This is an optimization exercise on Yosys and OpenROAD, whose aim is small area, not a production implementation.
The RTL was checked by simulation tests, not by an equivalence proof against the original design.
The series may have gaps, and a smaller design here may also do less where the tests do not look.
Power and IR drop assume default switching activity.

`flow/run.sh`:
```
#!/bin/bash
# synth_recipe.tcl (not shown) runs the flow's synth.tcl, then flattens the netlist and writes it again
# the make line also repeats each setting of config.mk as NAME=value (left out here)
make -C /OpenROAD-flow-scripts/flow DESIGN_CONFIG=/design/flow/config.mk WORK_HOME=/design/flow/orfs CLKGATE_MAP_FILE= SYNTH_SCRIPT=/design/flow/synth_recipe.tcl finish
```
`flow/config.mk`:
```
export PLATFORM = sky130hd
export DESIGN_NAME = alu
export DESIGN_NICKNAME = alu
export VERILOG_FILES = /design/flow/design.v
export SDC_FILE = /design/flow/constraint.sdc
export NUM_CORES = 4
export LEC_CHECK = 0
export CAP_MARGIN = 20
export CORE_MARGIN = 2
export CORE_UTILIZATION = 45
export SLEW_MARGIN = 20
```
`flow/constraint.sdc`:
```
create_clock -name core_clock -period 10.0 [get_ports {clk}]
set_input_delay 2.0000 -clock core_clock [delete_from_list [all_inputs] [get_ports {clk}]]
set_output_delay 2.0000 -clock core_clock [all_outputs]
set_load 0.01 [all_outputs]
```
`flow/design.v`:
```
module alu(input read,write,dig1,dig2,dig3,dig4,rst,clk,rev,exec,sign, output o1,o2,o3,o4, output [0:6] bcd);
localparam RESET=3'd0;
localparam IDLE=3'd1;
localparam ADDRESS=3'd2;
localparam DISPLAY=3'd3;
localparam WRITE=3'd4;
localparam EXECUTE=3'd5;
localparam [4:0] SY_BL=5'd16;  
localparam [4:0] SY_MI=5'd17;  
localparam [4:0] SY_L =5'd18;  
localparam [4:0] SY_O =5'd19;  
localparam [4:0] SY_U =5'd20;  
localparam [4:0] SY_EQ=5'd21;  
localparam [4:0] SY_P =5'd22;  
localparam [4:0] SY_N =5'd23;  
function [6:0] seg;  
	input [4:0] c;
	case (c)
		5'd0:seg=7'b0000001;
		5'd1:seg=7'b1001111;
		5'd2:seg=7'b0010010;
		5'd3:seg=7'b0000110;
		5'd4:seg=7'b1001100;
		5'd5:seg=7'b0100100;
		5'd6:seg=7'b0100000;
		5'd7:seg=7'b0001111;
		5'd8:seg=7'b0000000;
		5'd9:seg=7'b0001100;
		5'd10:seg=7'b0001000;
		5'd11:seg=7'b1100000;
		5'd12:seg=7'b0110001;
		5'd13:seg=7'b1000010;
		5'd14:seg=7'b0110000;
		5'd15:seg=7'b0111000;
		5'd16:seg=7'b1111111;
		5'd17:seg=7'b1111110;
		5'd18:seg=7'b1110001;
		5'd19:seg=7'b1100010;
		5'd20:seg=7'b1100011;
		5'd21:seg=7'b1110110;
		5'd22:seg=7'b0011000;
		5'd23:seg=7'b1101010;
		default:seg=7'b1111111;
	endcase
endfunction
function [4:0] op_sym;  
	input [1:0] d;
	case (d)
		2'd0:op_sym=5'd10;  
		2'd1:op_sym=5'd5;   
		2'd2:op_sym=SY_P;   
		default:op_sym=5'd13;  
	endcase
endfunction
reg idle, address_read_q, mul_en_q;
reg [1:0] loc_q;
reg [4:0] address_q;
reg [1:0] di1_q;
reg [3:0] di2_q, di4_q, add1_q;
reg [2:0] di3_q, di5_q;
reg add2_q;
reg [4:0] b1_q, b2_q, b3_q, b4_q;
reg [3:0] mc_q;
reg [4:0] deb1_q, deb2_q, deb3_q, deb4_q;
reg [15:0] tr_q;  
reg sign_1_q, sign_2_q;
reg [2:0] state;
reg mul_en, address_read;
reg [2:0] loc;
reg [4:0] address;
reg [1:0] di1;
reg [3:0] di2, di4, add1;
reg [2:0] di3, di5;
reg add2;
reg [4:0] b1, b2, b3, b4;
reg [3:0] mc;
reg [4:0] deb1, deb2, deb3, deb4;
reg m1, m2, m3, m4;
reg [15:0] tr;
reg sign_1, sign_2;
reg mem_we;
reg [17:0] mem_wdata;
reg [6:0] mag1, mag2;
reg [575:0] ring;
reg [4:0] ph;
reg [17:0] pf;  
reg pending;
reg [4:0] wa;
reg [7:0] t, neg_t, absr;
reg m_sub, r7, ovf, unf;
wire [15:0] mul_output;
always @(*)
begin
	if (rst==1)
		state=RESET;
	else if(idle==1)
		state=IDLE;
	else if(address_read_q==1 & exec==1)
		state=EXECUTE;
	else if(address_read_q==1 & read==1)
		state=DISPLAY;
	else if (address_read_q==1 & write==1)
		state=WRITE;
	else if (read==1 | write==1 | exec==1)
		state=ADDRESS;
	else
		state=IDLE;
end
always @(posedge clk)
begin
	if(read==1 | write==1 | rst==1 | exec==1)
		idle<=0;
	else
		idle<=1;
end
always @(*)
begin
	m_sub = tr_q[7] ^ tr_q[15] ^ pf[0];
	t = {1'b0,tr_q[6:0]} + ({1'b0,tr_q[14:8]} ^ {8{m_sub}}) + {7'd0,m_sub};
	neg_t = -t;
	r7 = tr_q[7] ? neg_t[7] : t[7];
	absr = (tr_q[7] ^ r7) ? neg_t : t;
	if (pf[0]==0)
	begin
		ovf = pf[9]==0 & pf[17]==0 & r7;
		unf = pf[9]==1 & pf[17]==1 & !r7;
	end
	else
	begin
		ovf = pf[9]==0 & pf[17]==1 & r7;
		unf = pf[9]==1 & pf[17]==0 & !r7;
	end
end
always @(*)
begin
	mul_en=mul_en_q;address_read=address_read_q;
	loc={1'b0,loc_q};
	address=address_q;
	di1=di1_q;di2=di2_q;di3=di3_q;di4=di4_q;di5=di5_q;add1=add1_q;add2=add2_q;
	b1=b1_q;b2=b2_q;b3=b3_q;b4=b4_q;
	mc=mc_q;
	deb1=deb1_q;deb2=deb2_q;deb3=deb3_q;deb4=deb4_q;
	m1=dig1 & deb1_q==5'd30;
	m2=dig2 & deb2_q==5'd30;
	m3=dig3 & deb3_q==5'd30;
	m4=dig4 & deb4_q==5'd30;
	tr=tr_q;
	sign_1=sign_1_q;sign_2=sign_2_q;
	mem_we=0;
	mag1={di3_q,di2_q};
	mag2={di5_q,di4_q};
	mem_wdata={~sign_2_q & (mag2!=0), mag2, ~sign_1_q & (mag1!=0), mag1, di1_q};
	case(state)
		RESET:
			begin
				mul_en=0;address_read=0;
				loc=0;
				address=0;
				mc=0;tr=0;sign_1=1;sign_2=1;
				deb1=0;deb2=0;deb3=0;deb4=0;
				di1=0;di2=0;di3=0;di4=0;di5=0;add1=0;add2=0;
				b4=5'd12;	 
				b3=SY_L;	 
				b2=5'd14;	 
				b1=SY_N;	 
			end
		IDLE:
			begin
				mul_en=0;address_read=0;
				loc=0;
				b4=5'd1;	 
				b3=5'd13;	 
				b2=SY_L;	 
				b1=5'd14;	 
			end
		ADDRESS:
			begin
				mc=mc_q+1;
				if(mc==4'd10)
				begin
					deb1=dig1 ? deb1_q+(deb1_q!=31) : 5'd0;
					deb2=dig2 ? deb2_q+(deb2_q!=31) : 5'd0;
					deb4=dig4 ? deb4_q+(deb4_q!=31) : 5'd0;
					if(m4)
					begin
						address_read=1;
						address={add2_q,add1_q};
					end
					else
					begin
						if(m1)
							add1=rev ? add1_q-1 : add1_q+1;
						if(m2)
							add2=~add2_q;
					end
					mc=0;
					b4=5'd10;	 
					b3=5'd13;	 
					b2={4'd0,add2};
					b1={1'b0,add1};
				end
			end
		EXECUTE:
			begin
				tr=pf[17:2];
				case(pf[1:0])
					2'd0, 2'd1:
						begin
							if(ovf | unf)
							begin
								b3=SY_BL;
								b2=SY_BL;
								b1=ovf ? SY_O : SY_U;
							end
							else
							begin
								b3=(r7 & t!=8'h80) ? SY_MI : SY_BL;
								b4=SY_EQ;
								b2={1'b0,absr[7:4]};
								b1={1'b0,absr[3:0]};
							end
						end
					2'd2:
						begin
							mul_en=1;
							b4={1'b0,mul_output[15:12]};
							b3={1'b0,mul_output[11:8]};
							b2={1'b0,mul_output[7:4]};
							b1={1'b0,mul_output[3:0]};
						end
					default:
						begin
							b2=5'd0;
							b1=5'd0;
						end
				endcase
			end
		WRITE:
			begin
				mc=mc_q+1;
				if(mc==4'd10)
				begin
					deb1=dig1 ? deb1_q+(deb1_q!=31) : 5'd0;
					deb2=dig2 ? deb2_q+(deb2_q!=31) : 5'd0;
					deb3=dig3 ? deb3_q+(deb3_q!=31) : 5'd0;
					deb4=dig4 ? deb4_q+(deb4_q!=31) : 5'd0;
					if(loc==0)
						loc=1;
					if(m4)
					begin
						loc=loc+1;
						if(loc>=4)
						begin
							mem_we=1;
							address_read=0;
							loc=0;
						end
					end
					else
					begin
						if (loc==1)
						begin
							if(m1)
								di1=rev ? di1_q-1 : di1_q+1;
						end
						else if(loc==2)
						begin
							sign_1=sign;
							if(m1)
								di2=rev ? di2_q-1 : di2_q+1;
							if(m2)
								di3=rev ? di3_q-1 : di3_q+1;
						end
						else if(loc==3)
						begin
							if(m1)
							begin
								sign_2=sign;
								di4=rev ? di4_q-1 : di4_q+1;
							end
							if(m2)
							begin
								sign_2=sign;
								di5=rev ? di5_q-1 : di5_q+1;
							end
						end
					end
					mc=0;
					if(loc==1)
					begin
						b4=SY_O;	 
						b3=SY_P;	 
						b2=SY_BL;
						b1=op_sym(di1);
					end
					else if (loc==2)
					begin
						b4=5'd1;
						b3=sign ? SY_BL : SY_MI;
						b2={2'd0,di3};
						b1={1'b0,di2};
					end
					else if (loc==3)
					begin
						b4=5'd2;
						b3=sign ? SY_BL : SY_MI;
						b2={2'd0,di5};
						b1={1'b0,di4};
					end
					else
					begin
						b4=SY_MI;
						b3=SY_MI;
						b2=SY_MI;
						b1=SY_MI;
					end
				end
			end
		DISPLAY:
			begin
				mc=mc_q+1;
				if(mc==4'd10)
				begin
					deb1=dig1 ? deb1_q+(deb1_q!=31) : 5'd0;
					deb2=dig2 ? deb2_q+(deb2_q!=31) : 5'd0;
					deb3=dig3 ? deb3_q+(deb3_q!=31) : 5'd0;
					deb4=dig4 ? deb4_q+(deb4_q!=31) : 5'd0;
					if(m4)
					begin
						address_read=0;
						loc=0;
					end
					else
					begin
						if(m1)
							loc=1;
						if(m2)
							loc=2;
						if(m3)
							loc=3;
					end
					mc=0;
					tr=pf[17:2];
					if(loc==1)
					begin
						b4=SY_O;
						b3=SY_P;
						b2=SY_BL;
						b1=op_sym(pf[1:0]);
					end
					else if (loc==2)
					begin
						b4=5'd1;
						b3=pf[9] ? SY_MI : SY_BL;
						b2={2'd0,pf[8:6]};
						b1={1'b0,pf[5:2]};
					end
					else if (loc==3)
					begin
						b4=5'd2;
						b3=pf[17] ? SY_MI : SY_BL;
						b2={2'd0,pf[16:14]};
						b1={1'b0,pf[13:10]};
					end
					else
					begin
						b4=5'd13;	 
						b3=5'd1;	 
						b2=5'd5;	 
						b1=SY_P;	 
					end
				end
			end
		default: ;
	endcase
end
always @(posedge clk)
begin
	mul_en_q<=mul_en;address_read_q<=address_read;
	loc_q<=loc[1:0];
	address_q<=address;
	di1_q<=di1;di2_q<=di2;di3_q<=di3;di4_q<=di4;di5_q<=di5;add1_q<=add1;add2_q<=add2;
	b1_q<=b1;b2_q<=b2;b3_q<=b3;b4_q<=b4;
	mc_q<=mc;
	deb1_q<=deb1;deb2_q<=deb2;deb3_q<=deb3;deb4_q<=deb4;
	tr_q<=tr;
	sign_1_q<=sign_1;sign_2_q<=sign_2;
end
wire commit = pending & (wa == ph);
wire [4:0] sel_addr = {add2_q, add1_q};
wire [1:0] tap = sel_addr[4:3] - ph[4:3];
reg [17:0] tap_q;
always @(*)
begin
	case (tap)
		2'd0: tap_q = ring[0*18 +: 18];
		2'd1: tap_q = ring[8*18 +: 18];
		2'd2: tap_q = ring[16*18 +: 18];
		default: tap_q = ring[24*18 +: 18];
	endcase
end
always @(posedge clk)
begin
	ph <= ph + 5'd1;
	ring <= {commit ? pf : ring[17:0], ring[575:18]};
	if (mem_we)
	begin
		pf <= mem_wdata;
		wa <= address_q;
		pending <= 1'b1;
	end
	else
	begin
		if (commit)
			pending <= 1'b0;
		if (!pending & sel_addr[2:0] == ph[2:0])
			pf <= tap_q;
	end
end
reg [15:0] acc;
reg [14:0] pm;
reg [6:0] tb;
reg prev, za;
always @(posedge clk)
begin
	if(mul_en_q)
	begin
		if(tb[0] & !prev)
			acc <= acc - {1'b0,pm};
		else if(!tb[0] & prev & !za)
			acc <= acc + {1'b0,pm};
		prev <= tb[0];
		pm <= pm << 1;
		tb <= tb >> 1;
	end
	else
	begin
		za <= tr_q[6:0] == 7'd0;
		pm <= (tr_q[6:0] == 7'd0) ? 15'd256 : {8'd0,tr_q[6:0]};
		tb <= tr_q[14:8];
		prev <= 1'b0;
		acc <= 16'd0;
	end
end
assign mul_output = (tr_q[7] ^ tr_q[15]) ? -acc : acc;
reg [7:0] dcount;
reg [4:0] bcd_code;
wire [7:0] count = rst ? 8'd0 : dcount + 8'd1;
always @(posedge clk)
begin
	dcount <= count;
	if (count <= 60)
		bcd_code <= b4_q;
	else if (count <= 120)
		bcd_code <= b3_q;
	else if (count <= 180)
		bcd_code <= b2_q;
	else if (count <= 240)
		bcd_code <= b1_q;
end
assign o4 = !(dcount <= 60);
assign o3 = !(dcount > 60 && dcount <= 120);
assign o2 = !(dcount > 120 && dcount <= 180);
assign o1 = !(dcount > 180);
assign bcd = seg(bcd_code);
endmodule
```
Fig. 1: run 1, top view of the die
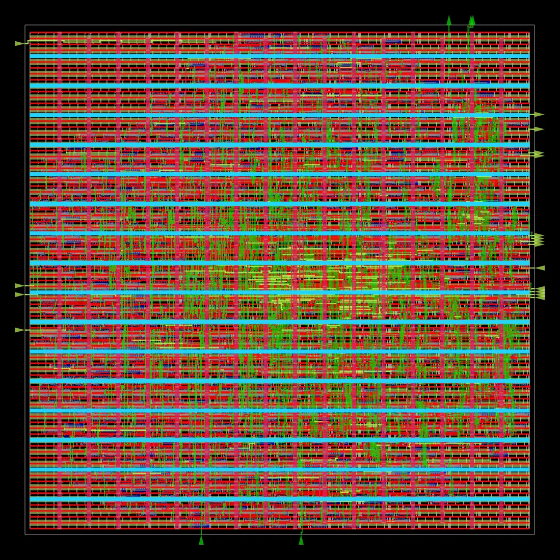
# IOs: 22
final WL: 46.0 mm
die area: 55,100 um^2
non-filler instance count after layout: 2,682
die height: 235 um

Fig. 2: run 1, routed metal per tile
Drawn at 1.5 px/um. 23 x 23 tiles, from white (low) to dark blue (high), scaled to the fullest tile. Values are wire area over tile area, all layers added.
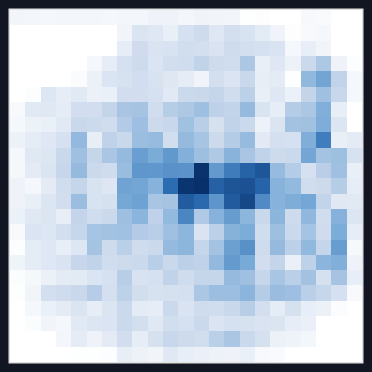
13% of the tiles are nearly empty. The fullest tile reaches 0.60. The mean over all tiles is 0.13.
DR WL/cell: 17.2 um
GRT Util Overall: 16.9%
via count: 13,700

==> impl_metrics.py, run 1 <==
metrics = {
    "status": {
        "status": "complete, no violations",
    },
    "timing": {
        "clock_skew_ps": 29.2,
        "max_freq_ghz": 0.182,
        "min_period_ps": 5500,
        "setup_violations": 0,
        "hold_viol_final": 0,
        "relSlewSlack_pct": 31.2,
        "worst_slew_pin_slew_ps": 1030,
        "rsz0062_at_grt": "false",
        "maxSlewViolCount": 0,
        "hold_slack_ps": 313,
        "tns_ps": 0,
    },
    "global_routing": {
        "grt_pass1_wl_mm": 73.7,
        "antenna_found_initial": 0,
        "grt_busiest_layer": "met2",
        "met2_usage_pct": 25.6,
        "grt_pass1_vias": 13500,
        "grt_max_degree": 31,
    },
    "logic_synthesis": {
        "synth.area.top_cells": "dfxtp_1, edfxtp_1, ha_1",
        "yosysWarnings": 1,
        "synth-xor-area-share_pct": 4.15,
        "synth_edf_count": 121,
        "synth-simple-area-share_pct": 9.80,
        "ys_types": 89,
        "synth_fa_ha_area_share_pct": 3.62,
        "synth_ff_type": "dfxtp_1",
        "synth_nets": 1960,
        "ys_seq_area_share_pct": 68.4,
        "synth_top_family_by_area": "simple AND/OR/NAND/NOR gates",
        "yosysTopAreaCell": "dfxtp_1",
        "syn_area_um2": 23900,
        "synth_mux_area_share_pct": 3.70,
        "ys_async_sr_fraction_pct": 0,
        "yosysTopAreaCellShare_pct": 53.3,
        "synth_compound_area_share_pct": 8.38,
        "syn_avg_cell_area_um2": 12.7,
    },
    "placed_design": {
        "gp_congestion": 0.912,
        "dp_hpwl_mm": 31.2,
    },
    "critical_path": {
        "crit_fanout": 30,
        "slowest_delay_ps": 620,
        "path_cells": "clkdlybuf4s50_1 > buf_4 > nor2_1 > a32o_1 > a211oi_2 > nor3_1 > or3_1 > a21oi_1 > inv_1 > ha_1 > inv_1 > nor3_1 > a211oi_1 > o31a_1",
        "worstPathRequired_ps": 10520,
        "path_buf_inv": 4,
        "startpoint_type": "input pin",
        "cp.arrival_ps": 6010,
        "critical_path_class": "input pin to flip-flop",
        "crit_slowest_cell": "a211oi_2",
        "critPathTopFamily": "compound AO/OA/AOI/OAI gates",
    },
    "clock_tree": {
        "clk_transition_reported_paths_ps": 60,
        "cts_inserted_buffers": 74,
        "cts_resized": 0,
        "clk-insertion-delay-late_ps": 640,
        "clockRootBuffer": "clkbuf_16",
        "cts_buffer_depth": 3,
        "clock_sinks": 758,
        "cts_hold_buf": 0,
        "cts_tree": "yes",
    },
    "final_layout": {
        "final_layout_size_suffix_gt1_share_pct": 11.2,
        "postLayoutCoreUtil_pct": 52.2,
        "nets": 2012,
        "antenna_cells": 0,
    },
    "pwr": {
        "maxPowerGroup": "sequential cells",
        "p_comb_uw": 642,
        "pg_seq_mw": 3.25,
        "powerClk_mw": 2.82,
        "p_clk_share_pct": 42.0,
        "p_seq_share_pct": 48.4,
        "swShare_pct": 24.0,
        "powerDensity_nw_per_um2": 244,
        "comb_power_share_pct": 9.6,
        "total_power_mw": 6.70,
        "power_switching_mw": 1.61,
    },
    "detailed_routing": {
        "wl_met1_mm": 22.1,
        "first_iter_violations": 918,
        "drcViolationCount": 0,
        "firstDrtPassIters": 5,
        "avgViaCountPerCell": 5.11,
    },
    "worst_hold_path": {
        "hp-class": "flip-flop to flip-flop",
    },
    "job": {
        "cap_violations": 0,
    },
    "floorplan": {
        "die_w_um": 235,
    },
}
Fig. 3: run 1, M1 wires
Drawn at 3 px/um. Supply wires on this layer in gray.
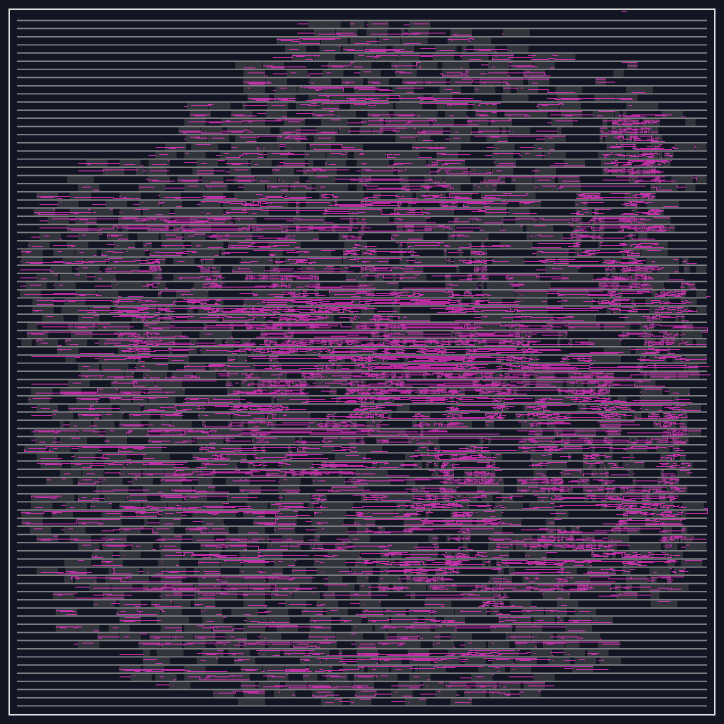
The longest straight run is 89.2 um. The wires run mostly horizontal. The layer holds 48% of the routed length.
met1 global-route usage: 23.7%

run 1: synth_stat cells, drive strengths merged (5+ instances only):
cell type and n:
xnor2 63, o211ai 8, nor2b 13, nor3 30, a221oi 6, ha 58
o31ai 14, xor2 47, nor2 122, nor4 12, o21bai 6, nor3b 8
mux2 33, or2 6, nand3 39, nand2 146, edfxtp 121, o21ai 63
fa 7, o311ai 5, dfxtp 637, a21o 14, mux2i 11, nand3b 5
clkbuf 43, a211oi 19, and4 6, buf 14, a211o 9, mux4 18
or3 16, or4 5, o22ai 6, a31oi 12, a21oi 82, and3 30
and2 16, o21a 9, nand4 9, inv 55
run 1: state kept, by name, summed over array words and instances, names as in the netlist, 7 cells and up:
signal / flops
acc: 16
bcd: 7
dcount: 8
pf: 18
pm: 15
ring: 576
tb: 7
tr_q: 16
run 1: kinds of logic after synthesis:
kind of cell	count (synthesis)
xor+xnor	111
flops	758
mux	62
fa+ha+maj	65
buf+inv	115
simple gates	478
compound gates	295
run 1: path summary, 6_finish.rpt:
check | start | to | slack [ps] | depth (start not counted)
worst max register to register | tr_q[7]$_SDFFCE_PN0P_ | b4_q[0]$_DFFE_PP_ | 5110 | 13
worst max-delay path | rst | bcd[3]$_DFF_P_ | 4500 | 14
worst min register to register | ring[550]$_DFF_P_ | ring[532]$_DFF_P_ | 310 | 0
worst min-delay path | ring[550]$_DFF_P_ | ring[532]$_DFF_P_ | 310 | 0
run 1: cells in the final DEF (no fill, tap or decap), drive strengths merged, types with 11 or more instances in the layout:
cell type	count
inv	63
nor2b	13
buf	12
xnor2	63
mux4	18
nor3	30
and3	30
nor4	12
or3	16
a21o	14
mux2	33
a31oi	12
o21ai	63
and2	16
clkbuf	102
a211oi	19
nor2	122
ha	58
o31ai	14
xor2	47
nand2	146
clkinv	20
a21oi	82
clkdlybuf4s50	21
edfxtp	121
dfxtp	637
nand3	39
mux2i	11
run 1: metrics by stage:
| step | cells | area [um^2] | worst slack (ps) |
|---|---|---|---|
| after global routing | 2682 | 27400 | 4170 |
| after CTS | 2682 | 27400 | 4560 |
| after floorplan | 1884 | 23900 | 4990 |
| final | 2682 | 27400 | 4500 |
| after detailed placement | 2548 | 24900 | 3910 |
| after global placement | 2548 | 24900 | 3960 |
run 1: cell type report:
class	count	area (um^2)
clock buffer	102	2130
tap	688	861
inverter	58	220
multi-input combinational	1011	7120
clock inverter	32	400
timing repair buffer	33	300
sequential	758	16400
fill	4514	25100
Fig. 4: run 1, the routed nets
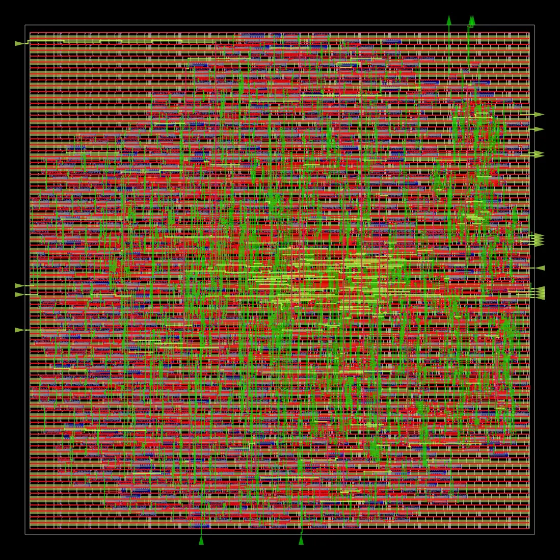

==> run 2: changes to the inputs <==
--- a/flow/design.v
+++ b/flow/design.v
@@ -86,5 +86,4 @@
 reg [17:0] pf;  
 reg pending;
-reg [4:0] wa;
 reg [7:0] t, neg_t, absr;
 reg m_sub, r7, ovf, unf;
@@ -156,5 +155,4 @@
 				mul_en=0;address_read=0;
 				loc=0;
-				address=0;
 				mc=0;tr=0;sign_1=1;sign_2=1;
 				deb1=0;deb2=0;deb3=0;deb4=0;
@@ -387,5 +385,5 @@
 	sign_1_q<=sign_1;sign_2_q<=sign_2;
 end
-wire commit = pending & (wa == ph);
+wire commit = pending & (address_q == ph);
 wire [4:0] sel_addr = {add2_q, add1_q};
 wire [1:0] tap = sel_addr[4:3] - ph[4:3];
@@ -407,5 +405,4 @@
 	begin
 		pf <= mem_wdata;
-		wa <= address_q;
 		pending <= 1'b1;
 	end
--- a/flow/config.mk
+++ b/flow/config.mk
@@ -6,4 +6,5 @@
 export NUM_CORES = 4
 export LEC_CHECK = 0
+export ABC_AREA = 1
 export CAP_MARGIN = 20
 export CORE_MARGIN = 2
Fig. 5: run 2, the routed nets
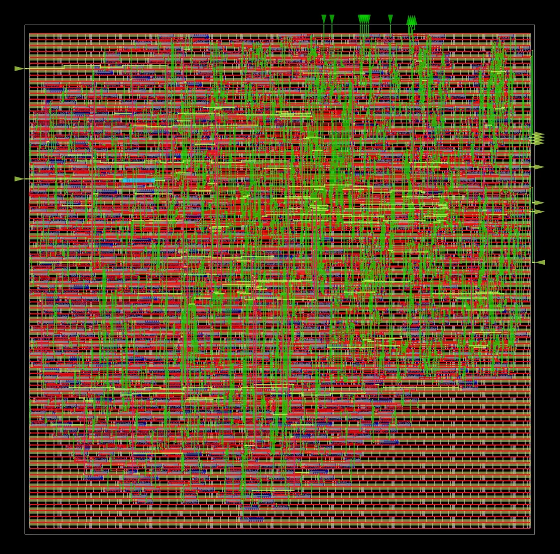
DR WL/cell: 15.3 um
via count: 14,000
Top Metal Used: met5

Fig. 6: run 2, routed metal per tile
Drawn at 1.5 px/um. 23 x 23 tiles, from white (low) to dark blue (high), scaled to the fullest tile. Values are wire area over tile area, all layers added.
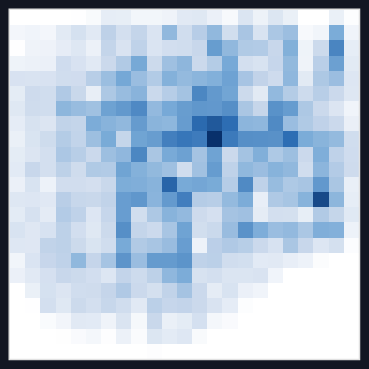
16% of the tiles are nearly empty. The mean over all tiles is 0.13. The fullest tile reaches 0.53.
final WL: 45.0 mm
GRT Util Overall: 17.1%

Fig. 7: run 2, top view of the die
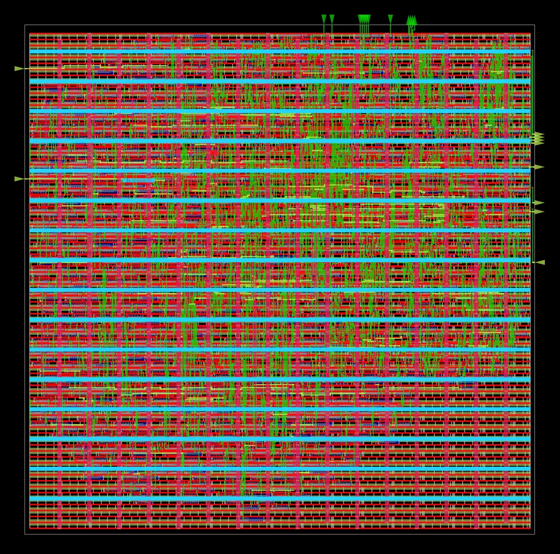
die height: 232 um
Core Util, Final: 52.4%
cell area after layout: 27,000 um^2

Fig. 8: run 2, M1 wires
Drawn at 3 px/um. Supply wires on this layer in gray.
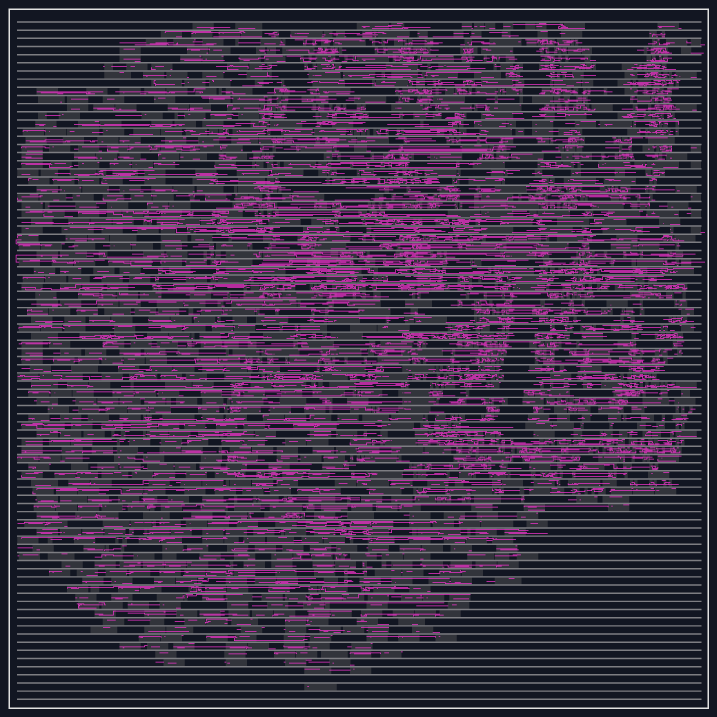
2,183 nets have wire on it. The wires run mostly horizontal. The layer holds 47% of the routed length. The layer carries 21.1 mm of wire.

==> run 2 against run 1 <==
  * Critical path type unchanged
  * Still clean
  * Critical path depth down 5
  * Highest routed layer is now met5
  * Die area is 1.9% lower
  * Fmax is 3.6% higher
  * Combinational power barely moved
  * Utilization up 0.26 points
  * Total power is 1.1% lower
  * Cell area down 1.5%
  * Worst hold slack worse by 4.9 ps
  * Clock power is 2% lower
  * Non-clock buffer count is 4 lower
==> impl_metrics.py, run 2 <==
metrics = {
    "status": {
        "status": "complete, no violations",
    },
    "final_layout": {
        "mostFrequentLayoutCells": "dfxtp_1, nand2_1, inv_1, nor2_1, edfxtp_1",
        "antenna_cells": 0,
        "largest-register": "ring",
        "final_cells": 2941,
        "final_layout_size_suffix_gt1_share_pct": 8.40,
        "nets": 2281,
        "layout_commonest_cell": "dfxtp_1",
        "reg.largest.list": "ring (576), pf (18)",
        "largest_reg_flops": 576,
    },
    "placed_design": {
        "port_buffers": 21,
        "placedCellCount": 2810,
        "gp_congestion": 0.886,
        "dp_hpwl_mm": 31.4,
        "placed_cell_area_um2": 24500,
    },
    "clock_tree": {
        "htreeDepth": 3,
        "clockRootBuffer": "clkbuf_16",
        "cts_hold_buf": 0,
        "cts_buffer_depth": 3,
        "cts_resized": 0,
        "cts_tree": "yes",
        "clk_transition_reported_paths_ps": 60,
        "clock_sinks": 753,
        "clk-insertion-delay-late_ps": 610,
        "cts_inserted_buffers": 73,
    },
    "detailed_routing": {
        "avgViaCountPerCell": 4.77,
        "firstDrtPassIters": 5,
        "first_iter_violations": 717,
        "ant_nets": 0,
        "drcViolationCount": 0,
    },
    "timing": {
        "max_freq_ghz": 0.189,
        "min_period_ps": 5300,
        "relSlewSlack_pct": 38.7,
        "setup_violations": 0,
        "rsz0062_at_grt": "false",
        "tns_ps": 0,
        "maxSlewViolCount": 0,
        "hold_viol_final": 0,
        "hold_slack_ps": 308,
        "worst_slew_pin_slew_ps": 917,
        "clock_skew_ps": 31.4,
    },
    "critical_path": {
        "startpoint_type": "input pin",
        "worstPathRequired_ps": 10230,
        "critical_path_class": "input pin to flip-flop",
        "crit_fanout": 28,
        "crit_slowest_cell": "nand2_1",
        "slowest_delay_ps": 870,
        "path_cells": "clkdlybuf4s50_1 > nor2_1 > nand2_1 > inv_1 > nand2_1 > buf_4 > nor3_2 > clkinv_1 > nand2_1",
        "cp.arrival_ps": 5530,
        "r2r_slack_ps": 5710,
    },
    "logic_synthesis": {
        "synth.area.top_cells": "dfxtp_1, edfxtp_1, nand2_1",
        "yosysWarnings": 1,
        "yosysTopAreaCellShare_pct": 54.3,
        "synth_edf_count": 116,
        "ys_types": 56,
        "synth_common_cells": "dfxtp_1, nand2_1, inv_1, nor2_1, edfxtp_1",
        "synthCells": 2130,
        "yosysTopAreaCell": "dfxtp_1",
        "syn_area_um2": 23500,
        "synth_nets": 2206,
        "synth_ff_type": "dfxtp_1",
        "synth.most_common_cell": "dfxtp_1",
        "ys_async_sr_fraction_pct": 0,
        "ys_seq_area_share_pct": 69.1,
        "syn_avg_cell_area_um2": 11.0,
    },
    "global_routing": {
        "grt_max_degree": 49,
        "grt_pass1_wl_mm": 72.3,
        "antenna_found_initial": 1,
        "grt_pass1_vias": 13800,
    },
    "pwr": {
        "p_clk_share_pct": 41.8,
        "p_seq_share_pct": 48.4,
        "powerDensity_nw_per_um2": 245,
        "power_switching_mw": 1.60,
        "swShare_pct": 24.2,
        "total_power_mw": 6.63,
        "comb_power_share_pct": 9.7,
        "total_leakage_power_nw": 11.6,
    },
    "job": {
        "cap_violations": 0,
    },
    "floorplan": {
        "die_w_um": 232,
        "io_pins": 22,
        "die_area_um2": 54000,
    },
    "worst_hold_path": {
        "hp-class": "flip-flop to flip-flop",
    },
}
run 2: changes by cell type after synthesis, sizes merged, moves of 29 or more:
cell   previous run  this run
nand3            39        93
mux2             33         0
xnor2            63        22
and3             30         1
nor2            122       163
nand2           146       376
inv              55       229
o21ai            63       117
run 2: layer usage:
layer,track usage [%],part of all wire [%],vias to the layer above
met5,0,0.027,-
met4,6.25,3.2,2
met3,3.59,4.2,94
met2,27.7,46,258
met1,22.6,47,6581
li1,-,-,7079
run 2: power by group through the flow:
stage          Combinational (mW)  Clock [mW]  Sequential [mW]
4_1_cts                     0.648        2.83             3.21
3_5_place_dp                0.642           0             3.28
3_3_place_gp                0.634           0             3.28
6_report                    0.645        2.77             3.21
5_1_grt                     0.739        2.96             3.22
2_1_floorplan               0.477           0             3.27
run 2: area by class of cell:
class / instances / area [um^2]
clock buffer: 103 / 2130
clock inverter: 28 / 380
fill: 4567 / 24500
inverter: 236 / 890
multi-input combinational: 1112 / 6250
sequential: 753 / 16200
tap: 680 / 851
timing repair buffer: 29 / 270
run 2: worst max-delay path: cells and delay by family:
| kind | cells | cell delay [ps] |
|---|---|---|
| simple gates | 5 | 1810 |
| buf+inv | 4 | 1670 |
run 2: path summary, 6_finish.rpt:
path                      from  cells after the start                 to
max                        rst                      9   pf[11]$_DFFE_PP_
min          ring[368]$_DFF_P_                      0  ring[350]$_DFF_P_
max reg2reg    pf[0]$_DFFE_PP_                     17  b4_q[0]$_DFFE_PP_
min reg2reg  ring[368]$_DFF_P_                      0  ring[350]$_DFF_P_
run 2: per-stage QoR:
step,worst slack [ps],util (%)
after floorplan,5650,-
after global placement,3810,47.6
after detailed placement,3620,47.6
after CTS,4230,52.4
after global routing,4320,52.4
final,4700,52.4
run 2: kinds of logic (layout without fill, tap and decap cells):
kind of cell | Yosys count | after routing | share of synthesized area [%]
AO/OA/AOI/OAI | 276 | 276 | 6.91
XOR/XNOR | 78 | 78 | 2.91
adder cells (fa/ha/maj) | 65 | 65 | 3.69
buffers and inverters | 265 | 396 | 4.32
flip-flops | 753 | 753 | 69.1
AND/OR/NAND/NOR | 693 | 693 | 13.1
Fig. 9: run 2, sequential cells grouped by signal name
Drawn at 1.5 px/um.
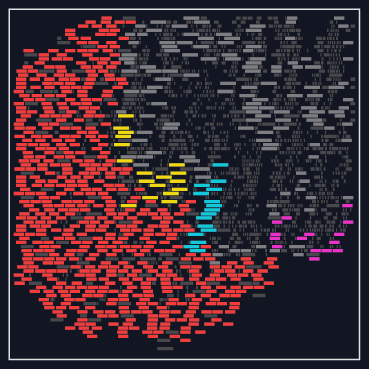

==> run 3: changes to the inputs <==
==> flow/flow/run.sh (new file) <==
#!/bin/bash
set -euo pipefail
export CTS_ARGS="-sink_clustering_enable -repair_clock_nets -dont_use_dummy_load -buf_list {sky130_fd_sc_hd__clkbuf_4 sky130_fd_sc_hd__clkbuf_8} -sink_clustering_size 15 -sink_clustering_max_diameter 50"
bash standard.sh > standard.log 2>&1
==> flow/standard.sh (new file) <==
#!/bin/bash
# synth_recipe.tcl (not shown) runs the flow's synth.tcl, then flattens the netlist and writes it again
# the make line also repeats each setting of config.mk as NAME=value (left out here)
make -C /OpenROAD-flow-scripts/flow DESIGN_CONFIG=/design/flow/config.mk WORK_HOME=/design/flow/orfs CLKGATE_MAP_FILE= SYNTH_SCRIPT=/design/flow/synth_recipe.tcl "${@:-finish}"
removed: flow/run.sh
Fig. 10: run 3, sequential cells grouped by signal name
Drawn at 1.5 px/um.
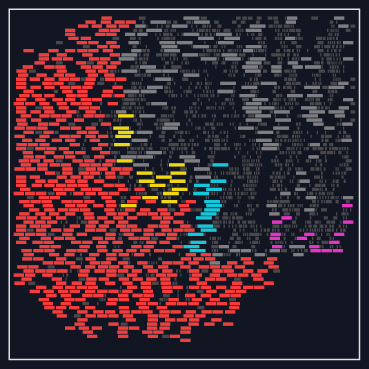
Red marks `ring`, placed flops 576. Cyan marks `tr_q`, placed flops 16, where middle. Yellow marks `pf`, placed flops 18, where middle. Magenta marks `pm`, placed flops 15.
Another 128 sequential cells are not colored.

Fig. 11: run 3, M1 wires
Drawn at 3 px/um. Supply wires on this layer in gray.
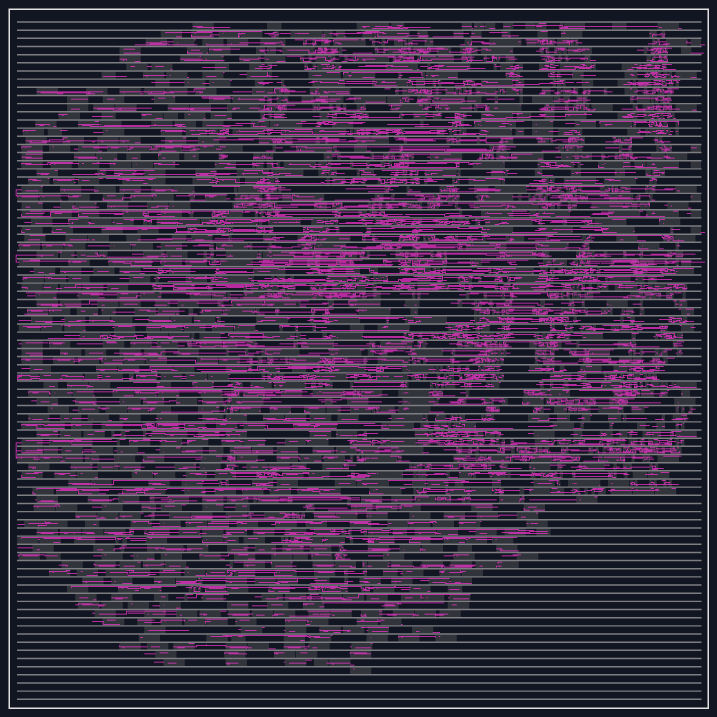
The layer holds 47% of the routed length. 2,186 nets have wire on it. The longest straight run is 72.7 um. The layer carries 21.0 mm of wire. The wires run mostly horizontal.

Fig. 12: run 3, top view of the die
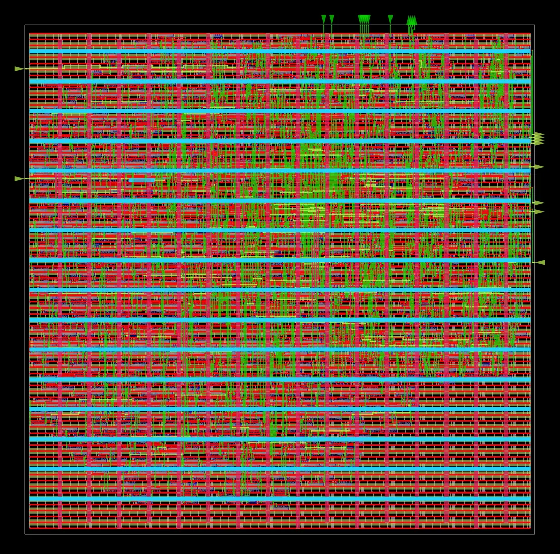
Core Util, Final: 49.4%
Die Wd: 232 um

Fig. 13: run 3, routed metal per tile
Drawn at 1.5 px/um. 23 x 23 tiles, from white (low) to dark blue (high), scaled to the fullest tile. Values are wire area over tile area, all layers added.
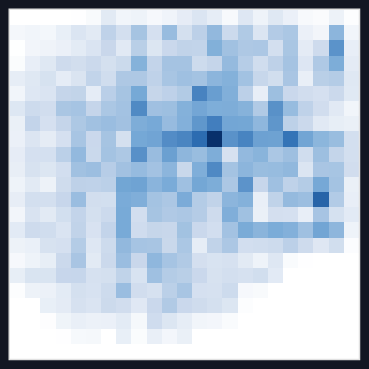
The densest ninth of the die: middle. The mean over all tiles is 0.13. The fullest tile reaches 0.57. 7.0% of the tiles are over half the peak.
DR WL/cell: 15.3 um
GRT Util Overall: 16.8%
final WL: 44.2 mm

==> run 3 against run 2 <==
  * Non-clock buffer count unchanged
  * Fmax decreased by 8.2%
  * Critical path depth increased by 1
  * Global-route usage decreased by 0.30 points
  * Cell area decreased by 5.7%
  * Synthesized cell count unchanged
  * Utilization decreased by 3.0 points
  * Sequential share of layout area increased by 3.7 points
  * Die area unchanged
  * Synthesized area unchanged
  * Largest cell class unchanged
  * Highest routed layer unchanged
==> impl_metrics.py, run 3 <==
metrics = {
    "clock_tree": {
        "cts_resized": 0,
        "htreeDepth": 3,
        "post_cts_buffers": 0,
        "clockRootBuffer": "clkbuf_8",
        "clk-insertion-delay-late_ps": 680,
        "cts_buffer_depth": 3,
        "cts_inserted_buffers": 70,
        "cts_hold_buf": 0,
        "clock_sinks": 753,
        "cts_tree": "yes",
        "clk_transition_reported_paths_ps": 90,
    },
    "logic_synthesis": {
        "synth.area.top_cells": "dfxtp_1, edfxtp_1, nand2_1",
        "ys_async_sr_fraction_pct": 0,
        "yosysTopAreaCell": "dfxtp_1",
        "ys_seq_area_share_pct": 69.1,
        "synth-seq-cells": 753,
        "synth_fa_ha_area_share_pct": 3.69,
        "synth_edf_count": 116,
        "synth-xor-area-share_pct": 2.91,
        "synth_mux_area_share_pct": 0,
        "synth_common_cells": "dfxtp_1, nand2_1, inv_1, nor2_1, edfxtp_1",
        "synth_nets": 2206,
        "synth_compound_area_share_pct": 6.91,
        "syn_area_um2": 23500,
        "syn_avg_cell_area_um2": 11.0,
        "synth_top_family_by_area": "simple AND/OR/NAND/NOR gates",
        "synthCells": 2130,
        "yosysTopAreaCellShare_pct": 54.3,
        "yosysWarnings": 1,
        "synth.most_common_cell": "dfxtp_1",
        "synth-simple-area-share_pct": 13.1,
        "synth_ff_type": "dfxtp_1",
        "ys_types": 56,
    },
    "detailed_routing": {
        "ant_nets": 0,
        "avgViaCountPerCell": 4.78,
        "first_iter_violations": 795,
        "dr_total_vias": 13800,
        "firstDrtPassIters": 5,
        "drcViolationCount": 0,
    },
    "placed_design": {
        "gp_congestion": 0.886,
        "dp_hpwl_mm": 31.4,
        "port_buffers": 21,
    },
    "worst_hold_path": {
        "worstHoldStart": "ring[35]$_DFF_P_",
        "holdPathStages": 0,
        "hp-class": "flip-flop to flip-flop",
    },
    "critical_path": {
        "cp_num_cells": 10,
        "crit_fanout": 28,
        "rr_startpoint": "pf[0]$_DFFE_PP_",
        "critPathTopFamily": "simple AND/OR/NAND/NOR gates",
        "critical_path_class": "input pin to flip-flop",
        "crit_slowest_cell": "clkinv_1",
        "path_buf_inv": 4,
        "reg2regPathDepth": 17,
        "startpoint_type": "input pin",
        "cp.arrival_ps": 6000,
        "endpoint_kind": "flip-flop",
        "worstPathRequired_ps": 10230,
        "crit_start": "write",
        "r2r_slack_ps": 5670,
        "path_cells": "clkdlybuf4s50_1 > nand2_1 > o21ai_0 > nand2_1 > inv_1 > nand2_1 > buf_4 > nor3_1 > clkinv_1 > nand2_1",
        "slowest_delay_ps": 930,
        "critPathMostFrequentCell": "nand2_1",
    },
    "floorplan": {
        "io_pins": 22,
        "initial_core_util_pct": 45.6,
        "rows": 83,
        "die_area_um2": 54000,
        "core_area_um2": 51500,
    },
    "pwr": {
        "total_power_mw": 5.36,
        "powerDensity_nw_per_um2": 211,
        "total_leakage_power_nw": 10.9,
        "ir_drop_mv": 0.156,
    },
    "timing": {
        "clock_skew_ps": 86.6,
        "rsz0062_at_grt": "false",
        "relSlewSlack_pct": 29.4,
        "setup_violations": 0,
        "max_freq_ghz": 0.173,
        "maxSlewViolCount": 0,
        "min_period_ps": 5780,
        "worst_slew_pin_slew_ps": 1050,
        "fin_crit_sh_pct": 57.8,
        "tns_ps": 0,
        "hold_viol_final": 0,
    },
    "final_layout": {
        "antenna_cells": 0,
        "nets": 2278,
        "area_growth_pct": 8.37,
        "mostFrequentLayoutCells": "dfxtp_1, nand2_1, inv_1, nor2_1, edfxtp_1",
        "reg.largest.list": "ring (576), pf (18)",
        "layout_commonest_cell": "dfxtp_1",
        "final_layout_size_suffix_gt1_share_pct": 6.55,
        "largest_reg_flops": 576,
        "largest-register": "ring",
    },
    "global_routing": {
        "grt_pass1_vias": 13600,
        "grt_pass1_wl_mm": 70.9,
        "grt_max_degree": 49,
        "grt_overflow_total": 0,
        "antenna_found_initial": 1,
    },
    "job": {
        "cap_violations": 0,
    },
    "status": {
        "status": "complete, no violations",
    },
}
run 3: cell type report:
type / count / area, um^2
tap: 680 / 851
fill: 4708 / 26100
inverter: 236 / 890
timing repair buffer: 29 / 270
sequential: 753 / 16200
multi-input combinational: 1112 / 6250
clock buffer: 70 / 963
run 3: worst paths after layout:
check | endpoint
worst max-delay path | pf[11]$_DFFE_PP_
worst min-delay path | ring[17]$_DFF_P_
worst max register to register | b4_q[1]$_DFFE_PP_
worst min register to register | ring[17]$_DFF_P_
run 3: metrics by stage:
stage | std cells | hold WS, ps | util (%) | setup WS, ps | instance area (um^2)
2_1_floorplan | 2130 | 310 | - | 5650 | 23500
3_3_place_gp | 2810 | 310 | 47.6 | 3810 | 24500
3_5_place_dp | 2810 | 312 | 47.6 | 3620 | 24500
4_1_cts | 2880 | 276 | 49.4 | 4270 | 25500
5_1_grt | 2880 | 286 | 49.4 | 3810 | 25500
6_report | 2880 | 279 | 49.4 | 4220 | 25500
run 3: cells by family (layout without fill, tap and decap cells):
kind of cell,count (synthesis),in the layout
simple gates,693,693
xor+xnor,78,78
flops,753,753
compound gates,276,276
buf+inv,265,335
fa+ha+maj,65,65
run 3: per-layer routing:
metal | share of wire [%] | GRT usage, % | routed length [um] | vias up
met3 | 4.6 | 3.14 | 2020 | 85
met1 | 47 | 22.4 | 21000 | 6424
met4 | 2.7 | 6.87 | 1210 | 2
li1 | - | - | - | 7002
met2 | 45 | 27.0 | 20000 | 265
met5 | 0.023 | 0 | 10 | -
run 3: worst register-to-register path: cells and delay by family (launching register included):
family	cells	cell delay [ps]
buffers and inverters	2	440
adders and majority gates	1	490
xor gates and xnor gates	2	650
and+or+nand+nor	11	1640
AOI/OAI and AO/OA	1	280
DFF	1	510
run 3: power breakdown:
group          internal [mW]  switching [mW]
logic                  0.233           0.410
clock network          0.625           0.888
registers               3.16          0.0503
total                   4.02            1.35
Fig. 14: run 3, the routed nets
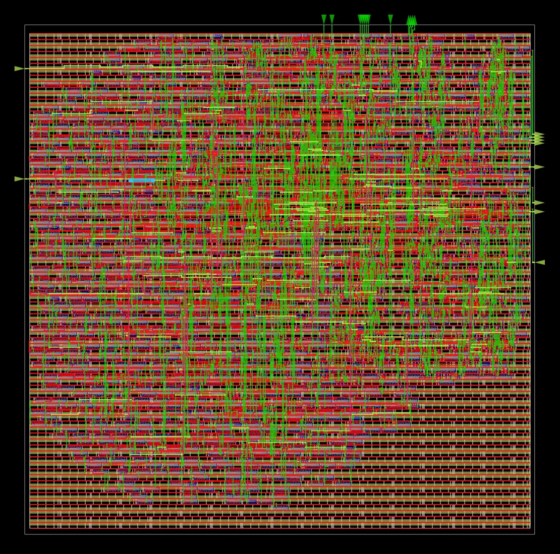

==> run 4: changes to the inputs <==
--- a/flow/design.v
+++ b/flow/design.v
@@ -44,4 +44,12 @@
 	endcase
 endfunction
+localparam [4:0] DEB0=5'b00001;
+localparam [4:0] DEB30=5'b10000;
+function [4:0] deb_next;
+	input [4:0] d;
+	deb_next = (d==DEB30) ? 5'd0 : {d[3:0], d[4]^d[2]};
+endfunction
+localparam [3:0] MC0=4'b0001;
+localparam [3:0] MC9=4'b1011;
 function [4:0] op_sym;  
 	input [1:0] d;
@@ -65,4 +73,5 @@
 reg [15:0] tr_q;  
 reg sign_1_q, sign_2_q;
+reg dclr_q;
 reg [2:0] state;
 reg mul_en, address_read;
@@ -79,4 +88,5 @@
 reg [15:0] tr;
 reg sign_1, sign_2;
+reg dclr;
 reg mem_we;
 reg [17:0] mem_wdata;
@@ -140,8 +150,8 @@
 	mc=mc_q;
 	deb1=deb1_q;deb2=deb2_q;deb3=deb3_q;deb4=deb4_q;
-	m1=dig1 & deb1_q==5'd30;
-	m2=dig2 & deb2_q==5'd30;
-	m3=dig3 & deb3_q==5'd30;
-	m4=dig4 & deb4_q==5'd30;
+	m1=dig1 & deb1_q==DEB30;
+	m2=dig2 & deb2_q==DEB30;
+	m3=dig3 & deb3_q==DEB30;
+	m4=dig4 & deb4_q==DEB30;
 	tr=tr_q;
 	sign_1=sign_1_q;sign_2=sign_2_q;
@@ -155,7 +165,7 @@
 				mul_en=0;address_read=0;
 				loc=0;
-				mc=0;tr=0;sign_1=1;sign_2=1;
-				deb1=0;deb2=0;deb3=0;deb4=0;
-				di1=0;di2=0;di3=0;di4=0;di5=0;add1=0;add2=0;
+				mc=MC0;tr=0;
+				deb1=DEB0;deb2=DEB0;deb3=DEB0;deb4=DEB0;
+				add1=0;add2=0;
 				b4=5'd12;	 
 				b3=SY_L;	 
@@ -174,10 +184,10 @@
 		ADDRESS:
 			begin
-				mc=mc_q+1;
-				if(mc==4'd10)
+				mc={mc_q[2:0],mc_q[3]^mc_q[2]};
+				if(mc_q==MC9)
 				begin
-					deb1=dig1 ? deb1_q+(deb1_q!=31) : 5'd0;
-					deb2=dig2 ? deb2_q+(deb2_q!=31) : 5'd0;
-					deb4=dig4 ? deb4_q+(deb4_q!=31) : 5'd0;
+					deb1=dig1 ? deb_next(deb1_q) : DEB0;
+					deb2=dig2 ? deb_next(deb2_q) : DEB0;
+					deb4=dig4 ? deb_next(deb4_q) : DEB0;
 					if(m4)
 					begin
@@ -192,5 +202,5 @@
 							add2=~add2_q;
 					end
-					mc=0;
+					mc=MC0;
 					b4=5'd10;	 
 					b3=5'd13;	 
@@ -236,11 +246,11 @@
 		WRITE:
 			begin
-				mc=mc_q+1;
-				if(mc==4'd10)
+				mc={mc_q[2:0],mc_q[3]^mc_q[2]};
+				if(mc_q==MC9)
 				begin
-					deb1=dig1 ? deb1_q+(deb1_q!=31) : 5'd0;
-					deb2=dig2 ? deb2_q+(deb2_q!=31) : 5'd0;
-					deb3=dig3 ? deb3_q+(deb3_q!=31) : 5'd0;
-					deb4=dig4 ? deb4_q+(deb4_q!=31) : 5'd0;
+					deb1=dig1 ? deb_next(deb1_q) : DEB0;
+					deb2=dig2 ? deb_next(deb2_q) : DEB0;
+					deb3=dig3 ? deb_next(deb3_q) : DEB0;
+					deb4=dig4 ? deb_next(deb4_q) : DEB0;
 					if(loc==0)
 						loc=1;
@@ -284,5 +294,5 @@
 						end
 					end
-					mc=0;
+					mc=MC0;
 					if(loc==1)
 					begin
@@ -317,11 +327,11 @@
 		DISPLAY:
 			begin
-				mc=mc_q+1;
-				if(mc==4'd10)
+				mc={mc_q[2:0],mc_q[3]^mc_q[2]};
+				if(mc_q==MC9)
 				begin
-					deb1=dig1 ? deb1_q+(deb1_q!=31) : 5'd0;
-					deb2=dig2 ? deb2_q+(deb2_q!=31) : 5'd0;
-					deb3=dig3 ? deb3_q+(deb3_q!=31) : 5'd0;
-					deb4=dig4 ? deb4_q+(deb4_q!=31) : 5'd0;
+					deb1=dig1 ? deb_next(deb1_q) : DEB0;
+					deb2=dig2 ? deb_next(deb2_q) : DEB0;
+					deb3=dig3 ? deb_next(deb3_q) : DEB0;
+					deb4=dig4 ? deb_next(deb4_q) : DEB0;
 					if(m4)
 					begin
@@ -338,5 +348,5 @@
 							loc=3;
 					end
-					mc=0;
+					mc=MC0;
 					tr=pf[17:2];
 					if(loc==1)
@@ -372,4 +382,11 @@
 		default: ;
 	endcase
+	dclr=(state==RESET) | dclr_q;
+	if(dclr_q & !pending)
+	begin
+		di1=0;di2=0;di3=0;di4=0;di5=0;
+		sign_1=1;sign_2=1;
+		dclr=(state==RESET);
+	end
 end
 always @(posedge clk)
@@ -384,4 +401,5 @@
 	tr_q<=tr;
 	sign_1_q<=sign_1;sign_2_q<=sign_2;
+	dclr_q<=dclr;
 end
 wire commit = pending & (address_q == ph);
@@ -401,30 +419,28 @@
 begin
 	ph <= ph + 5'd1;
-	ring <= {commit ? pf : ring[17:0], ring[575:18]};
+	ring <= {commit ? mem_wdata : ring[17:0], ring[575:18]};
 	if (mem_we)
-	begin
-		pf <= mem_wdata;
 		pending <= 1'b1;
-	end
-	else
-	begin
-		if (commit)
-			pending <= 1'b0;
-		if (!pending & sel_addr[2:0] == ph[2:0])
-			pf <= tap_q;
-	end
+	else if (commit)
+		pending <= 1'b0;
+	if (sel_addr[2:0] == ph[2:0])
+		pf <= tap_q;
 end
-reg [15:0] acc;
+reg [15:0] prod;
 reg [14:0] pm;
 reg [6:0] tb;
 reg prev, za;
+wire s_q = tr_q[7] ^ tr_q[15];
+wire flip = s_q ^ tr[7] ^ tr[15];
+wire do_sub = tb[0] & !prev;
+wire do_add = !tb[0] & prev & !za;
+wire psub = (do_sub & !s_q) | (do_add & s_q);
+wire [15:0] msum = (flip ? ~prod : prod) + (flip ? 16'd0 : ({1'b0,pm} ^ {16{psub}})) + {15'd0, flip | psub};
 always @(posedge clk)
 begin
 	if(mul_en_q)
 	begin
-		if(tb[0] & !prev)
-			acc <= acc - {1'b0,pm};
-		else if(!tb[0] & prev & !za)
-			acc <= acc + {1'b0,pm};
+		if(flip | do_sub | do_add)
+			prod <= msum;
 		prev <= tb[0];
 		pm <= pm << 1;
@@ -437,8 +453,8 @@
 		tb <= tr_q[14:8];
 		prev <= 1'b0;
-		acc <= 16'd0;
+		prod <= 16'd0;
 	end
 end
-assign mul_output = (tr_q[7] ^ tr_q[15]) ? -acc : acc;
+assign mul_output = prod;
 reg [7:0] dcount;
 reg [4:0] bcd_code;
==> flow/flow/run.sh (replaced) <==
#!/bin/bash
# The standard layout (standard.sh) with two changes:
# - synthesis maps logic with an area-only ABC script (flow/abc_area.script, no buffering
#   or upsizing), through a copy of the ORFS scripts folder that differs only in that file;
# - the clock tree is built from clkbuf_4/clkbuf_8 in sink clusters of 15, without dummy loads.
# Each tool's output goes to the ORFS logs under orfs/logs; make's output to standard.log.
set -euo pipefail
here=$(pwd)
rm -rf "$here/scripts_local"
cp -r "$FLOW_HOME/scripts" "$here/scripts_local"
cp "$here/flow/abc_area.script" "$here/scripts_local/abc_area.script"
export SCRIPTS_DIR="$here/scripts_local"
export CTS_ARGS="-sink_clustering_enable -repair_clock_nets -dont_use_dummy_load -buf_list {sky130_fd_sc_hd__clkbuf_4 sky130_fd_sc_hd__clkbuf_8} -sink_clustering_size 15 -sink_clustering_max_diameter 50"
bash standard.sh > standard.log 2>&1
==> flow/flow/abc_area.script (new file) <==
strash
&get -n
&st
&dch
&nf -R 1000
&put
topo
stime -c
Fig. 15: run 4, the routed nets
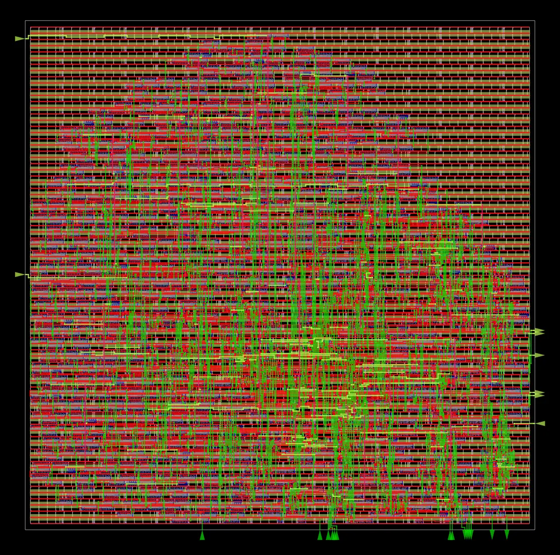
Metal-1 WL: 18.8 mm
Top Metal Used: met4
via count: 11,600
met3 WL: 1.82 mm

Fig. 16: run 4, sequential cells grouped by signal name
Drawn at 1.5 px/um.
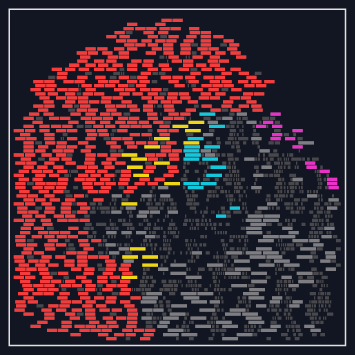
Red marks `ring`, placed flops 576. Yellow marks `pf`, placed flops 18, where middle. Cyan marks `tr_q`, placed flops 16, where middle. Magenta marks `pm`, placed flops 15, where right middle.
Another 129 sequential cells are not colored.

==> run 4 against run 3 <==
  * Still clean on timing, DRC and antenna
  * Non-clock buffer count rose by 4
  * Flip-flop and latch count increased by 1
  * Cell area fell by 7.2%
  * Total power rose by 8.2%
  * Routed wire length is 12% lower
  * Cell count fell by 19%
  * Sequential power up 2%
  * Synthesized cell count fell by 24%
==> impl_metrics.py, run 4 <==
metrics = {
    "status": {
        "status": "complete, no violations",
    },
    "logic_synthesis": {
        "syn_avg_cell_area_um2": 13.4,
        "ys_types": 51,
        "syn_area_um2": 21600,
        "yosysTopAreaCellShare_pct": 60.9,
        "synth_ff_type": "dfxtp_1",
        "ys_async_sr_fraction_pct": 0,
        "synth_edf_count": 96,
        "synth.most_common_cell": "dfxtp_1",
        "synth_nets": 1682,
        "yosysWarnings": 1,
        "synth-seq-cells": 754,
        "synthCells": 1615,
        "synth_common_cells": "dfxtp_1, nand2_1, edfxtp_1, a21oi_1, nor2_1",
        "yosysTopAreaCell": "dfxtp_1",
    },
    "worst_hold_path": {
        "worstHoldStart": "ring[243]$_DFF_P_",
        "holdPathStages": 0,
        "hold_end": "ring[225]$_DFF_P_",
        "hp-class": "flip-flop to flip-flop",
    },
    "critical_path": {
        "reg2regPathDepth": 27,
        "worstPathRequired_ps": 10450,
        "crit_fanout": 18,
        "reg2reg_to": "prod[14]$_SDFFE_PN0P_",
        "cp.arrival_ps": 9100,
        "endpoint_kind": "flip-flop",
        "r2r_slack_ps": 3000,
        "startpoint_type": "input pin",
        "critPathTopFamily": "compound AO/OA/AOI/OAI gates",
        "rr_startpoint": "address_read_q$_DFFE_PP_",
        "critical_path_class": "input pin to flip-flop",
        "crit_slowest_cell": "nor2_1",
        "slowest_delay_ps": 750,
        "path_buf_inv": 3,
    },
    "detailed_routing": {
        "wl_per_cell_um": 16.7,
        "first_iter_violations": 771,
        "firstDrtPassIters": 5,
        "avgViaCountPerCell": 5.00,
        "drcViolationCount": 0,
        "ant_nets": 0,
    },
    "timing": {
        "fin_crit_sh_pct": 86.5,
        "max_freq_ghz": 0.116,
        "maxSlewViolCount": 0,
        "hold_slack_ps": 284,
        "setup_violations": 0,
        "rsz0062_at_grt": "false",
        "min_period_ps": 8650,
        "relSlewSlack_pct": 34.3,
        "hold_viol_final": 0,
        "tns_ps": 0,
        "worst_slew_pin_slew_ps": 975,
        "clock_skew_ps": 78.5,
    },
    "floorplan": {
        "initial_core_util_pct": 45.5,
        "io_pins": 22,
        "core_area_um2": 47500,
        "rows": 80,
    },
    "clock_tree": {
        "cts_hold_buf": 0,
        "clockRootBuffer": "clkbuf_8",
        "clock_sinks": 754,
        "cts_resized": 0,
        "cts_tree": "yes",
        "htreeDepth": 3,
        "post_cts_buffers": 0,
        "clk-insertion-delay-late_ps": 650,
        "cts_buffer_depth": 3,
        "cts_inserted_buffers": 67,
    },
    "global_routing": {
        "track_usage_pct": 16.2,
        "grt_overflow_total": 0,
        "grt_pass1_vias": 11500,
        "antenna_found_initial": 1,
        "grt_pass1_wl_mm": 62.8,
        "grt_max_degree": 40,
    },
    "placed_design": {
        "placedCellCount": 2263,
        "placed_cell_area_um2": 22700,
        "gp_congestion": 0.855,
        "dp_hpwl_mm": 26.1,
        "port_buffers": 21,
    },
    "pwr": {
        "total_leakage_power_nw": 9.25,
    },
    "final_layout": {
        "final_cells": 2331,
        "layout_commonest_cell": "dfxtp_1",
        "area_growth_pct": 9.34,
        "reg.largest.list": "ring (576), pf (18)",
        "mostFrequentLayoutCells": "dfxtp_1, nand2_1, edfxtp_1, a21oi_1, nor2_1",
        "largest_reg_flops": 576,
        "final_layout_size_suffix_gt1_share_pct": 4.96,
        "nets": 1784,
        "largest-register": "ring",
    },
    "job": {
        "cap_violations": 0,
    },
}
Fig. 17: run 4, top view of the die
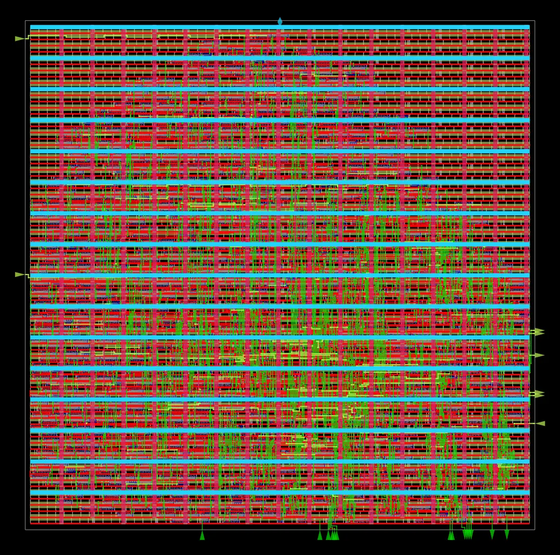
die area: 49,800 um^2
Die Wd: 223 um
cell area after layout: 23,600 um^2
Core Util, Final: 49.7%

Fig. 18: run 4, M1 wires
Drawn at 3 px/um. Supply wires on this layer in gray.
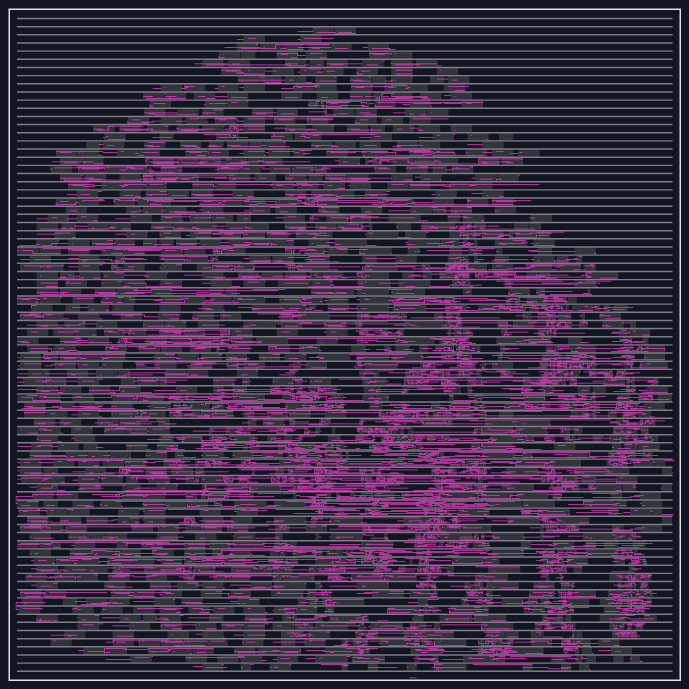
1,725 nets have wire on it. The layer carries 18,800 um of wire.
met1 global-route usage: 22.2%
final WL: 39.0 mm

## run 4: layout make-up
class,count,area (um^2)
inverters,30,113
flip-flops and latches,754,16100
clock buffers,67,922
well taps,615,769
diodes,1,2.50
fillers,4111,23900
repair buffers,33,300
multi-input cells,831,5470
## run 4: worst max path at each step
stage                             to  cells after the start  start  slack (ps)
3_5_place_dp   prod[14]$_SDFFE_PN0P_                     27   exec         830
4_1_cts        prod[14]$_SDFFE_PN0P_                     27   exec        1460
2_1_floorplan  prod[15]$_SDFFE_PN0P_                     27   exec        1740
5_1_grt        prod[14]$_SDFFE_PN0P_                     27   exec         740
6_report       prod[14]$_SDFFE_PN0P_                     27   exec        1350
3_3_place_gp   prod[14]$_SDFFE_PN0P_                     27   exec        1180
## run 4: cells by family after synthesis
logic type                 count (synthesis)  synth area share [%]
muxes                                     46                  2.32
adders and majority gates                 56                  3.52
xor gates and xnor gates                  93                  3.77
buffers and inverters                     30                 0.521
and+or+nand+nor                          367                  7.86
DFF                                      754                  74.3
AOI/OAI and AO/OA                        269                  7.73
## run 4: per-layer routing
| layer | part of all wire, % | GRT usage, % | vias to the layer above |
|---|---|---|---|
| met5 | 0 | 0 | - |
| met1 | 48 | 22.2 | 5562 |
| li1 | - | - | 5766 |
| met3 | 4.7 | 3.60 | 75 |
| met2 | 45 | 25.2 | 242 |
| met4 | 2.7 | 5.91 | 0 |
## run 4: per-stage QoR
step	power (mW)	setup slack (ps)
after CTS	5.87	1460
final	5.81	1350
after floorplan	4.10	1740
after detailed placement	4.39	829
after global routing	6.12	743
after global placement	4.38	1180
## run 4: power by group
part | internal (mW) | total [mW] | switching, mW
sequential | 3.20 | 3.29 | 0.0918
clock | 0.600 | 1.48 | 0.876
combinational | 0.422 | 1.04 | 0.615
Fig. 19: run 4, routed metal per tile
Drawn at 1.5 px/um. 22 x 22 tiles, from white (low) to dark blue (high), scaled to the fullest tile. Values are wire area over tile area, all layers added.
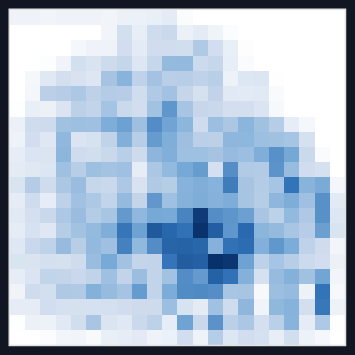

==> run 5: changes to the inputs <==
--- a/flow/design.v
+++ b/flow/design.v
@@ -436,11 +436,10 @@
 wire do_add = !tb[0] & prev & !za;
 wire psub = (do_sub & !s_q) | (do_add & s_q);
-wire [15:0] msum = (flip ? ~prod : prod) + (flip ? 16'd0 : ({1'b0,pm} ^ {16{psub}})) + {15'd0, flip | psub};
+wire [15:0] msum = (flip ? ~prod : prod) + ((flip | !(do_sub | do_add)) ? 16'd0 : ({1'b0,pm} ^ {16{psub}})) + {15'd0, flip | psub};
 always @(posedge clk)
 begin
 	if(mul_en_q)
 	begin
-		if(flip | do_sub | do_add)
-			prod <= msum;
+		prod <= msum;
 		prev <= tb[0];
 		pm <= pm << 1;
--- a/flow/flow/run.sh
+++ b/flow/flow/run.sh
@@ -3,4 +3,5 @@
 # - synthesis maps logic with an area-only ABC script (flow/abc_area.script, no buffering
 #   or upsizing), through a copy of the ORFS scripts folder that differs only in that file;
+# - ports are buffered with buf_1;
 # - the clock tree is built from clkbuf_4/clkbuf_8 in sink clusters of 15, without dummy loads.
 # Each tool's output goes to the ORFS logs under orfs/logs; make's output to standard.log.
@@ -11,4 +12,5 @@
 cp "$here/flow/abc_area.script" "$here/scripts_local/abc_area.script"
 export SCRIPTS_DIR="$here/scripts_local"
+export BUFFER_PORTS_ARGS="-buffer_cell sky130_fd_sc_hd__buf_1"
 export CTS_ARGS="-sink_clustering_enable -repair_clock_nets -dont_use_dummy_load -buf_list {sky130_fd_sc_hd__clkbuf_4 sky130_fd_sc_hd__clkbuf_8} -sink_clustering_size 15 -sink_clustering_max_diameter 50"
 bash standard.sh > standard.log 2>&1
Fig. 20: run 5, routed metal per tile
Drawn at 1.5 px/um. 22 x 22 tiles, from white (low) to dark blue (high), scaled to the fullest tile. Values are wire area over tile area, all layers added.
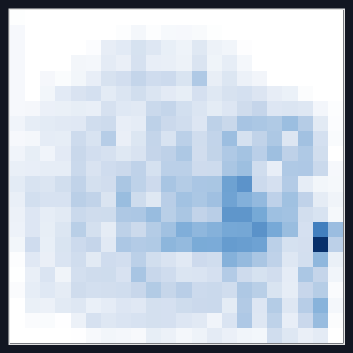
17% of the tiles are nearly empty. The mean over all tiles is 0.12. 3.1% of the tiles are over half the peak. The fullest tile reaches 0.69.

Fig. 21: run 5, sequential cells grouped by signal name
Drawn at 1.5 px/um.
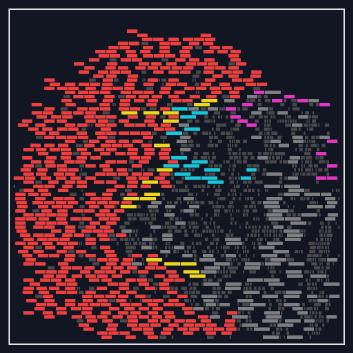
Cyan marks `tr_q`, placed flops 16, where middle. Red marks `ring`, placed flops 576. Magenta marks `pm`, placed flops 15. Yellow marks `pf`, placed flops 18.
Another 129 sequential cells are not colored.
P_seq: 3.25 mW
Core Util, Final: 49.7%

Fig. 22: run 5, M1 wires
Drawn at 3 px/um. Supply wires on this layer in gray.
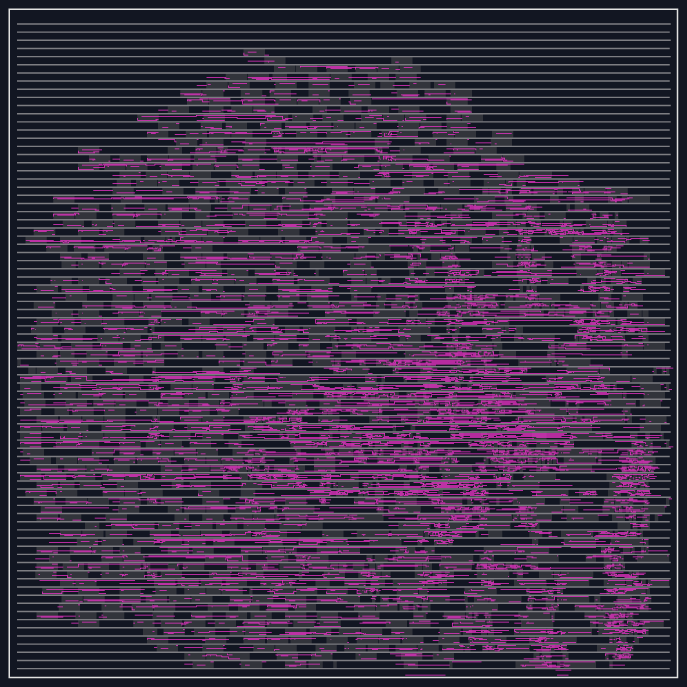
The layer holds 49% of the routed length. 1,679 nets have wire on it. The layer carries 18,600 um of wire.

Fig. 23: run 5, selected gate families
Drawn at 2 px/um.
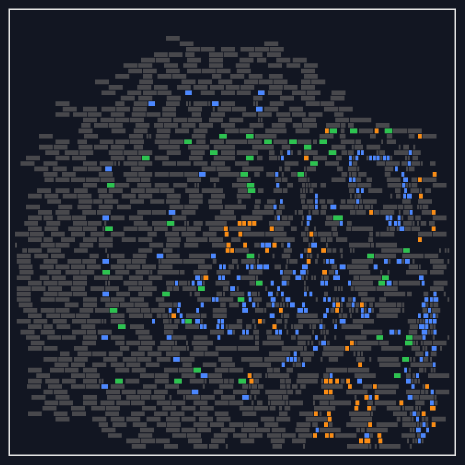
Green marks multiplexers, cells 45. Orange marks AND and OR gates, cells 73. Blue marks inverting AOI/OAI gates, cells 215.
most common cell after layout, fill and taps aside: dfxtp_1
fraction of area in multi-input gates: 22.8%
non-filler instance count after layout: 2,271

==> run 5 against run 4 <==
  * Sequential power fell by 1%
  * Worst setup slack improved by 240 ps
  * Still clean on timing, DRC and antenna
  * Worst hold slack got worse by 22 ps
  * Critical endpoint is now prod[14]$_SDFF_PN0_
  * Register-to-register slack got worse by 240 ps
  * Largest power group unchanged
  * Synthesized cell count fell by 3.1%
  * Sequential share of layout area rose by 1.1 points
  * Critical path type unchanged
  * Synthesized area fell by 0.82%
  * Fmax rose by 2.8%
  * Global-route usage fell by 0.49 points
  * Critical path depth rose by 4
==> impl_metrics.py, run 5 <==
metrics = {
    "clock_tree": {
        "cts_hold_buf": 0,
        "cts_inserted_buffers": 60,
        "cts_tree": "yes",
        "cts_resized": 0,
        "cts_buffer_depth": 3,
    },
    "logic_synthesis": {
        "synth_common_cells": "dfxtp_1, nand2_1, edfxtp_1, a21oi_1, nor2_1",
        "synth_edf_count": 96,
        "yosysWarnings": 1,
        "yosysTopAreaCellShare_pct": 61.5,
        "synth_ff_type": "dfxtp_1",
        "synthCells": 1565,
        "syn_avg_cell_area_um2": 13.7,
        "synth_nets": 1630,
        "ys_types": 52,
    },
    "timing": {
        "fin_crit_sh_pct": 84.1,
        "clock_skew_ps": 98.7,
        "maxSlewViolCount": 0,
        "tns_ps": 0,
        "min_period_ps": 8410,
        "relSlewSlack_pct": 27.3,
    },
    "final_layout": {
        "largest_reg_flops": 576,
        "area_growth_pct": 8.49,
        "mostFrequentLayoutCells": "dfxtp_1, nand2_1, edfxtp_1, a21oi_1, nor2_1",
        "final_area_um2": 23300,
        "final_layout_size_suffix_gt1_share_pct": 4.99,
        "reg.largest.list": "ring (576), pf (18)",
        "nFillCells": 4054,
    },
    "global_routing": {
        "track_usage_pct": 15.7,
        "grt_max_degree": 35,
        "grt_pass1_vias": 11300,
        "grt_busiest_layer": "met2",
    },
    "floorplan": {
        "initial_core_util_pct": 45.8,
        "rows": 79,
    },
    "critical_path": {
        "rr_startpoint": "address_read_q$_DFFE_PP_",
        "endpoint_kind": "flip-flop",
        "startpoint_type": "input pin",
        "slowest_delay_ps": 580,
        "crit_fanout": 16,
        "worstPathRequired_ps": 10510,
    },
    "detailed_routing": {
        "ant_nets": 0,
    },
    "job": {
        "cap_violations": 0,
    },
    "placed_design": {
        "gp_congestion": 0.890,
        "placed_cell_area_um2": 22400,
    },
    "status": {
        "status": "complete, no violations",
    },
    "worst_hold_path": {
        "hp-class": "flip-flop to flip-flop",
    },
}
-- run 5: final timing paths --
kind                         endpoint  slack (ps)  cells past startpoint
setup reg to reg  prod[14]$_SDFF_PN0_        2760                     33
hold reg to reg     ring[504]$_DFF_P_         260                      0
hold / removal      ring[504]$_DFF_P_         260                      0
setup / recovery  prod[14]$_SDFF_PN0_        1590                     31
-- run 5: layout make-up --
cell class / count / area share [%]
tap: 607 / 3.27
sequential: 754 / 69.0
clock buffer: 60 / 3.55
timing repair buffer: 38 / 0.888
multi-input combinational: 781 / 22.8
antenna: 1 / 0.0108
inverter: 30 / 0.484
-- run 5: cells by family after synthesis --
logic type	Yosys count	synth area share [%]
flops	754	74.9
fa+ha+maj	54	3.40
buf+inv	30	0.525
mux	45	2.28
simple gates	338	7.48
compound gates	247	7.45
xor+xnor	97	3.96
-- run 5: report_power, final --
group          switching, mW  internal (mW)
Sequential            0.0681           3.18
Clock                  0.851          0.533
Combinational          0.413          0.281
Total                   1.33           3.99
-- run 5: routing by layer --
metal,vias to the layer above,routed length (um)
met3,70,1620
met5,-,0
met4,0,918
met1,5458,18600
li1,5594,-
met2,239,17000
-- run 5: critical path, delay by kind of cell --
kind / cells / cell delay, ps
AO/OA/AOI/OAI: 11 / 2600
AND/OR/NAND/NOR: 11 / 2210
adder cells (fa/ha/maj): 1 / 210
buffers and inverters: 4 / 1100
XOR/XNOR: 4 / 760
-- run 5: stage by stage --
stage	setup slack [ps]	total power [mW]	std cells	utilization [%]	hold slack [ps]
5_1_grt	1010	5.58	2270	49.7	277
3_5_place_dp	1090	4.01	2210	48.0	312
4_1_cts	1740	5.39	2270	49.7	259
6_report	1590	5.32	2271	49.7	262
3_3_place_gp	1340	3.99	2210	48.0	310
2_1_floorplan	545	3.81	1565	-	310
Fig. 24: run 5, the routed nets
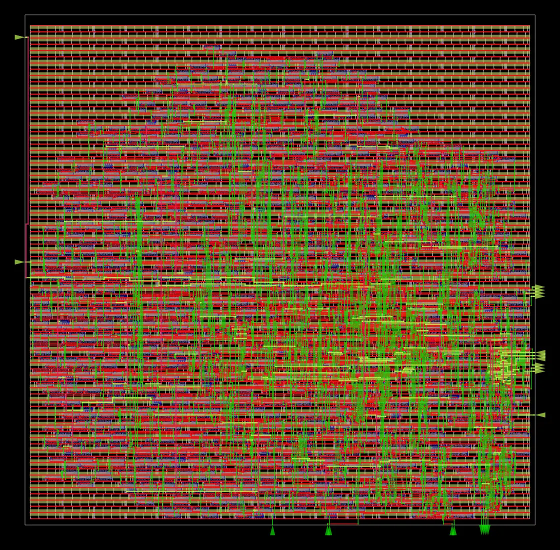

==> run 6: changes to the inputs <==
--- a/flow/design.v
+++ b/flow/design.v
@@ -90,4 +90,5 @@
 reg dclr;
 reg mem_we;
+reg fmt;
 reg [17:0] mem_wdata;
 reg [6:0] mag1, mag2;
@@ -157,4 +158,5 @@
 	sign_1=sign_1_q;sign_2=sign_2_q;
 	mem_we=0;
+	fmt=0;
 	mag1={di3_q,di2_q};
 	mag2={di5_q,di4_q};
@@ -295,32 +297,5 @@
 					end
 					mc=MC0;
-					if(loc==1)
-					begin
-						b4=SY_O;	 
-						b3=SY_P;	 
-						b2=SY_BL;
-						b1=op_sym(di1);
-					end
-					else if (loc==2)
-					begin
-						b4=5'd1;
-						b3=sign ? SY_BL : SY_MI;
-						b2={2'd0,di3};
-						b1={1'b0,di2};
-					end
-					else if (loc==3)
-					begin
-						b4=5'd2;
-						b3=sign ? SY_BL : SY_MI;
-						b2={2'd0,di5};
-						b1={1'b0,di4};
-					end
-					else
-					begin
-						b4=SY_MI;
-						b3=SY_MI;
-						b2=SY_MI;
-						b1=SY_MI;
-					end
+					fmt=1;
 				end
 			end
@@ -350,36 +325,42 @@
 					mc=MC0;
 					tr=pf[17:2];
-					if(loc==1)
-					begin
-						b4=SY_O;
-						b3=SY_P;
-						b2=SY_BL;
-						b1=op_sym(pf[1:0]);
-					end
-					else if (loc==2)
-					begin
-						b4=5'd1;
-						b3=pf[9] ? SY_MI : SY_BL;
-						b2={2'd0,pf[8:6]};
-						b1={1'b0,pf[5:2]};
-					end
-					else if (loc==3)
-					begin
-						b4=5'd2;
-						b3=pf[17] ? SY_MI : SY_BL;
-						b2={2'd0,pf[16:14]};
-						b1={1'b0,pf[13:10]};
-					end
-					else
-					begin
-						b4=5'd13;	 
-						b3=5'd1;	 
-						b2=5'd5;	 
-						b1=SY_P;	 
-					end
+					fmt=1;
 				end
 			end
 		default: ;
 	endcase
+	if(fmt)
+	begin
+		case(loc[1:0])
+			2'd1:
+				begin
+					b4=SY_O;	 
+					b3=SY_P;	 
+					b2=SY_BL;
+					b1=op_sym(state==WRITE ? di1 : pf[1:0]);
+				end
+			2'd2:
+				begin
+					b4=5'd1;
+					b3=(state==WRITE ? !sign : pf[9]) ? SY_MI : SY_BL;
+					b2={2'd0,state==WRITE ? di3 : pf[8:6]};
+					b1={1'b0,state==WRITE ? di2 : pf[5:2]};
+				end
+			2'd3:
+				begin
+					b4=5'd2;
+					b3=(state==WRITE ? !sign : pf[17]) ? SY_MI : SY_BL;
+					b2={2'd0,state==WRITE ? di5 : pf[16:14]};
+					b1={1'b0,state==WRITE ? di4 : pf[13:10]};
+				end
+			default:
+				begin
+					b4=state==WRITE ? SY_MI : 5'd13;	 
+					b3=state==WRITE ? SY_MI : 5'd1;	 
+					b2=state==WRITE ? SY_MI : 5'd5;	 
+					b1=state==WRITE ? SY_MI : SY_P;	 
+				end
+		endcase
+	end
 	dclr=(state==RESET) | dclr_q;
 	if(dclr_q & !pending)
Fig. 25: run 6, the routed nets
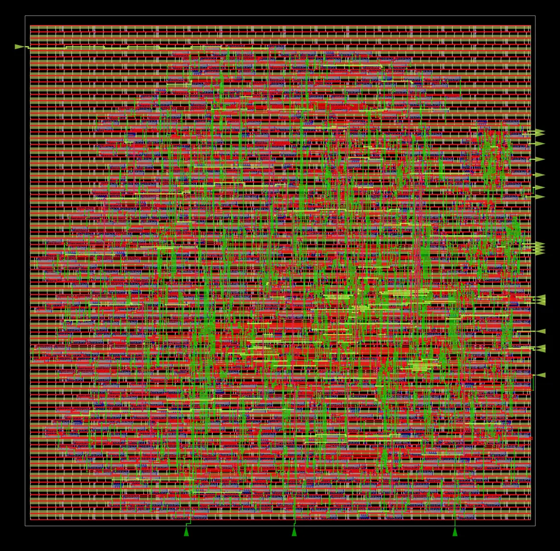
Metal-1 WL: 18.1 mm
final WL: 36.6 mm

Fig. 26: run 6, M1 wires
Drawn at 3 px/um. Supply wires on this layer in gray.
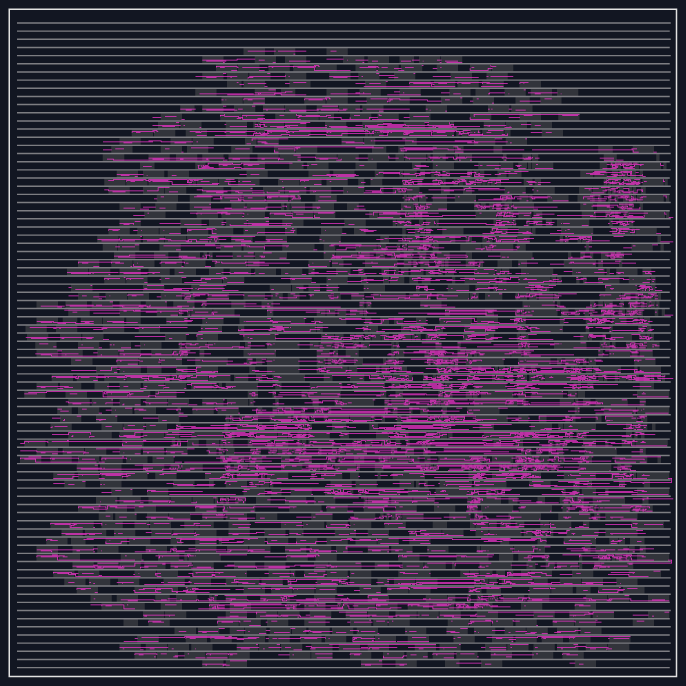
The layer carries 18,100 um of wire. The layer holds 49% of the routed length. The longest straight run is 52.5 um. The wires run mostly horizontal. 1,714 nets have wire on it.
met1 global-route usage: 21.2%
via count: 11,300

==> run 6 against run 5 <==
  * Sequential power shrank 2%
  * Flip-flop and latch count unchanged
  * Via count shrank 0.52%
  * Register-to-register slack improved by 1200 ps
  * Still clean
  * Highest routed layer unchanged
  * Largest cell class unchanged
  * Critical path type unchanged
  * Cell area shrank 0.33%
  * Worst setup slack better by 640 ps
  * Die area decreased by 0.29%
  * Sequential share of layout area rose by 0.14 points
  * Critical path depth is 2 lower
  * Largest power group unchanged
  * Clock-buffer cell count is the same
==> impl_metrics.py, run 6 <==
metrics = {
    "pwr": {
        "ir_drop_mv": 0.118,
        "p_clk_share_pct": 27.8,
        "intPower_mw": 3.84,
        "swShare_pct": 23.4,
        "powerDensity_nw_per_um2": 216,
        "comb_power_share_pct": 8.5,
        "total_leakage_power_nw": 9.03,
        "power_switching_mw": 1.17,
        "p_seq_share_pct": 63.7,
    },
    "logic_synthesis": {
        "synth.area.top_cells": "dfxtp_1, edfxtp_1, ha_1",
        "synth_nets": 1667,
        "ys_types": 47,
        "yosysTopAreaCell": "dfxtp_1",
        "synth_edf_count": 94,
        "synth.most_common_cell": "dfxtp_1",
        "synth-seq-cells": 754,
        "ys_seq_area_share_pct": 75.0,
        "synthCells": 1606,
        "yosysTopAreaCellShare_pct": 61.8,
        "synth_common_cells": "dfxtp_1, nand2_1, nor2_1, edfxtp_1, o21ai_0",
        "ys_async_sr_fraction_pct": 0,
        "syn_area_um2": 21400,
        "syn_avg_cell_area_um2": 13.3,
        "yosysWarnings": 1,
        "synth_ff_type": "dfxtp_1",
    },
    "final_layout": {
        "multi_input_area_um2": 5210,
        "largest_reg_flops": 576,
        "mostFrequentLayoutCells": "dfxtp_1, nand2_1, nor2_1, edfxtp_1, o21ai_0",
        "area_growth_pct": 8.46,
        "register_area_um2": 16000,
        "final_area_um2": 23200,
        "largest-register": "ring",
        "layout_commonest_cell": "dfxtp_1",
        "reg.largest.list": "ring (576), pf (18)",
        "final_layout_size_suffix_gt1_share_pct": 4.76,
        "nets": 1766,
        "nFillCells": 4028,
    },
    "critical_path": {
        "critPathTopFamily": "compound AO/OA/AOI/OAI gates",
        "startpoint_type": "input pin",
        "crit_slowest_cell": "buf_1",
        "critical_path_class": "input pin to flip-flop",
        "endpoint_kind": "flip-flop",
        "cp.arrival_ps": 8250,
        "worstPathRequired_ps": 10470,
        "path_buf_inv": 4,
        "crit_fanout": 19,
        "slowest_delay_ps": 630,
    },
    "job": {
        "cap_violations": 0,
    },
    "clock_tree": {
        "post_cts_buffers": 0,
        "cts_buffer_depth": 3,
        "cts_inserted_buffers": 60,
        "clk-insertion-delay-late_ps": 670,
        "cts_hold_buf": 0,
        "clockRootBuffer": "clkbuf_8",
        "clk_transition_reported_paths_ps": 90,
        "clock_sinks": 754,
        "cts_tree": "yes",
        "htreeDepth": 2,
        "cts_resized": 0,
    },
    "floorplan": {
        "die_height_um": 222,
        "rows": 79,
        "die_w_um": 222,
        "io_pins": 22,
        "die_area_um2": 49300,
        "core_area_um2": 46800,
        "initial_core_util_pct": 45.7,
    },
    "global_routing": {
        "grt_pass1_wl_mm": 58.9,
        "antenna_found_initial": 1,
        "grt_pass1_vias": 10900,
        "grt_overflow_total": 0,
        "grt_max_degree": 34,
    },
    "timing": {
        "worst_slew_pin_slew_ps": 1090,
        "clock_skew_ps": 77.6,
        "relSlewSlack_pct": 27.1,
        "tns_ps": 0,
        "worst_slack_ps": 2220,
        "max_freq_ghz": 0.129,
        "fin_crit_sh_pct": 77.8,
        "rsz0062_at_grt": "false",
        "hold_viol_final": 0,
        "setup_violations": 0,
        "maxSlewViolCount": 0,
        "min_period_ps": 7780,
    },
    "placed_design": {
        "port_buffers": 21,
        "gp_congestion": 0.871,
        "placed_cell_area_um2": 22400,
        "dpl_worst_slack_ps": 1700,
        "dp_hpwl_mm": 24.3,
    },
    "detailed_routing": {
        "firstDrtPassIters": 5,
        "avgViaCountPerCell": 4.89,
        "drcViolationCount": 0,
        "ant_nets": 0,
        "first_iter_violations": 735,
    },
    "status": {
        "status": "complete, no violations",
    },
    "worst_hold_path": {
        "hp-class": "flip-flop to flip-flop",
    },
}
Fig. 27: run 6, routed metal per tile
Drawn at 1.5 px/um. 22 x 22 tiles, from white (low) to dark blue (high), scaled to the fullest tile. Values are wire area over tile area, all layers added.
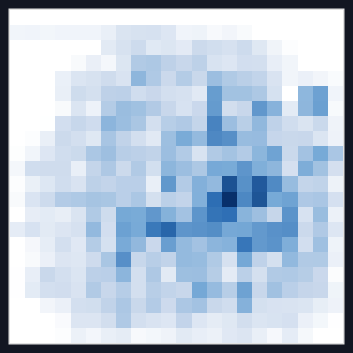
16% of the tiles are nearly empty. The fullest tile reaches 0.51. The emptiest ninth of the die: top left.
GRT Util Overall: 15.1%
DR WL/cell: 15.8 um

Fig. 28: run 6, selected gate families
Drawn at 2 px/um.
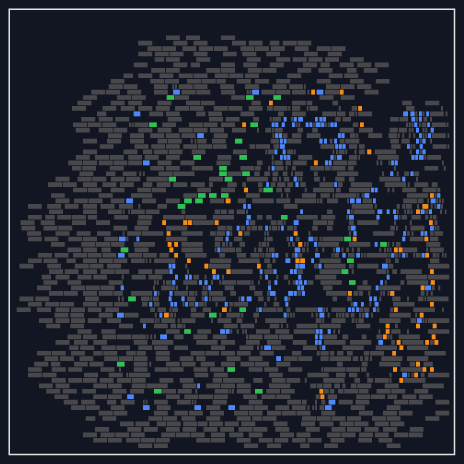
Orange marks AND and OR gates, cells 67. Blue marks inverting AOI/OAI gates, cells 226. Green marks multiplexers, cells 35.
non-filler instance count after layout: 2,311
fraction of area in multi-input gates: 22.5%

-- run 6: cell count changes after synthesis, moves of 5 or more --
cell,change
nand2_1,+21
mux2i_1,-5
a211oi_1,-6
o21ai_0,+28
nor2_1,+28
mux2_1,-5
nand3_1,-5
o31ai_1,-7
clkinv_1,+9
ha_1,-5
and3_1,-5
-- run 6: cell type report --
| class | count | area share (%) |
|---|---|---|
| Sequential cell | 754 | 69.2 |
| Multi-Input combinational cell | 813 | 22.5 |
| Antenna cell | 1 | 0.0108 |
| Inverter | 39 | 0.632 |
| Tap cell | 607 | 3.28 |
| Clock buffer | 60 | 3.56 |
| Timing Repair Buffer | 37 | 0.858 |
-- run 6: cells by family (layout without fill, tap and decap cells) --
logic type / Yosys count / after routing / synth area share, %
XOR/XNOR: 96 / 96 / 3.93
other: 0 / 1 / 0
adder cells (fa/ha/maj): 50 / 50 / 3.21
buffers and inverters: 39 / 136 / 0.685
flip-flops: 754 / 754 / 75.0
multiplexers: 35 / 35 / 1.79
AND/OR/NAND/NOR: 380 / 380 / 8.20
AO/OA/AOI/OAI: 252 / 252 / 7.15
-- run 6: through the flow --
step	hold slack, ps	power (mW)	utilization [%]	std cells
floorplan	310	3.56	-	1606
global placement	310	3.67	47.8	2250
detailed placement	312	3.68	47.8	2250
CTS	281	5.07	49.6	2310
global route	305	5.24	49.6	2311
finish	297	5.01	49.6	2311
-- run 6: path summary, 6_finish.rpt --
path	from	to	slack, ps	cells after the start
worst max-delay path	rst	prod[14]$_SDFF_PN0_	2220	29
worst min-delay path	ring[541]$_DFF_P_	ring[523]$_DFF_P_	300	0
worst max register to register	idle$_DFF_P_	prod[14]$_SDFF_PN0_	3930	28
worst min register to register	ring[541]$_DFF_P_	ring[523]$_DFF_P_	300	0
-- run 6: power groups by stage --
stage          clock, mW  sequential, mW  combinational, mW
2_1_floorplan          0            3.25              0.312
3_3_place_gp           0            3.26              0.416
3_5_place_dp           0            3.26              0.425
4_1_cts             1.45            3.19              0.426
5_1_grt             1.56            3.20              0.483
6_report            1.39            3.19              0.426
-- run 6: layer usage --
metal,vias to the layer above,share of wire (%),GRT usage [%]
met5,-,0,0
met4,0,3.1,5.71
met3,71,4.6,3.26
met2,222,43,22.7
met1,5367,49,21.2
li1,5642,-,-
Fig. 29: run 6, top view of the die
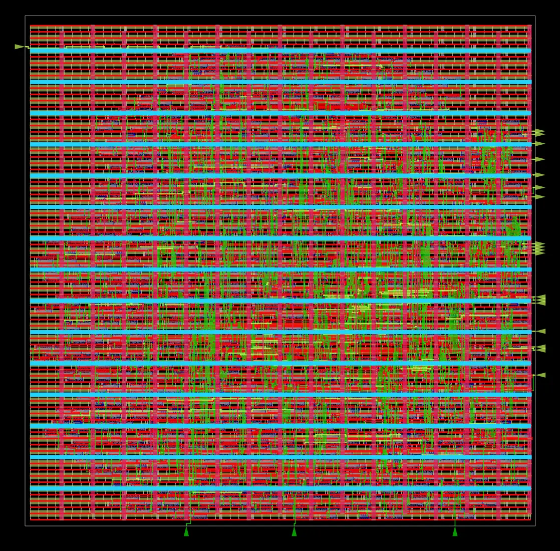

==> run 7: changes to the inputs <==
--- a/flow/config.mk
+++ b/flow/config.mk
@@ -9,4 +9,4 @@
 export CAP_MARGIN = 20
 export CORE_MARGIN = 2
-export CORE_UTILIZATION = 45
+export CORE_UTILIZATION = 70
 export SLEW_MARGIN = 20
Fig. 30: run 7, top view of the die
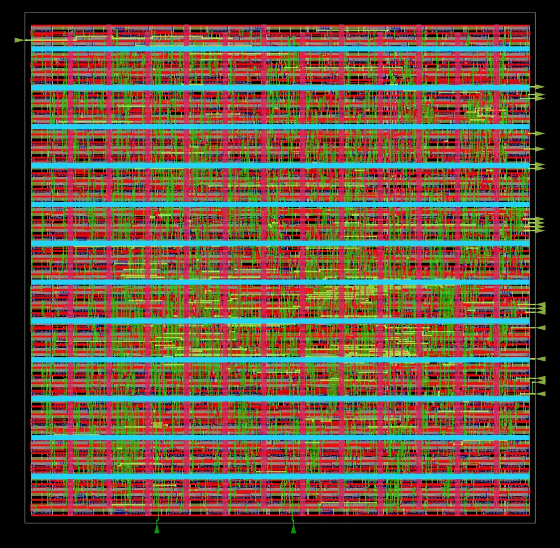
Core Util, Final: 76.6%
final WL: 39.9 mm

Fig. 31: run 7, selected gate families
Drawn at 3 px/um.
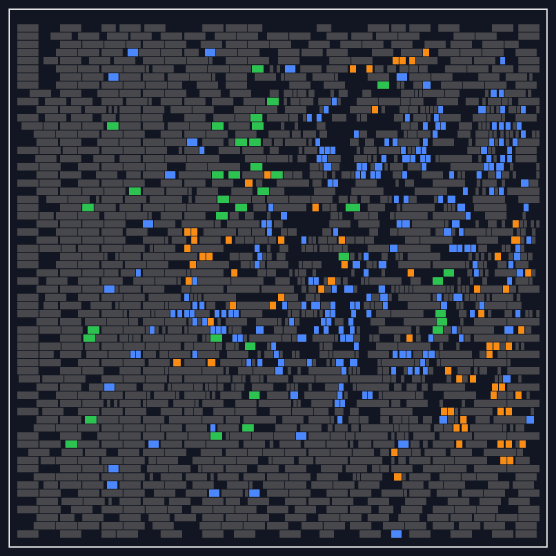
Blue marks inverting AOI/OAI gates, cells 226. Orange marks AND and OR gates, cells 67. Green marks multiplexers, cells 35.
fraction of area in multi-input gates: 22.8%
non-filler instance count after layout: 2,092

==> run 7 against run 6 <==
  * Still clean on timing, DRC and antenna
  * Sequential share of layout area increased by 0.87 points
  * Clock-buffer cell count down 1
  * First-iteration DRC count is 1.9% higher
  * Critical path depth down 1
  * Sequential power hardly changed
  * Synthesized cell count is the same
  * Non-clock buffer count did not move
  * Via count is 2.7% higher
  * Register-to-register slack better by 30 ps
  * Global-route usage increased by 11 points
  * Clock skew rose by 3.3 ps
  * Flip-flop and latch count unchanged
  * Critical endpoint unchanged
  * Largest cell class unchanged
  * Highest routed layer unchanged
==> impl_metrics.py, run 7 <==
metrics = {
    "logic_synthesis": {
        "ys_async_sr_fraction_pct": 0,
        "ys_types": 47,
        "synth_nets": 1667,
        "yosysTopAreaCell": "dfxtp_1",
        "syn_avg_cell_area_um2": 13.3,
        "synthCells": 1606,
        "synth_edf_count": 94,
        "synth-seq-cells": 754,
        "synth_fa_ha_area_share_pct": 3.21,
        "synth-simple-area-share_pct": 8.20,
        "yosysWarnings": 1,
        "synth.area.top_cells": "dfxtp_1, edfxtp_1, ha_1",
        "synth.most_common_cell": "dfxtp_1",
        "ys_seq_area_share_pct": 75.0,
        "synth_compound_area_share_pct": 7.15,
        "synth_ff_type": "dfxtp_1",
        "synth-xor-area-share_pct": 3.93,
        "synth_mux_area_share_pct": 1.79,
        "synth_top_family_by_area": "simple AND/OR/NAND/NOR gates",
        "syn_area_um2": 21400,
        "yosysTopAreaCellShare_pct": 61.8,
    },
    "pwr": {
        "p_clk_share_pct": 27.7,
        "powerDensity_nw_per_um2": 219,
        "p_seq_share_pct": 63.7,
        "total_leakage_power_nw": 9.02,
        "power_switching_mw": 1.17,
        "intPower_mw": 3.83,
        "comb_power_share_pct": 8.6,
        "swShare_pct": 23.4,
        "ir_drop_mv": 0.188,
    },
    "critical_path": {
        "crit_slowest_cell": "buf_1",
        "critPathMostFrequentCell": "a21oi_1",
        "path_buf_inv": 2,
        "cp.arrival_ps": 8310,
        "slowest_delay_ps": 670,
        "crit_fanout": 19,
        "critPathTopFamily": "compound AO/OA/AOI/OAI gates",
        "worstPathRequired_ps": 10460,
        "critical_path_class": "input pin to flip-flop",
        "endpoint_kind": "flip-flop",
    },
    "final_layout": {
        "layout_commonest_cell": "dfxtp_1",
        "final_layout_size_suffix_gt1_share_pct": 4.70,
        "multi_input_area_um2": 5210,
        "largest-register": "ring",
        "nFillCells": 1802,
        "antenna_cells": 0,
        "final_area_um2": 22900,
        "mostFrequentLayoutCells": "dfxtp_1, nand2_1, nor2_1, edfxtp_1, o21ai_0",
        "register_area_um2": 16000,
        "nets": 1765,
        "area_growth_pct": 7.12,
        "largest_reg_flops": 576,
        "reg.largest.list": "ring (576), pf (18)",
    },
    "global_routing": {
        "met2_usage_pct": 42.8,
        "groute.layer.met3.usage_pct": 3.84,
        "grt_busiest_layer": "met2",
        "grtUsageMet1_pct": 34.0,
        "grt_pass1_vias": 11800,
        "antenna_found_initial": 0,
        "grt_overflow_total": 0,
        "grt_pass1_wl_mm": 62.9,
        "grt_max_degree": 34,
    },
    "placed_design": {
        "placed_cell_area_um2": 22100,
        "gp_congestion": 0.890,
        "port_buffers": 21,
        "dpl_worst_slack_ps": 1680,
        "dp_hpwl_mm": 26.1,
        "placedCellCount": 2033,
    },
    "floorplan": {
        "die_w_um": 179,
        "rows": 63,
        "io_pins": 22,
        "initial_core_util_pct": 71.5,
        "core_area_um2": 29900,
        "die_area_um2": 31900,
        "die_height_um": 179,
    },
    "clock_tree": {
        "clk_transition_reported_paths_ps": 90,
        "cts_tree": "yes",
        "clk-insertion-delay-late_ps": 640,
        "htreeDepth": 2,
        "cts_inserted_buffers": 59,
        "cts_resized": 0,
        "cts_hold_buf": 0,
        "clockRootBuffer": "clkbuf_8",
        "post_cts_buffers": 0,
        "clock_sinks": 754,
        "cts_buffer_depth": 3,
    },
    "timing": {
        "maxSlewViolCount": 0,
        "relSlewSlack_pct": 38.2,
        "min_period_ps": 7840,
        "setup_violations": 0,
        "worst_slew_pin_slew_ps": 927,
        "hold_viol_final": 0,
        "max_freq_ghz": 0.127,
        "worst_slack_ps": 2160,
        "tns_ps": 0,
        "fin_crit_sh_pct": 78.4,
        "clock_skew_ps": 80.9,
    },
    "status": {
        "status": "complete, no violations",
    },
    "detailed_routing": {
        "firstDrtPassIters": 6,
        "drcViolationCount": 0,
        "first_iter_violations": 749,
        "avgViaCountPerCell": 5.55,
        "ant_nets": 0,
    },
    "worst_hold_path": {
        "hp-class": "flip-flop to flip-flop",
    },
    "job": {
        "cap_violations": 0,
    },
}
Fig. 32: run 7, sequential cells grouped by signal name
Drawn at 2 px/um.
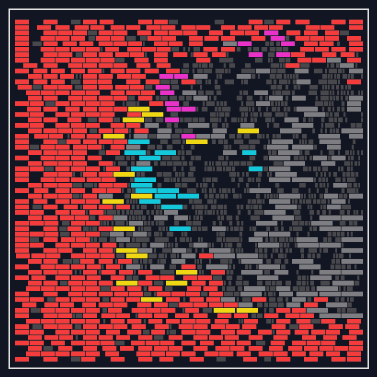
Cyan marks `tr_q`, placed flops 16, where middle. Red marks `ring`, placed flops 576, where widely spread. Yellow marks `pf`, placed flops 18. Magenta marks `pm`, placed flops 15, where top middle.
Another 129 sequential cells are not colored.

Fig. 33: run 7, routed metal per tile
Drawn at 2 px/um. 36 x 36 tiles, from white (low) to dark blue (high), scaled to the fullest tile. Values are wire area over tile area, all layers added.
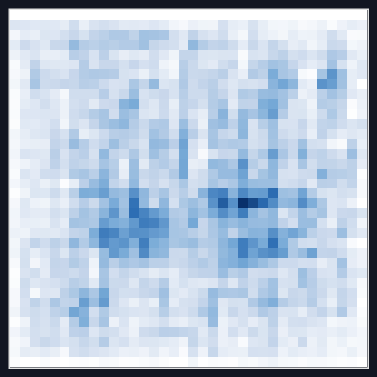
The mean over all tiles is 0.20. 5.7% of the tiles are over half the peak. The densest ninth of the die: middle. 5.2% of the tiles are nearly empty. The fullest tile reaches 0.86.
GRT Util Overall: 25.8%
DR WL/cell: 19.1 um
via count: 11,600

## run 7: cell type report
type,count,share of cell area [%]
Timing Repair Buffer,37,0.869
Clock buffer,59,3.55
Tap cell,390,2.13
Sequential cell,754,70.0
Inverter,39,0.639
Multi-Input combinational cell,813,22.8
## run 7: cells by family (layout without fill, tap and decap cells)
| group | after synthesis | after routing |
|---|---|---|
| adders and majority gates | 50 | 50 |
| buffers and inverters | 39 | 135 |
| muxes | 35 | 35 |
| and+or+nand+nor | 380 | 380 |
| xor gates and xnor gates | 96 | 96 |
| DFF | 754 | 754 |
| AOI/OAI and AO/OA | 252 | 252 |
## run 7: path summary, 6_finish.rpt
path | cells after the start | start | to | slack [ps]
worst max-delay path | 28 | rst | prod[14]$_SDFF_PN0_ | 2160
worst min-delay path | 0 | ring[555]$_DFF_P_ | ring[537]$_DFF_P_ | 290
worst max register to register | 27 | idle$_DFF_P_ | prod[14]$_SDFF_PN0_ | 3960
worst min register to register | 0 | ring[555]$_DFF_P_ | ring[537]$_DFF_P_ | 290
## run 7: per-layer routing
layer	wire, um	part of all wire (%)
met3	1960	4.9
met1	17500	44
met2	18800	47
met5	0	0
met4	1640	4.1
## run 7: power by group through the flow
| stage | Sequential, mW | Combinational [mW] | Clock [mW] |
|---|---|---|---|
| after global placement | 3.26 | 0.413 | 0 |
| after detailed placement | 3.26 | 0.425 | 0 |
| final | 3.19 | 0.431 | 1.38 |
| after global routing | 3.20 | 0.486 | 1.52 |
| after CTS | 3.19 | 0.429 | 1.42 |
| after floorplan | 3.25 | 0.312 | 0 |
## run 7: metrics by stage
| stage | hold slack [ps] | util [%] |
|---|---|---|
| CTS | 290 | 76.6 |
| global placement | 310 | 73.9 |
| finish | 291 | 76.6 |
| detailed placement | 312 | 73.9 |
| global route | 289 | 76.6 |
| floorplan | 310 | - |
Fig. 34: run 7, M1 wires
Drawn at 4 px/um. Supply wires on this layer in gray.
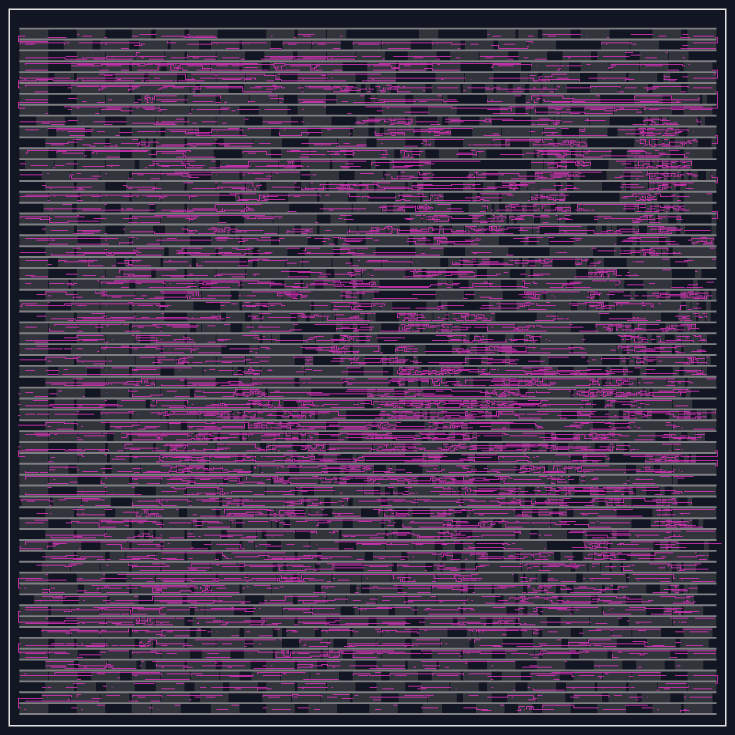

==> run 8: changes to the inputs <==
==> flow/flow/run.sh (replaced) <==
#!/bin/bash
# The standard layout (standard.sh) with two changes:
# - synthesis maps logic with an area-only ABC script (flow/abc_area.script, no buffering
#   or upsizing), through a copy of the ORFS scripts folder that differs only in that file;
# - ports are buffered with buf_1;
# - the clock tree is built from clkbuf_4/clkbuf_8 in sink clusters of 18, without dummy loads.
# Each tool's output goes to the ORFS logs under orfs/logs; make's output to standard.log.
set -euo pipefail
here=$(pwd)
rm -rf "$here/scripts_local"
cp -r "$FLOW_HOME/scripts" "$here/scripts_local"
cp "$here/flow/abc_area.script" "$here/scripts_local/abc_area.script"
export SCRIPTS_DIR="$here/scripts_local"
export BUFFER_PORTS_ARGS="-buffer_cell sky130_fd_sc_hd__buf_1"
export CTS_ARGS="-sink_clustering_enable -repair_clock_nets -dont_use_dummy_load -buf_list {sky130_fd_sc_hd__clkbuf_4 sky130_fd_sc_hd__clkbuf_8} -sink_clustering_size 18 -sink_clustering_max_diameter 50"
bash standard.sh > standard.log 2>&1
Fig. 35: run 8, M1 wires
Drawn at 4 px/um. Supply wires on this layer in gray.
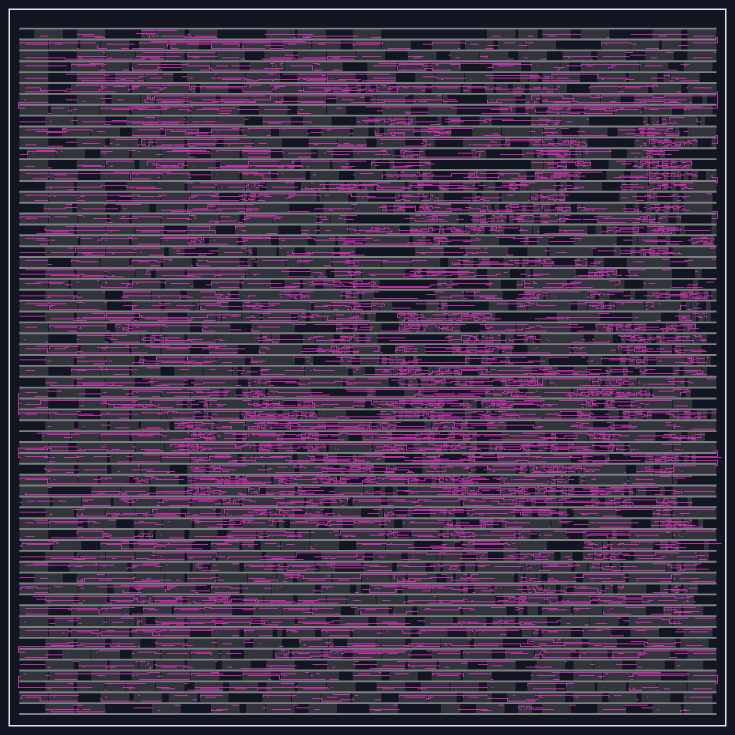
The wires run mostly horizontal. The longest straight run is 66.7 um. The layer holds 45% of the routed length. 1,698 nets have wire on it.
via count: 11,500
final WL: 38.9 mm
met1 global-route usage: 33.5%

Fig. 36: run 8, sequential cells grouped by signal name
Drawn at 2 px/um.
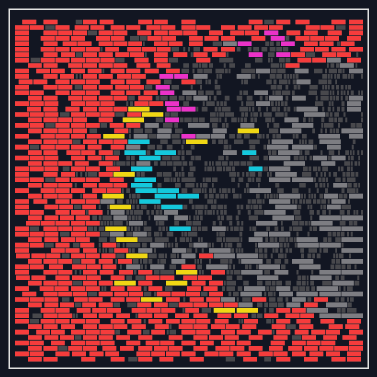
Cyan marks `tr_q`, placed flops 16, where middle. Yellow marks `pf`, placed flops 18. Magenta marks `pm`, placed flops 15, where top middle. Red marks `ring`, placed flops 576, where widely spread.

==> run 8 against run 7 <==
  * Flip-flop and latch count unchanged
  * Combinational power about the same
  * Clock power down 6%
  * Cell count down 0.33%
  * Critical endpoint unchanged
  * Via count down 0.94%
  * Global-route usage down 0.74 points
  * Register-to-register slack worse by 100 ps
  * Die area unchanged
==> impl_metrics.py, run 8 <==
metrics = {
    "logic_synthesis": {
        "synth_top_family_by_area": "simple AND/OR/NAND/NOR gates",
        "syn_area_um2": 21400,
        "synth_compound_area_share_pct": 7.15,
        "synth_mux_area_share_pct": 1.79,
        "synthCells": 1606,
        "ys_async_sr_fraction_pct": 0,
        "synth_nets": 1667,
        "synth.area.top_cells": "dfxtp_1, edfxtp_1, ha_1",
        "ys_types": 47,
        "synth_ff_type": "dfxtp_1",
        "syn_avg_cell_area_um2": 13.3,
        "yosysTopAreaCell": "dfxtp_1",
        "yosysTopAreaCellShare_pct": 61.8,
        "synth_fa_ha_area_share_pct": 3.21,
        "synth.most_common_cell": "dfxtp_1",
        "synth_edf_count": 94,
        "synth-simple-area-share_pct": 8.20,
    },
    "timing": {
        "hold_slack_ps": 278,
        "min_period_ps": 7950,
        "fin_crit_sh_pct": 79.5,
        "relSlewSlack_pct": 38.0,
        "hold_viol_final": 0,
        "tns_ps": 0,
        "clock_skew_ps": 91.9,
        "setup_violations": 0,
        "max_freq_ghz": 0.126,
    },
    "clock_tree": {
        "cts_buffer_depth": 3,
        "cts_hold_buf": 0,
        "cts_tree": "yes",
        "clk_transition_reported_paths_ps": 90,
        "clock_sinks": 754,
        "post_cts_buffers": 0,
        "cts_resized": 0,
        "htreeDepth": 2,
        "clk-insertion-delay-late_ps": 610,
    },
    "final_layout": {
        "layout_commonest_cell": "dfxtp_1",
        "final_cells": 2085,
        "reg.largest.list": "ring (576), pf (18)",
        "final_layout_size_suffix_gt1_share_pct": 4.31,
        "largest_reg_flops": 576,
        "largest-register": "ring",
        "final_area_um2": 22800,
        "area_growth_pct": 6.67,
        "nFillCells": 1824,
        "mostFrequentLayoutCells": "dfxtp_1, nand2_1, nor2_1, edfxtp_1, o21ai_0",
        "nets": 1758,
        "postLayoutCoreUtil_pct": 76.3,
    },
    "detailed_routing": {
        "firstDrtPassIters": 5,
        "first_iter_violations": 836,
        "ant_nets": 0,
        "drcViolationCount": 0,
        "avgViaCountPerCell": 5.51,
    },
    "critical_path": {
        "worstPathRequired_ps": 10430,
        "cp.arrival_ps": 8370,
        "r2r_slack_ps": 3860,
        "endpoint_kind": "flip-flop",
        "critical_path_class": "input pin to flip-flop",
        "crit_fanout": 19,
        "reg2reg_to": "prod[14]$_SDFF_PN0_",
    },
    "placed_design": {
        "dpl_worst_slack_ps": 1680,
        "gp_congestion": 0.890,
        "placed_cell_area_um2": 22100,
        "dp_hpwl_mm": 26.1,
    },
    "floorplan": {
        "die_w_um": 179,
        "initial_core_util_pct": 71.5,
        "io_pins": 22,
        "die_area_um2": 31900,
        "die_height_um": 179,
    },
    "worst_hold_path": {
        "hold_end": "ring[501]$_DFF_P_",
        "holdPathStages": 0,
        "hp-class": "flip-flop to flip-flop",
        "worstHoldStart": "ring[519]$_DFF_P_",
    },
    "global_routing": {
        "grt_overflow_total": 0,
        "met2_usage_pct": 41.6,
        "grt_busiest_layer": "met2",
        "grt_pass1_vias": 11500,
        "grt_pass1_wl_mm": 61.3,
        "antenna_found_initial": 0,
    },
    "pwr": {
        "powerDensity_nw_per_um2": 216,
        "ir_drop_mv": 0.175,
    },
    "status": {
        "status": "complete, no violations",
    },
}
Fig. 37: run 8, selected gate families
Drawn at 3 px/um.
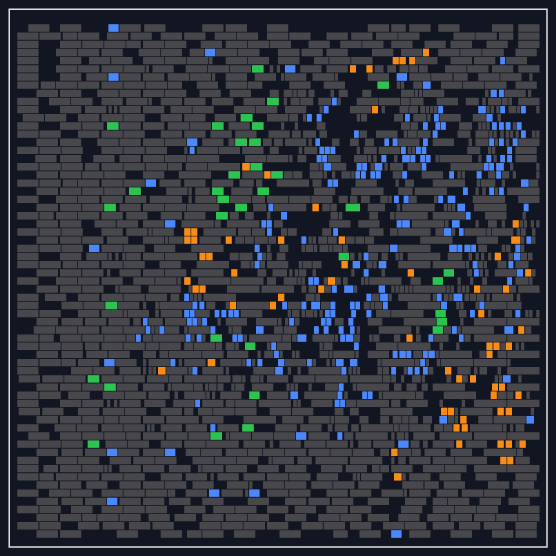
Green marks multiplexers, cells 35. Blue marks inverting AOI/OAI gates, cells 226. Orange marks AND and OR gates, cells 67.

Fig. 38: run 8, routed metal per tile
Drawn at 2 px/um. 36 x 36 tiles, from white (low) to dark blue (high), scaled to the fullest tile. Values are wire area over tile area, all layers added.
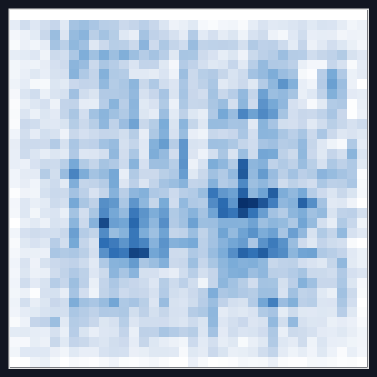
The mean over all tiles is 0.20. The densest ninth of the die: middle. The fullest tile reaches 0.75.
DR WL/cell: 18.6 um
GRT Util Overall: 25.1%

-- run 8: cell types whose count changed in the layout (fill, tap and decap cells not counted) --
cell / previous run / this run
clkbuf_8: 59 / 52
-- run 8: worst max-delay path by stage --
stage,from,to,slack (ps)
floorplan,exec,prod[14]$_SDFF_PN0_,1170
global placement,rst,prod[14]$_SDFF_PN0_,1960
detailed placement,rst,prod[14]$_SDFF_PN0_,1680
CTS,rst,prod[14]$_SDFF_PN0_,2160
global route,rst,prod[14]$_SDFF_PN0_,1490
finish,rst,prod[14]$_SDFF_PN0_,2050
-- run 8: layout make-up --
| type | instances | area (um^2) | area share [%] |
|---|---|---|---|
| Tap cell | 390 | 488 | 2.14 |
| Timing Repair Buffer | 37 | 199 | 0.873 |
| Multi-Input combinational cell | 813 | 5210 | 22.9 |
| Clock buffer | 52 | 716 | 3.14 |
| Inverter | 39 | 146 | 0.642 |
| Sequential cell | 754 | 16000 | 70.3 |
-- run 8: kinds of logic (layout without fill, tap and decap cells) --
family                   Yosys count  in the layout
flip-flops                       754            754
AND/OR/NAND/NOR                  380            380
AO/OA/AOI/OAI                    252            252
XOR/XNOR                          96             96
adder cells (fa/ha/maj)           50             50
buffers and inverters             39            128
multiplexers                      35             35
-- run 8: routing by layer --
layer / vias to the layer above / routed length [um]
li1: 5616 / -
met1: 5487 / 17500
met2: 307 / 18100
met3: 87 / 1820
met4: 0 / 1450
met5: - / 0
-- run 8: power breakdown --
part | switching (mW) | leakage, nW | internal, mW
clock | 0.832 | 0.374 | 0.467
sequential | 0.0466 | 6.26 | 3.14
combinational | 0.266 | 2.34 | 0.162
-- run 8: critical path: stages --
cell	delay (ps)
buf_1	670
nor2_1	120
and2_0	240
and2_0	210
nor2_1	300
nand2_1	330
nand2_1	150
o22ai_1	140
a22o_1	320
xor2_1	260
xnor2_2	140
buf_4	300
o21ai_0	160
nand2b_1	190
fa_1	440
fa_1	420
o21ai_0	330
a21oi_1	130
o21bai_1	230
a21o_1	170
a21oi_1	90
o21bai_1	160
a21oi_1	120
o21ai_0	300
a21o_1	160
a21oi_1	70
xor2_1	150
nor2_1	50
Fig. 39: run 8, top view of the die
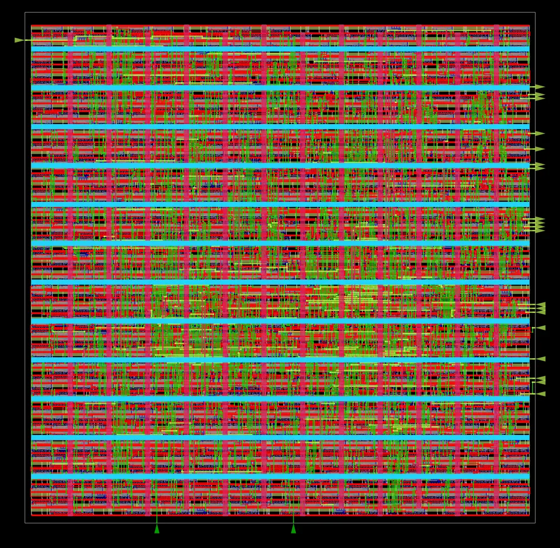

==> run 9: changes to the inputs <==
--- a/flow/design.v
+++ b/flow/design.v
@@ -14,34 +14,11 @@
 localparam [4:0] SY_P =5'd22;  
 localparam [4:0] SY_N =5'd23;  
-function [6:0] seg;  
-	input [4:0] c;
-	case (c)
-		5'd0:seg=7'b0000001;
-		5'd1:seg=7'b1001111;
-		5'd2:seg=7'b0010010;
-		5'd3:seg=7'b0000110;
-		5'd4:seg=7'b1001100;
-		5'd5:seg=7'b0100100;
-		5'd6:seg=7'b0100000;
-		5'd7:seg=7'b0001111;
-		5'd8:seg=7'b0000000;
-		5'd9:seg=7'b0001100;
-		5'd10:seg=7'b0001000;
-		5'd11:seg=7'b1100000;
-		5'd12:seg=7'b0110001;
-		5'd13:seg=7'b1000010;
-		5'd14:seg=7'b0110000;
-		5'd15:seg=7'b0111000;
-		5'd16:seg=7'b1111111;
-		5'd17:seg=7'b1111110;
-		5'd18:seg=7'b1110001;
-		5'd19:seg=7'b1100010;
-		5'd20:seg=7'b1100011;
-		5'd21:seg=7'b1110110;
-		5'd22:seg=7'b0011000;
-		5'd23:seg=7'b1101010;
-		default:seg=7'b1111111;
-	endcase
-endfunction
+localparam [31:0] SEG0=32'h00bf2812;
+localparam [31:0] SEG1=32'h00bfd860;
+localparam [31:0] SEG2=32'hff67d004;
+localparam [31:0] SEG3=32'hffc38692;
+localparam [31:0] SEG4=32'hff2302ba;
+localparam [31:0] SEG5=32'h00bb208e;
+localparam [31:0] SEG6=32'hff151083;
 localparam [4:0] DEB0=5'b00001;
 localparam [4:0] DEB30=5'b10000;
@@ -98,4 +75,7 @@
 reg pending;
 reg [7:0] t, neg_t, absr;
+reg [6:0] ty;
+reg [7:0] tc;
+integer k;
 reg m_sub, r7, ovf, unf;
 wire [15:0] mul_output;
@@ -127,5 +107,12 @@
 begin
 	m_sub = tr_q[7] ^ tr_q[15] ^ pf[0];
-	t = {1'b0,tr_q[6:0]} + ({1'b0,tr_q[14:8]} ^ {8{m_sub}}) + {7'd0,m_sub};
+	ty = tr_q[14:8] ^ {7{m_sub}};
+	tc[0] = m_sub;
+	for (k = 0; k < 7; k = k + 1)
+	begin
+		t[k] = tr_q[k] ^ ty[k] ^ tc[k];
+		tc[k+1] = (tr_q[k] & ty[k]) | (tr_q[k] & tc[k]) | (ty[k] & tc[k]);
+	end
+	t[7] = m_sub ^ tc[7];
 	neg_t = -t;
 	r7 = tr_q[7] ? neg_t[7] : t[7];
@@ -417,5 +404,18 @@
 wire do_add = !tb[0] & prev & !za;
 wire psub = (do_sub & !s_q) | (do_add & s_q);
-wire [15:0] msum = (flip ? ~prod : prod) + ((flip | !(do_sub | do_add)) ? 16'd0 : ({1'b0,pm} ^ {16{psub}})) + {15'd0, flip | psub};
+wire [15:0] mx = prod ^ {16{flip}};
+wire [15:0] my = flip ? 16'd0 : ({1'b0, pm & {15{do_sub | do_add}}} ^ {16{psub}});
+reg [15:0] msum;
+reg [16:0] cy;
+integer i;
+always @(*)
+begin
+	cy[0] = flip | psub;
+	for (i = 0; i < 16; i = i + 1)
+	begin
+		msum[i] = mx[i] ^ my[i] ^ cy[i];
+		cy[i+1] = (mx[i] & my[i]) | (mx[i] & cy[i]) | (my[i] & cy[i]);
+	end
+end
 always @(posedge clk)
 begin
@@ -456,4 +456,10 @@
 assign o2 = !(dcount > 120 && dcount <= 180);
 assign o1 = !(dcount > 180);
-assign bcd = seg(bcd_code);
+assign bcd[0] = SEG0[bcd_code];
+assign bcd[1] = SEG1[bcd_code];
+assign bcd[2] = SEG2[bcd_code];
+assign bcd[3] = SEG3[bcd_code];
+assign bcd[4] = SEG4[bcd_code];
+assign bcd[5] = SEG5[bcd_code];
+assign bcd[6] = SEG6[bcd_code];
 endmodule
==> flow/flow/run.sh (replaced) <==
#!/bin/bash
# The standard layout (standard.sh) with two changes:
# - synthesis maps logic with an area-only ABC script (flow/abc_area.script, no buffering
#   or upsizing), through a copy of the ORFS scripts folder that differs only in that file;
# - ports are buffered with buf_1;
# - the clock tree is built from clkbuf_4/clkbuf_8 in sink clusters of 15, without dummy loads.
# Each tool's output goes to the ORFS logs under orfs/logs; make's output to standard.log.
set -euo pipefail
here=$(pwd)
rm -rf "$here/scripts_local"
cp -r "$FLOW_HOME/scripts" "$here/scripts_local"
cp "$here/flow/abc_area.script" "$here/scripts_local/abc_area.script"
export SCRIPTS_DIR="$here/scripts_local"
export BUFFER_PORTS_ARGS="-buffer_cell sky130_fd_sc_hd__buf_1"
export CTS_ARGS="-sink_clustering_enable -repair_clock_nets -dont_use_dummy_load -buf_list {sky130_fd_sc_hd__clkbuf_4 sky130_fd_sc_hd__clkbuf_8} -sink_clustering_size 15 -sink_clustering_max_diameter 50"
bash standard.sh > standard.log 2>&1
Fig. 40: run 9, top view of the die
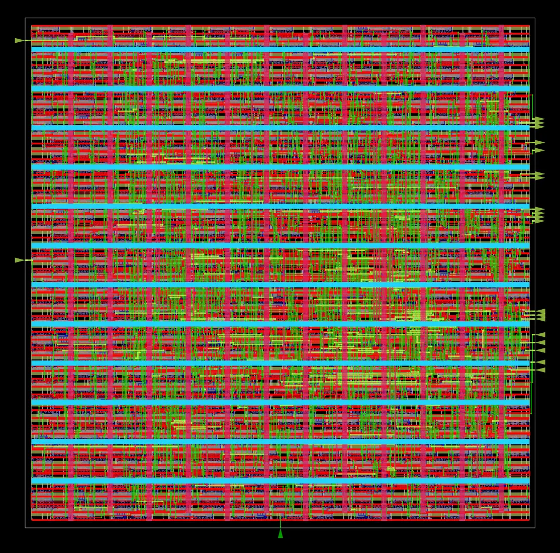
Die Wd: 177 um
die height: 177 um

Fig. 41: run 9, sequential cells grouped by signal name
Drawn at 2 px/um.
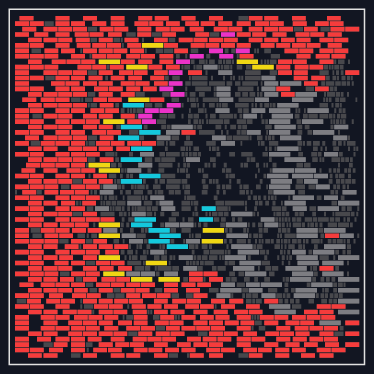
Red marks `ring`, placed flops 576, where widely spread. Magenta marks `pm`, placed flops 15, where top middle. Yellow marks `pf`, placed flops 18. Cyan marks `tr_q`, placed flops 16, where middle.
Another 122 sequential cells are not colored.

Fig. 42: run 9, the routed nets
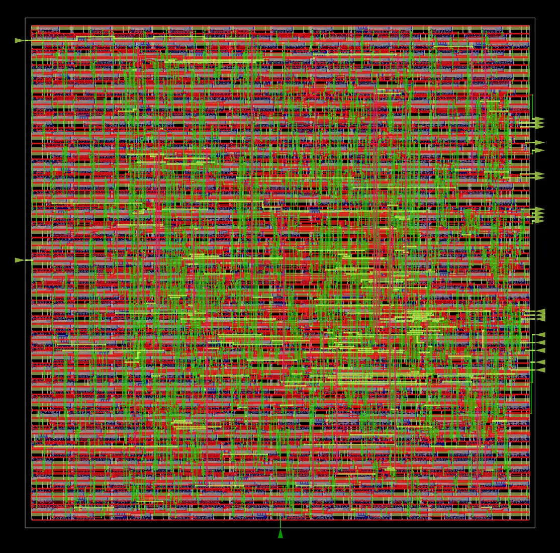
via count: 11,000
DR WL/cell: 19.0 um
met2 routed WL: 17.9 mm

Fig. 43: run 9, M1 wires
Drawn at 4 px/um. Supply wires on this layer in gray.
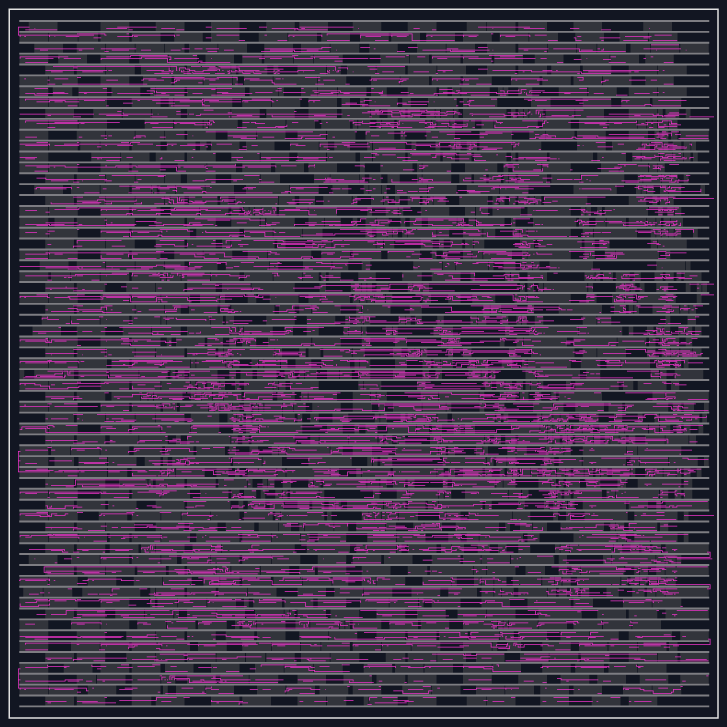
The longest straight run is 44.6 um. The layer carries 17,000 um of wire. 1,608 nets have wire on it. The layer holds 45% of the routed length. The wires run mostly horizontal.
final WL: 38.1 mm
met1 global-route usage: 34.2%

==> run 9 against run 8 <==
  * Still clean
  * Register-to-register slack worse by 2300 ps
  * Via count down 4.6%
  * Routed wire length down 2.0%
  * Die area down 2.1%
  * Utilization up 0.11 points
  * Global-route usage down 0.097 points
  * Critical path type unchanged
  * Critical endpoint is now prod[15]$_SDFF_PN0_
  * Highest routed layer unchanged
==> impl_metrics.py, run 9 <==
metrics = {
    "status": {
        "status": "complete, no violations",
    },
    "detailed_routing": {
        "top_layer_used": "met4",
    },
    "placed_design": {
        "dpl_worst_slack_ps": -121,
        "dp_hpwl_mm": 25.9,
    },
    "floorplan": {
        "io_pins": 22,
    },
    "clock_tree": {
        "clk_transition_reported_paths_ps": 90,
    },
    "final_layout": {
        "area_growth_pct": 8.04,
    },
}
==> run 9: cell count changes after synthesis, sizes merged, moves of 7 or more <==
cell	change
o21ai	-25
a21oi	-23
ha	-23
nor2	-19
fa	+18
xnor2	-18
nand2	-12
nor3	+9
xor2	+9
clkinv	-8
dfxtp	-7
==> run 9: critical path: stages <==
cell	delay, ps
buf_1	140
a21oi_1	240
o31ai_4	150
nor3_4	340
nand2_2	190
o22ai_2	340
a22oi_2	140
xor2_2	200
xnor2_4	280
buf_4	370
xor2_1	160
fa_1	450
fa_1	400
fa_2	360
fa_2	360
fa_2	350
fa_2	350
fa_2	350
fa_2	370
fa_2	350
fa_2	350
fa_2	340
fa_2	350
fa_2	340
fa_1	380
xor2_1	160
buf_4	130
a21oi_1	120

==> notes/layouts.md <==
Pictures saved along the way, in no particular order.

Selected gate families.
Plate I
Drawn at 2 px/um.
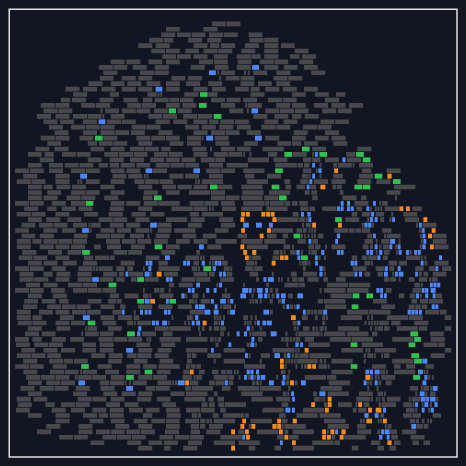
Plate II
Drawn at 3 px/um.
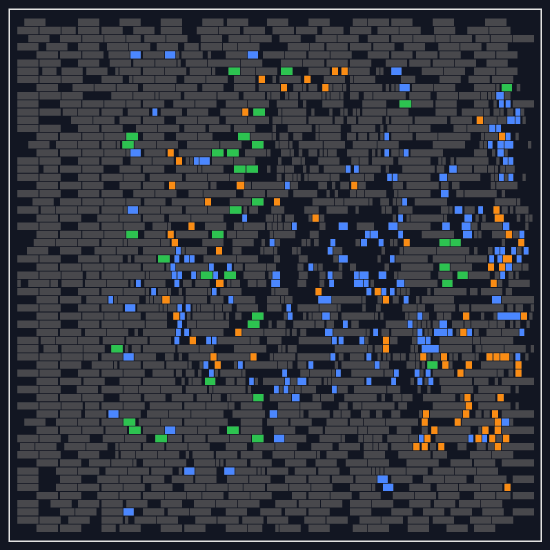
Plate III
Drawn at 2 px/um.
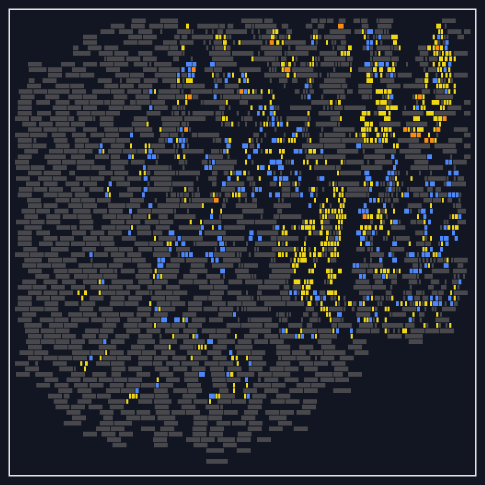
Plate IV
Drawn at 2 px/um.
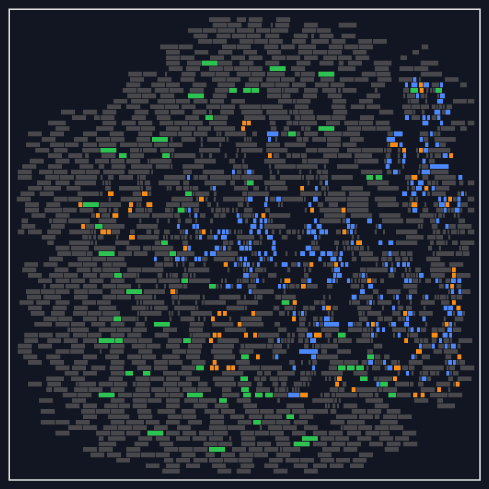
- smallest die: Plate II
Run 4 is Plate I.
Run 9 is Plate II.
Run 2 is Plate III.
Run 1 is Plate IV.

[separate check: timing with driven ports]
Ports are ideal in the flow. The routed layouts listed here were re-timed in OpenROAD.
Step 1 sets driving cells, clkbuf_16 on the clock port and buf_2 on the other inputs (assumed; they add their load-dependent delay and slew).
Step 2, shift: input delay + t, output delay - t, t = (earliest + latest rising clock arrival at the registers) / 2. This alone moves slack from input paths to output paths.
a / b / c = no drivers / after step 1 / after step 2; a / b = the first two.
run	t (ns)	setup WS [ns]	hold WS [ns]	clock arrival spread, ns	slew at the worst register clock pin (ns)
run 1	0.677	4.504 / 4.536 / 3.859	0.313 / 0.313 / 0.313	0.031 / 0.031	0.07 / 0.07
run 2	0.651	4.697 / 4.729 / 4.079	0.308 / 0.308 / 0.308	0.039 / 0.039	0.07 / 0.07
run 3	0.680	4.224 / 4.250 / 3.570	0.279 / 0.279 / 0.279	0.096 / 0.096	0.10 / 0.10
run 4	0.664	1.348 / 1.366 / 0.702	0.284 / 0.284 / 0.284	0.079 / 0.080	0.09 / 0.09
run 5	0.702	1.586 / 1.604 / 0.902	0.262 / 0.262 / 0.262	0.104 / 0.104	0.09 / 0.09
run 6	0.685	2.225 / 2.241 / 1.556	0.297 / 0.297 / 0.297	0.085 / 0.085	0.10 / 0.10
run 7	0.648	2.156 / 2.176 / 1.528	0.291 / 0.291 / 0.291	0.082 / 0.082	0.09 / 0.09
run 8	0.619	2.055 / 2.076 / 1.457	0.278 / 0.278 / 0.278	0.102 / 0.102	0.11 / 0.11
run 9	0.647	0.439 / 0.470 / -0.178	0.299 / 0.299 / 0.299	0.067 / 0.067	0.10 / 0.10
With both steps, setup timing fails in run 9, where it was met with ideal ports. For run 5, which loses most, drivers alone change the setup slack by +0.018 ns; drivers and shift together by -0.684 ns.
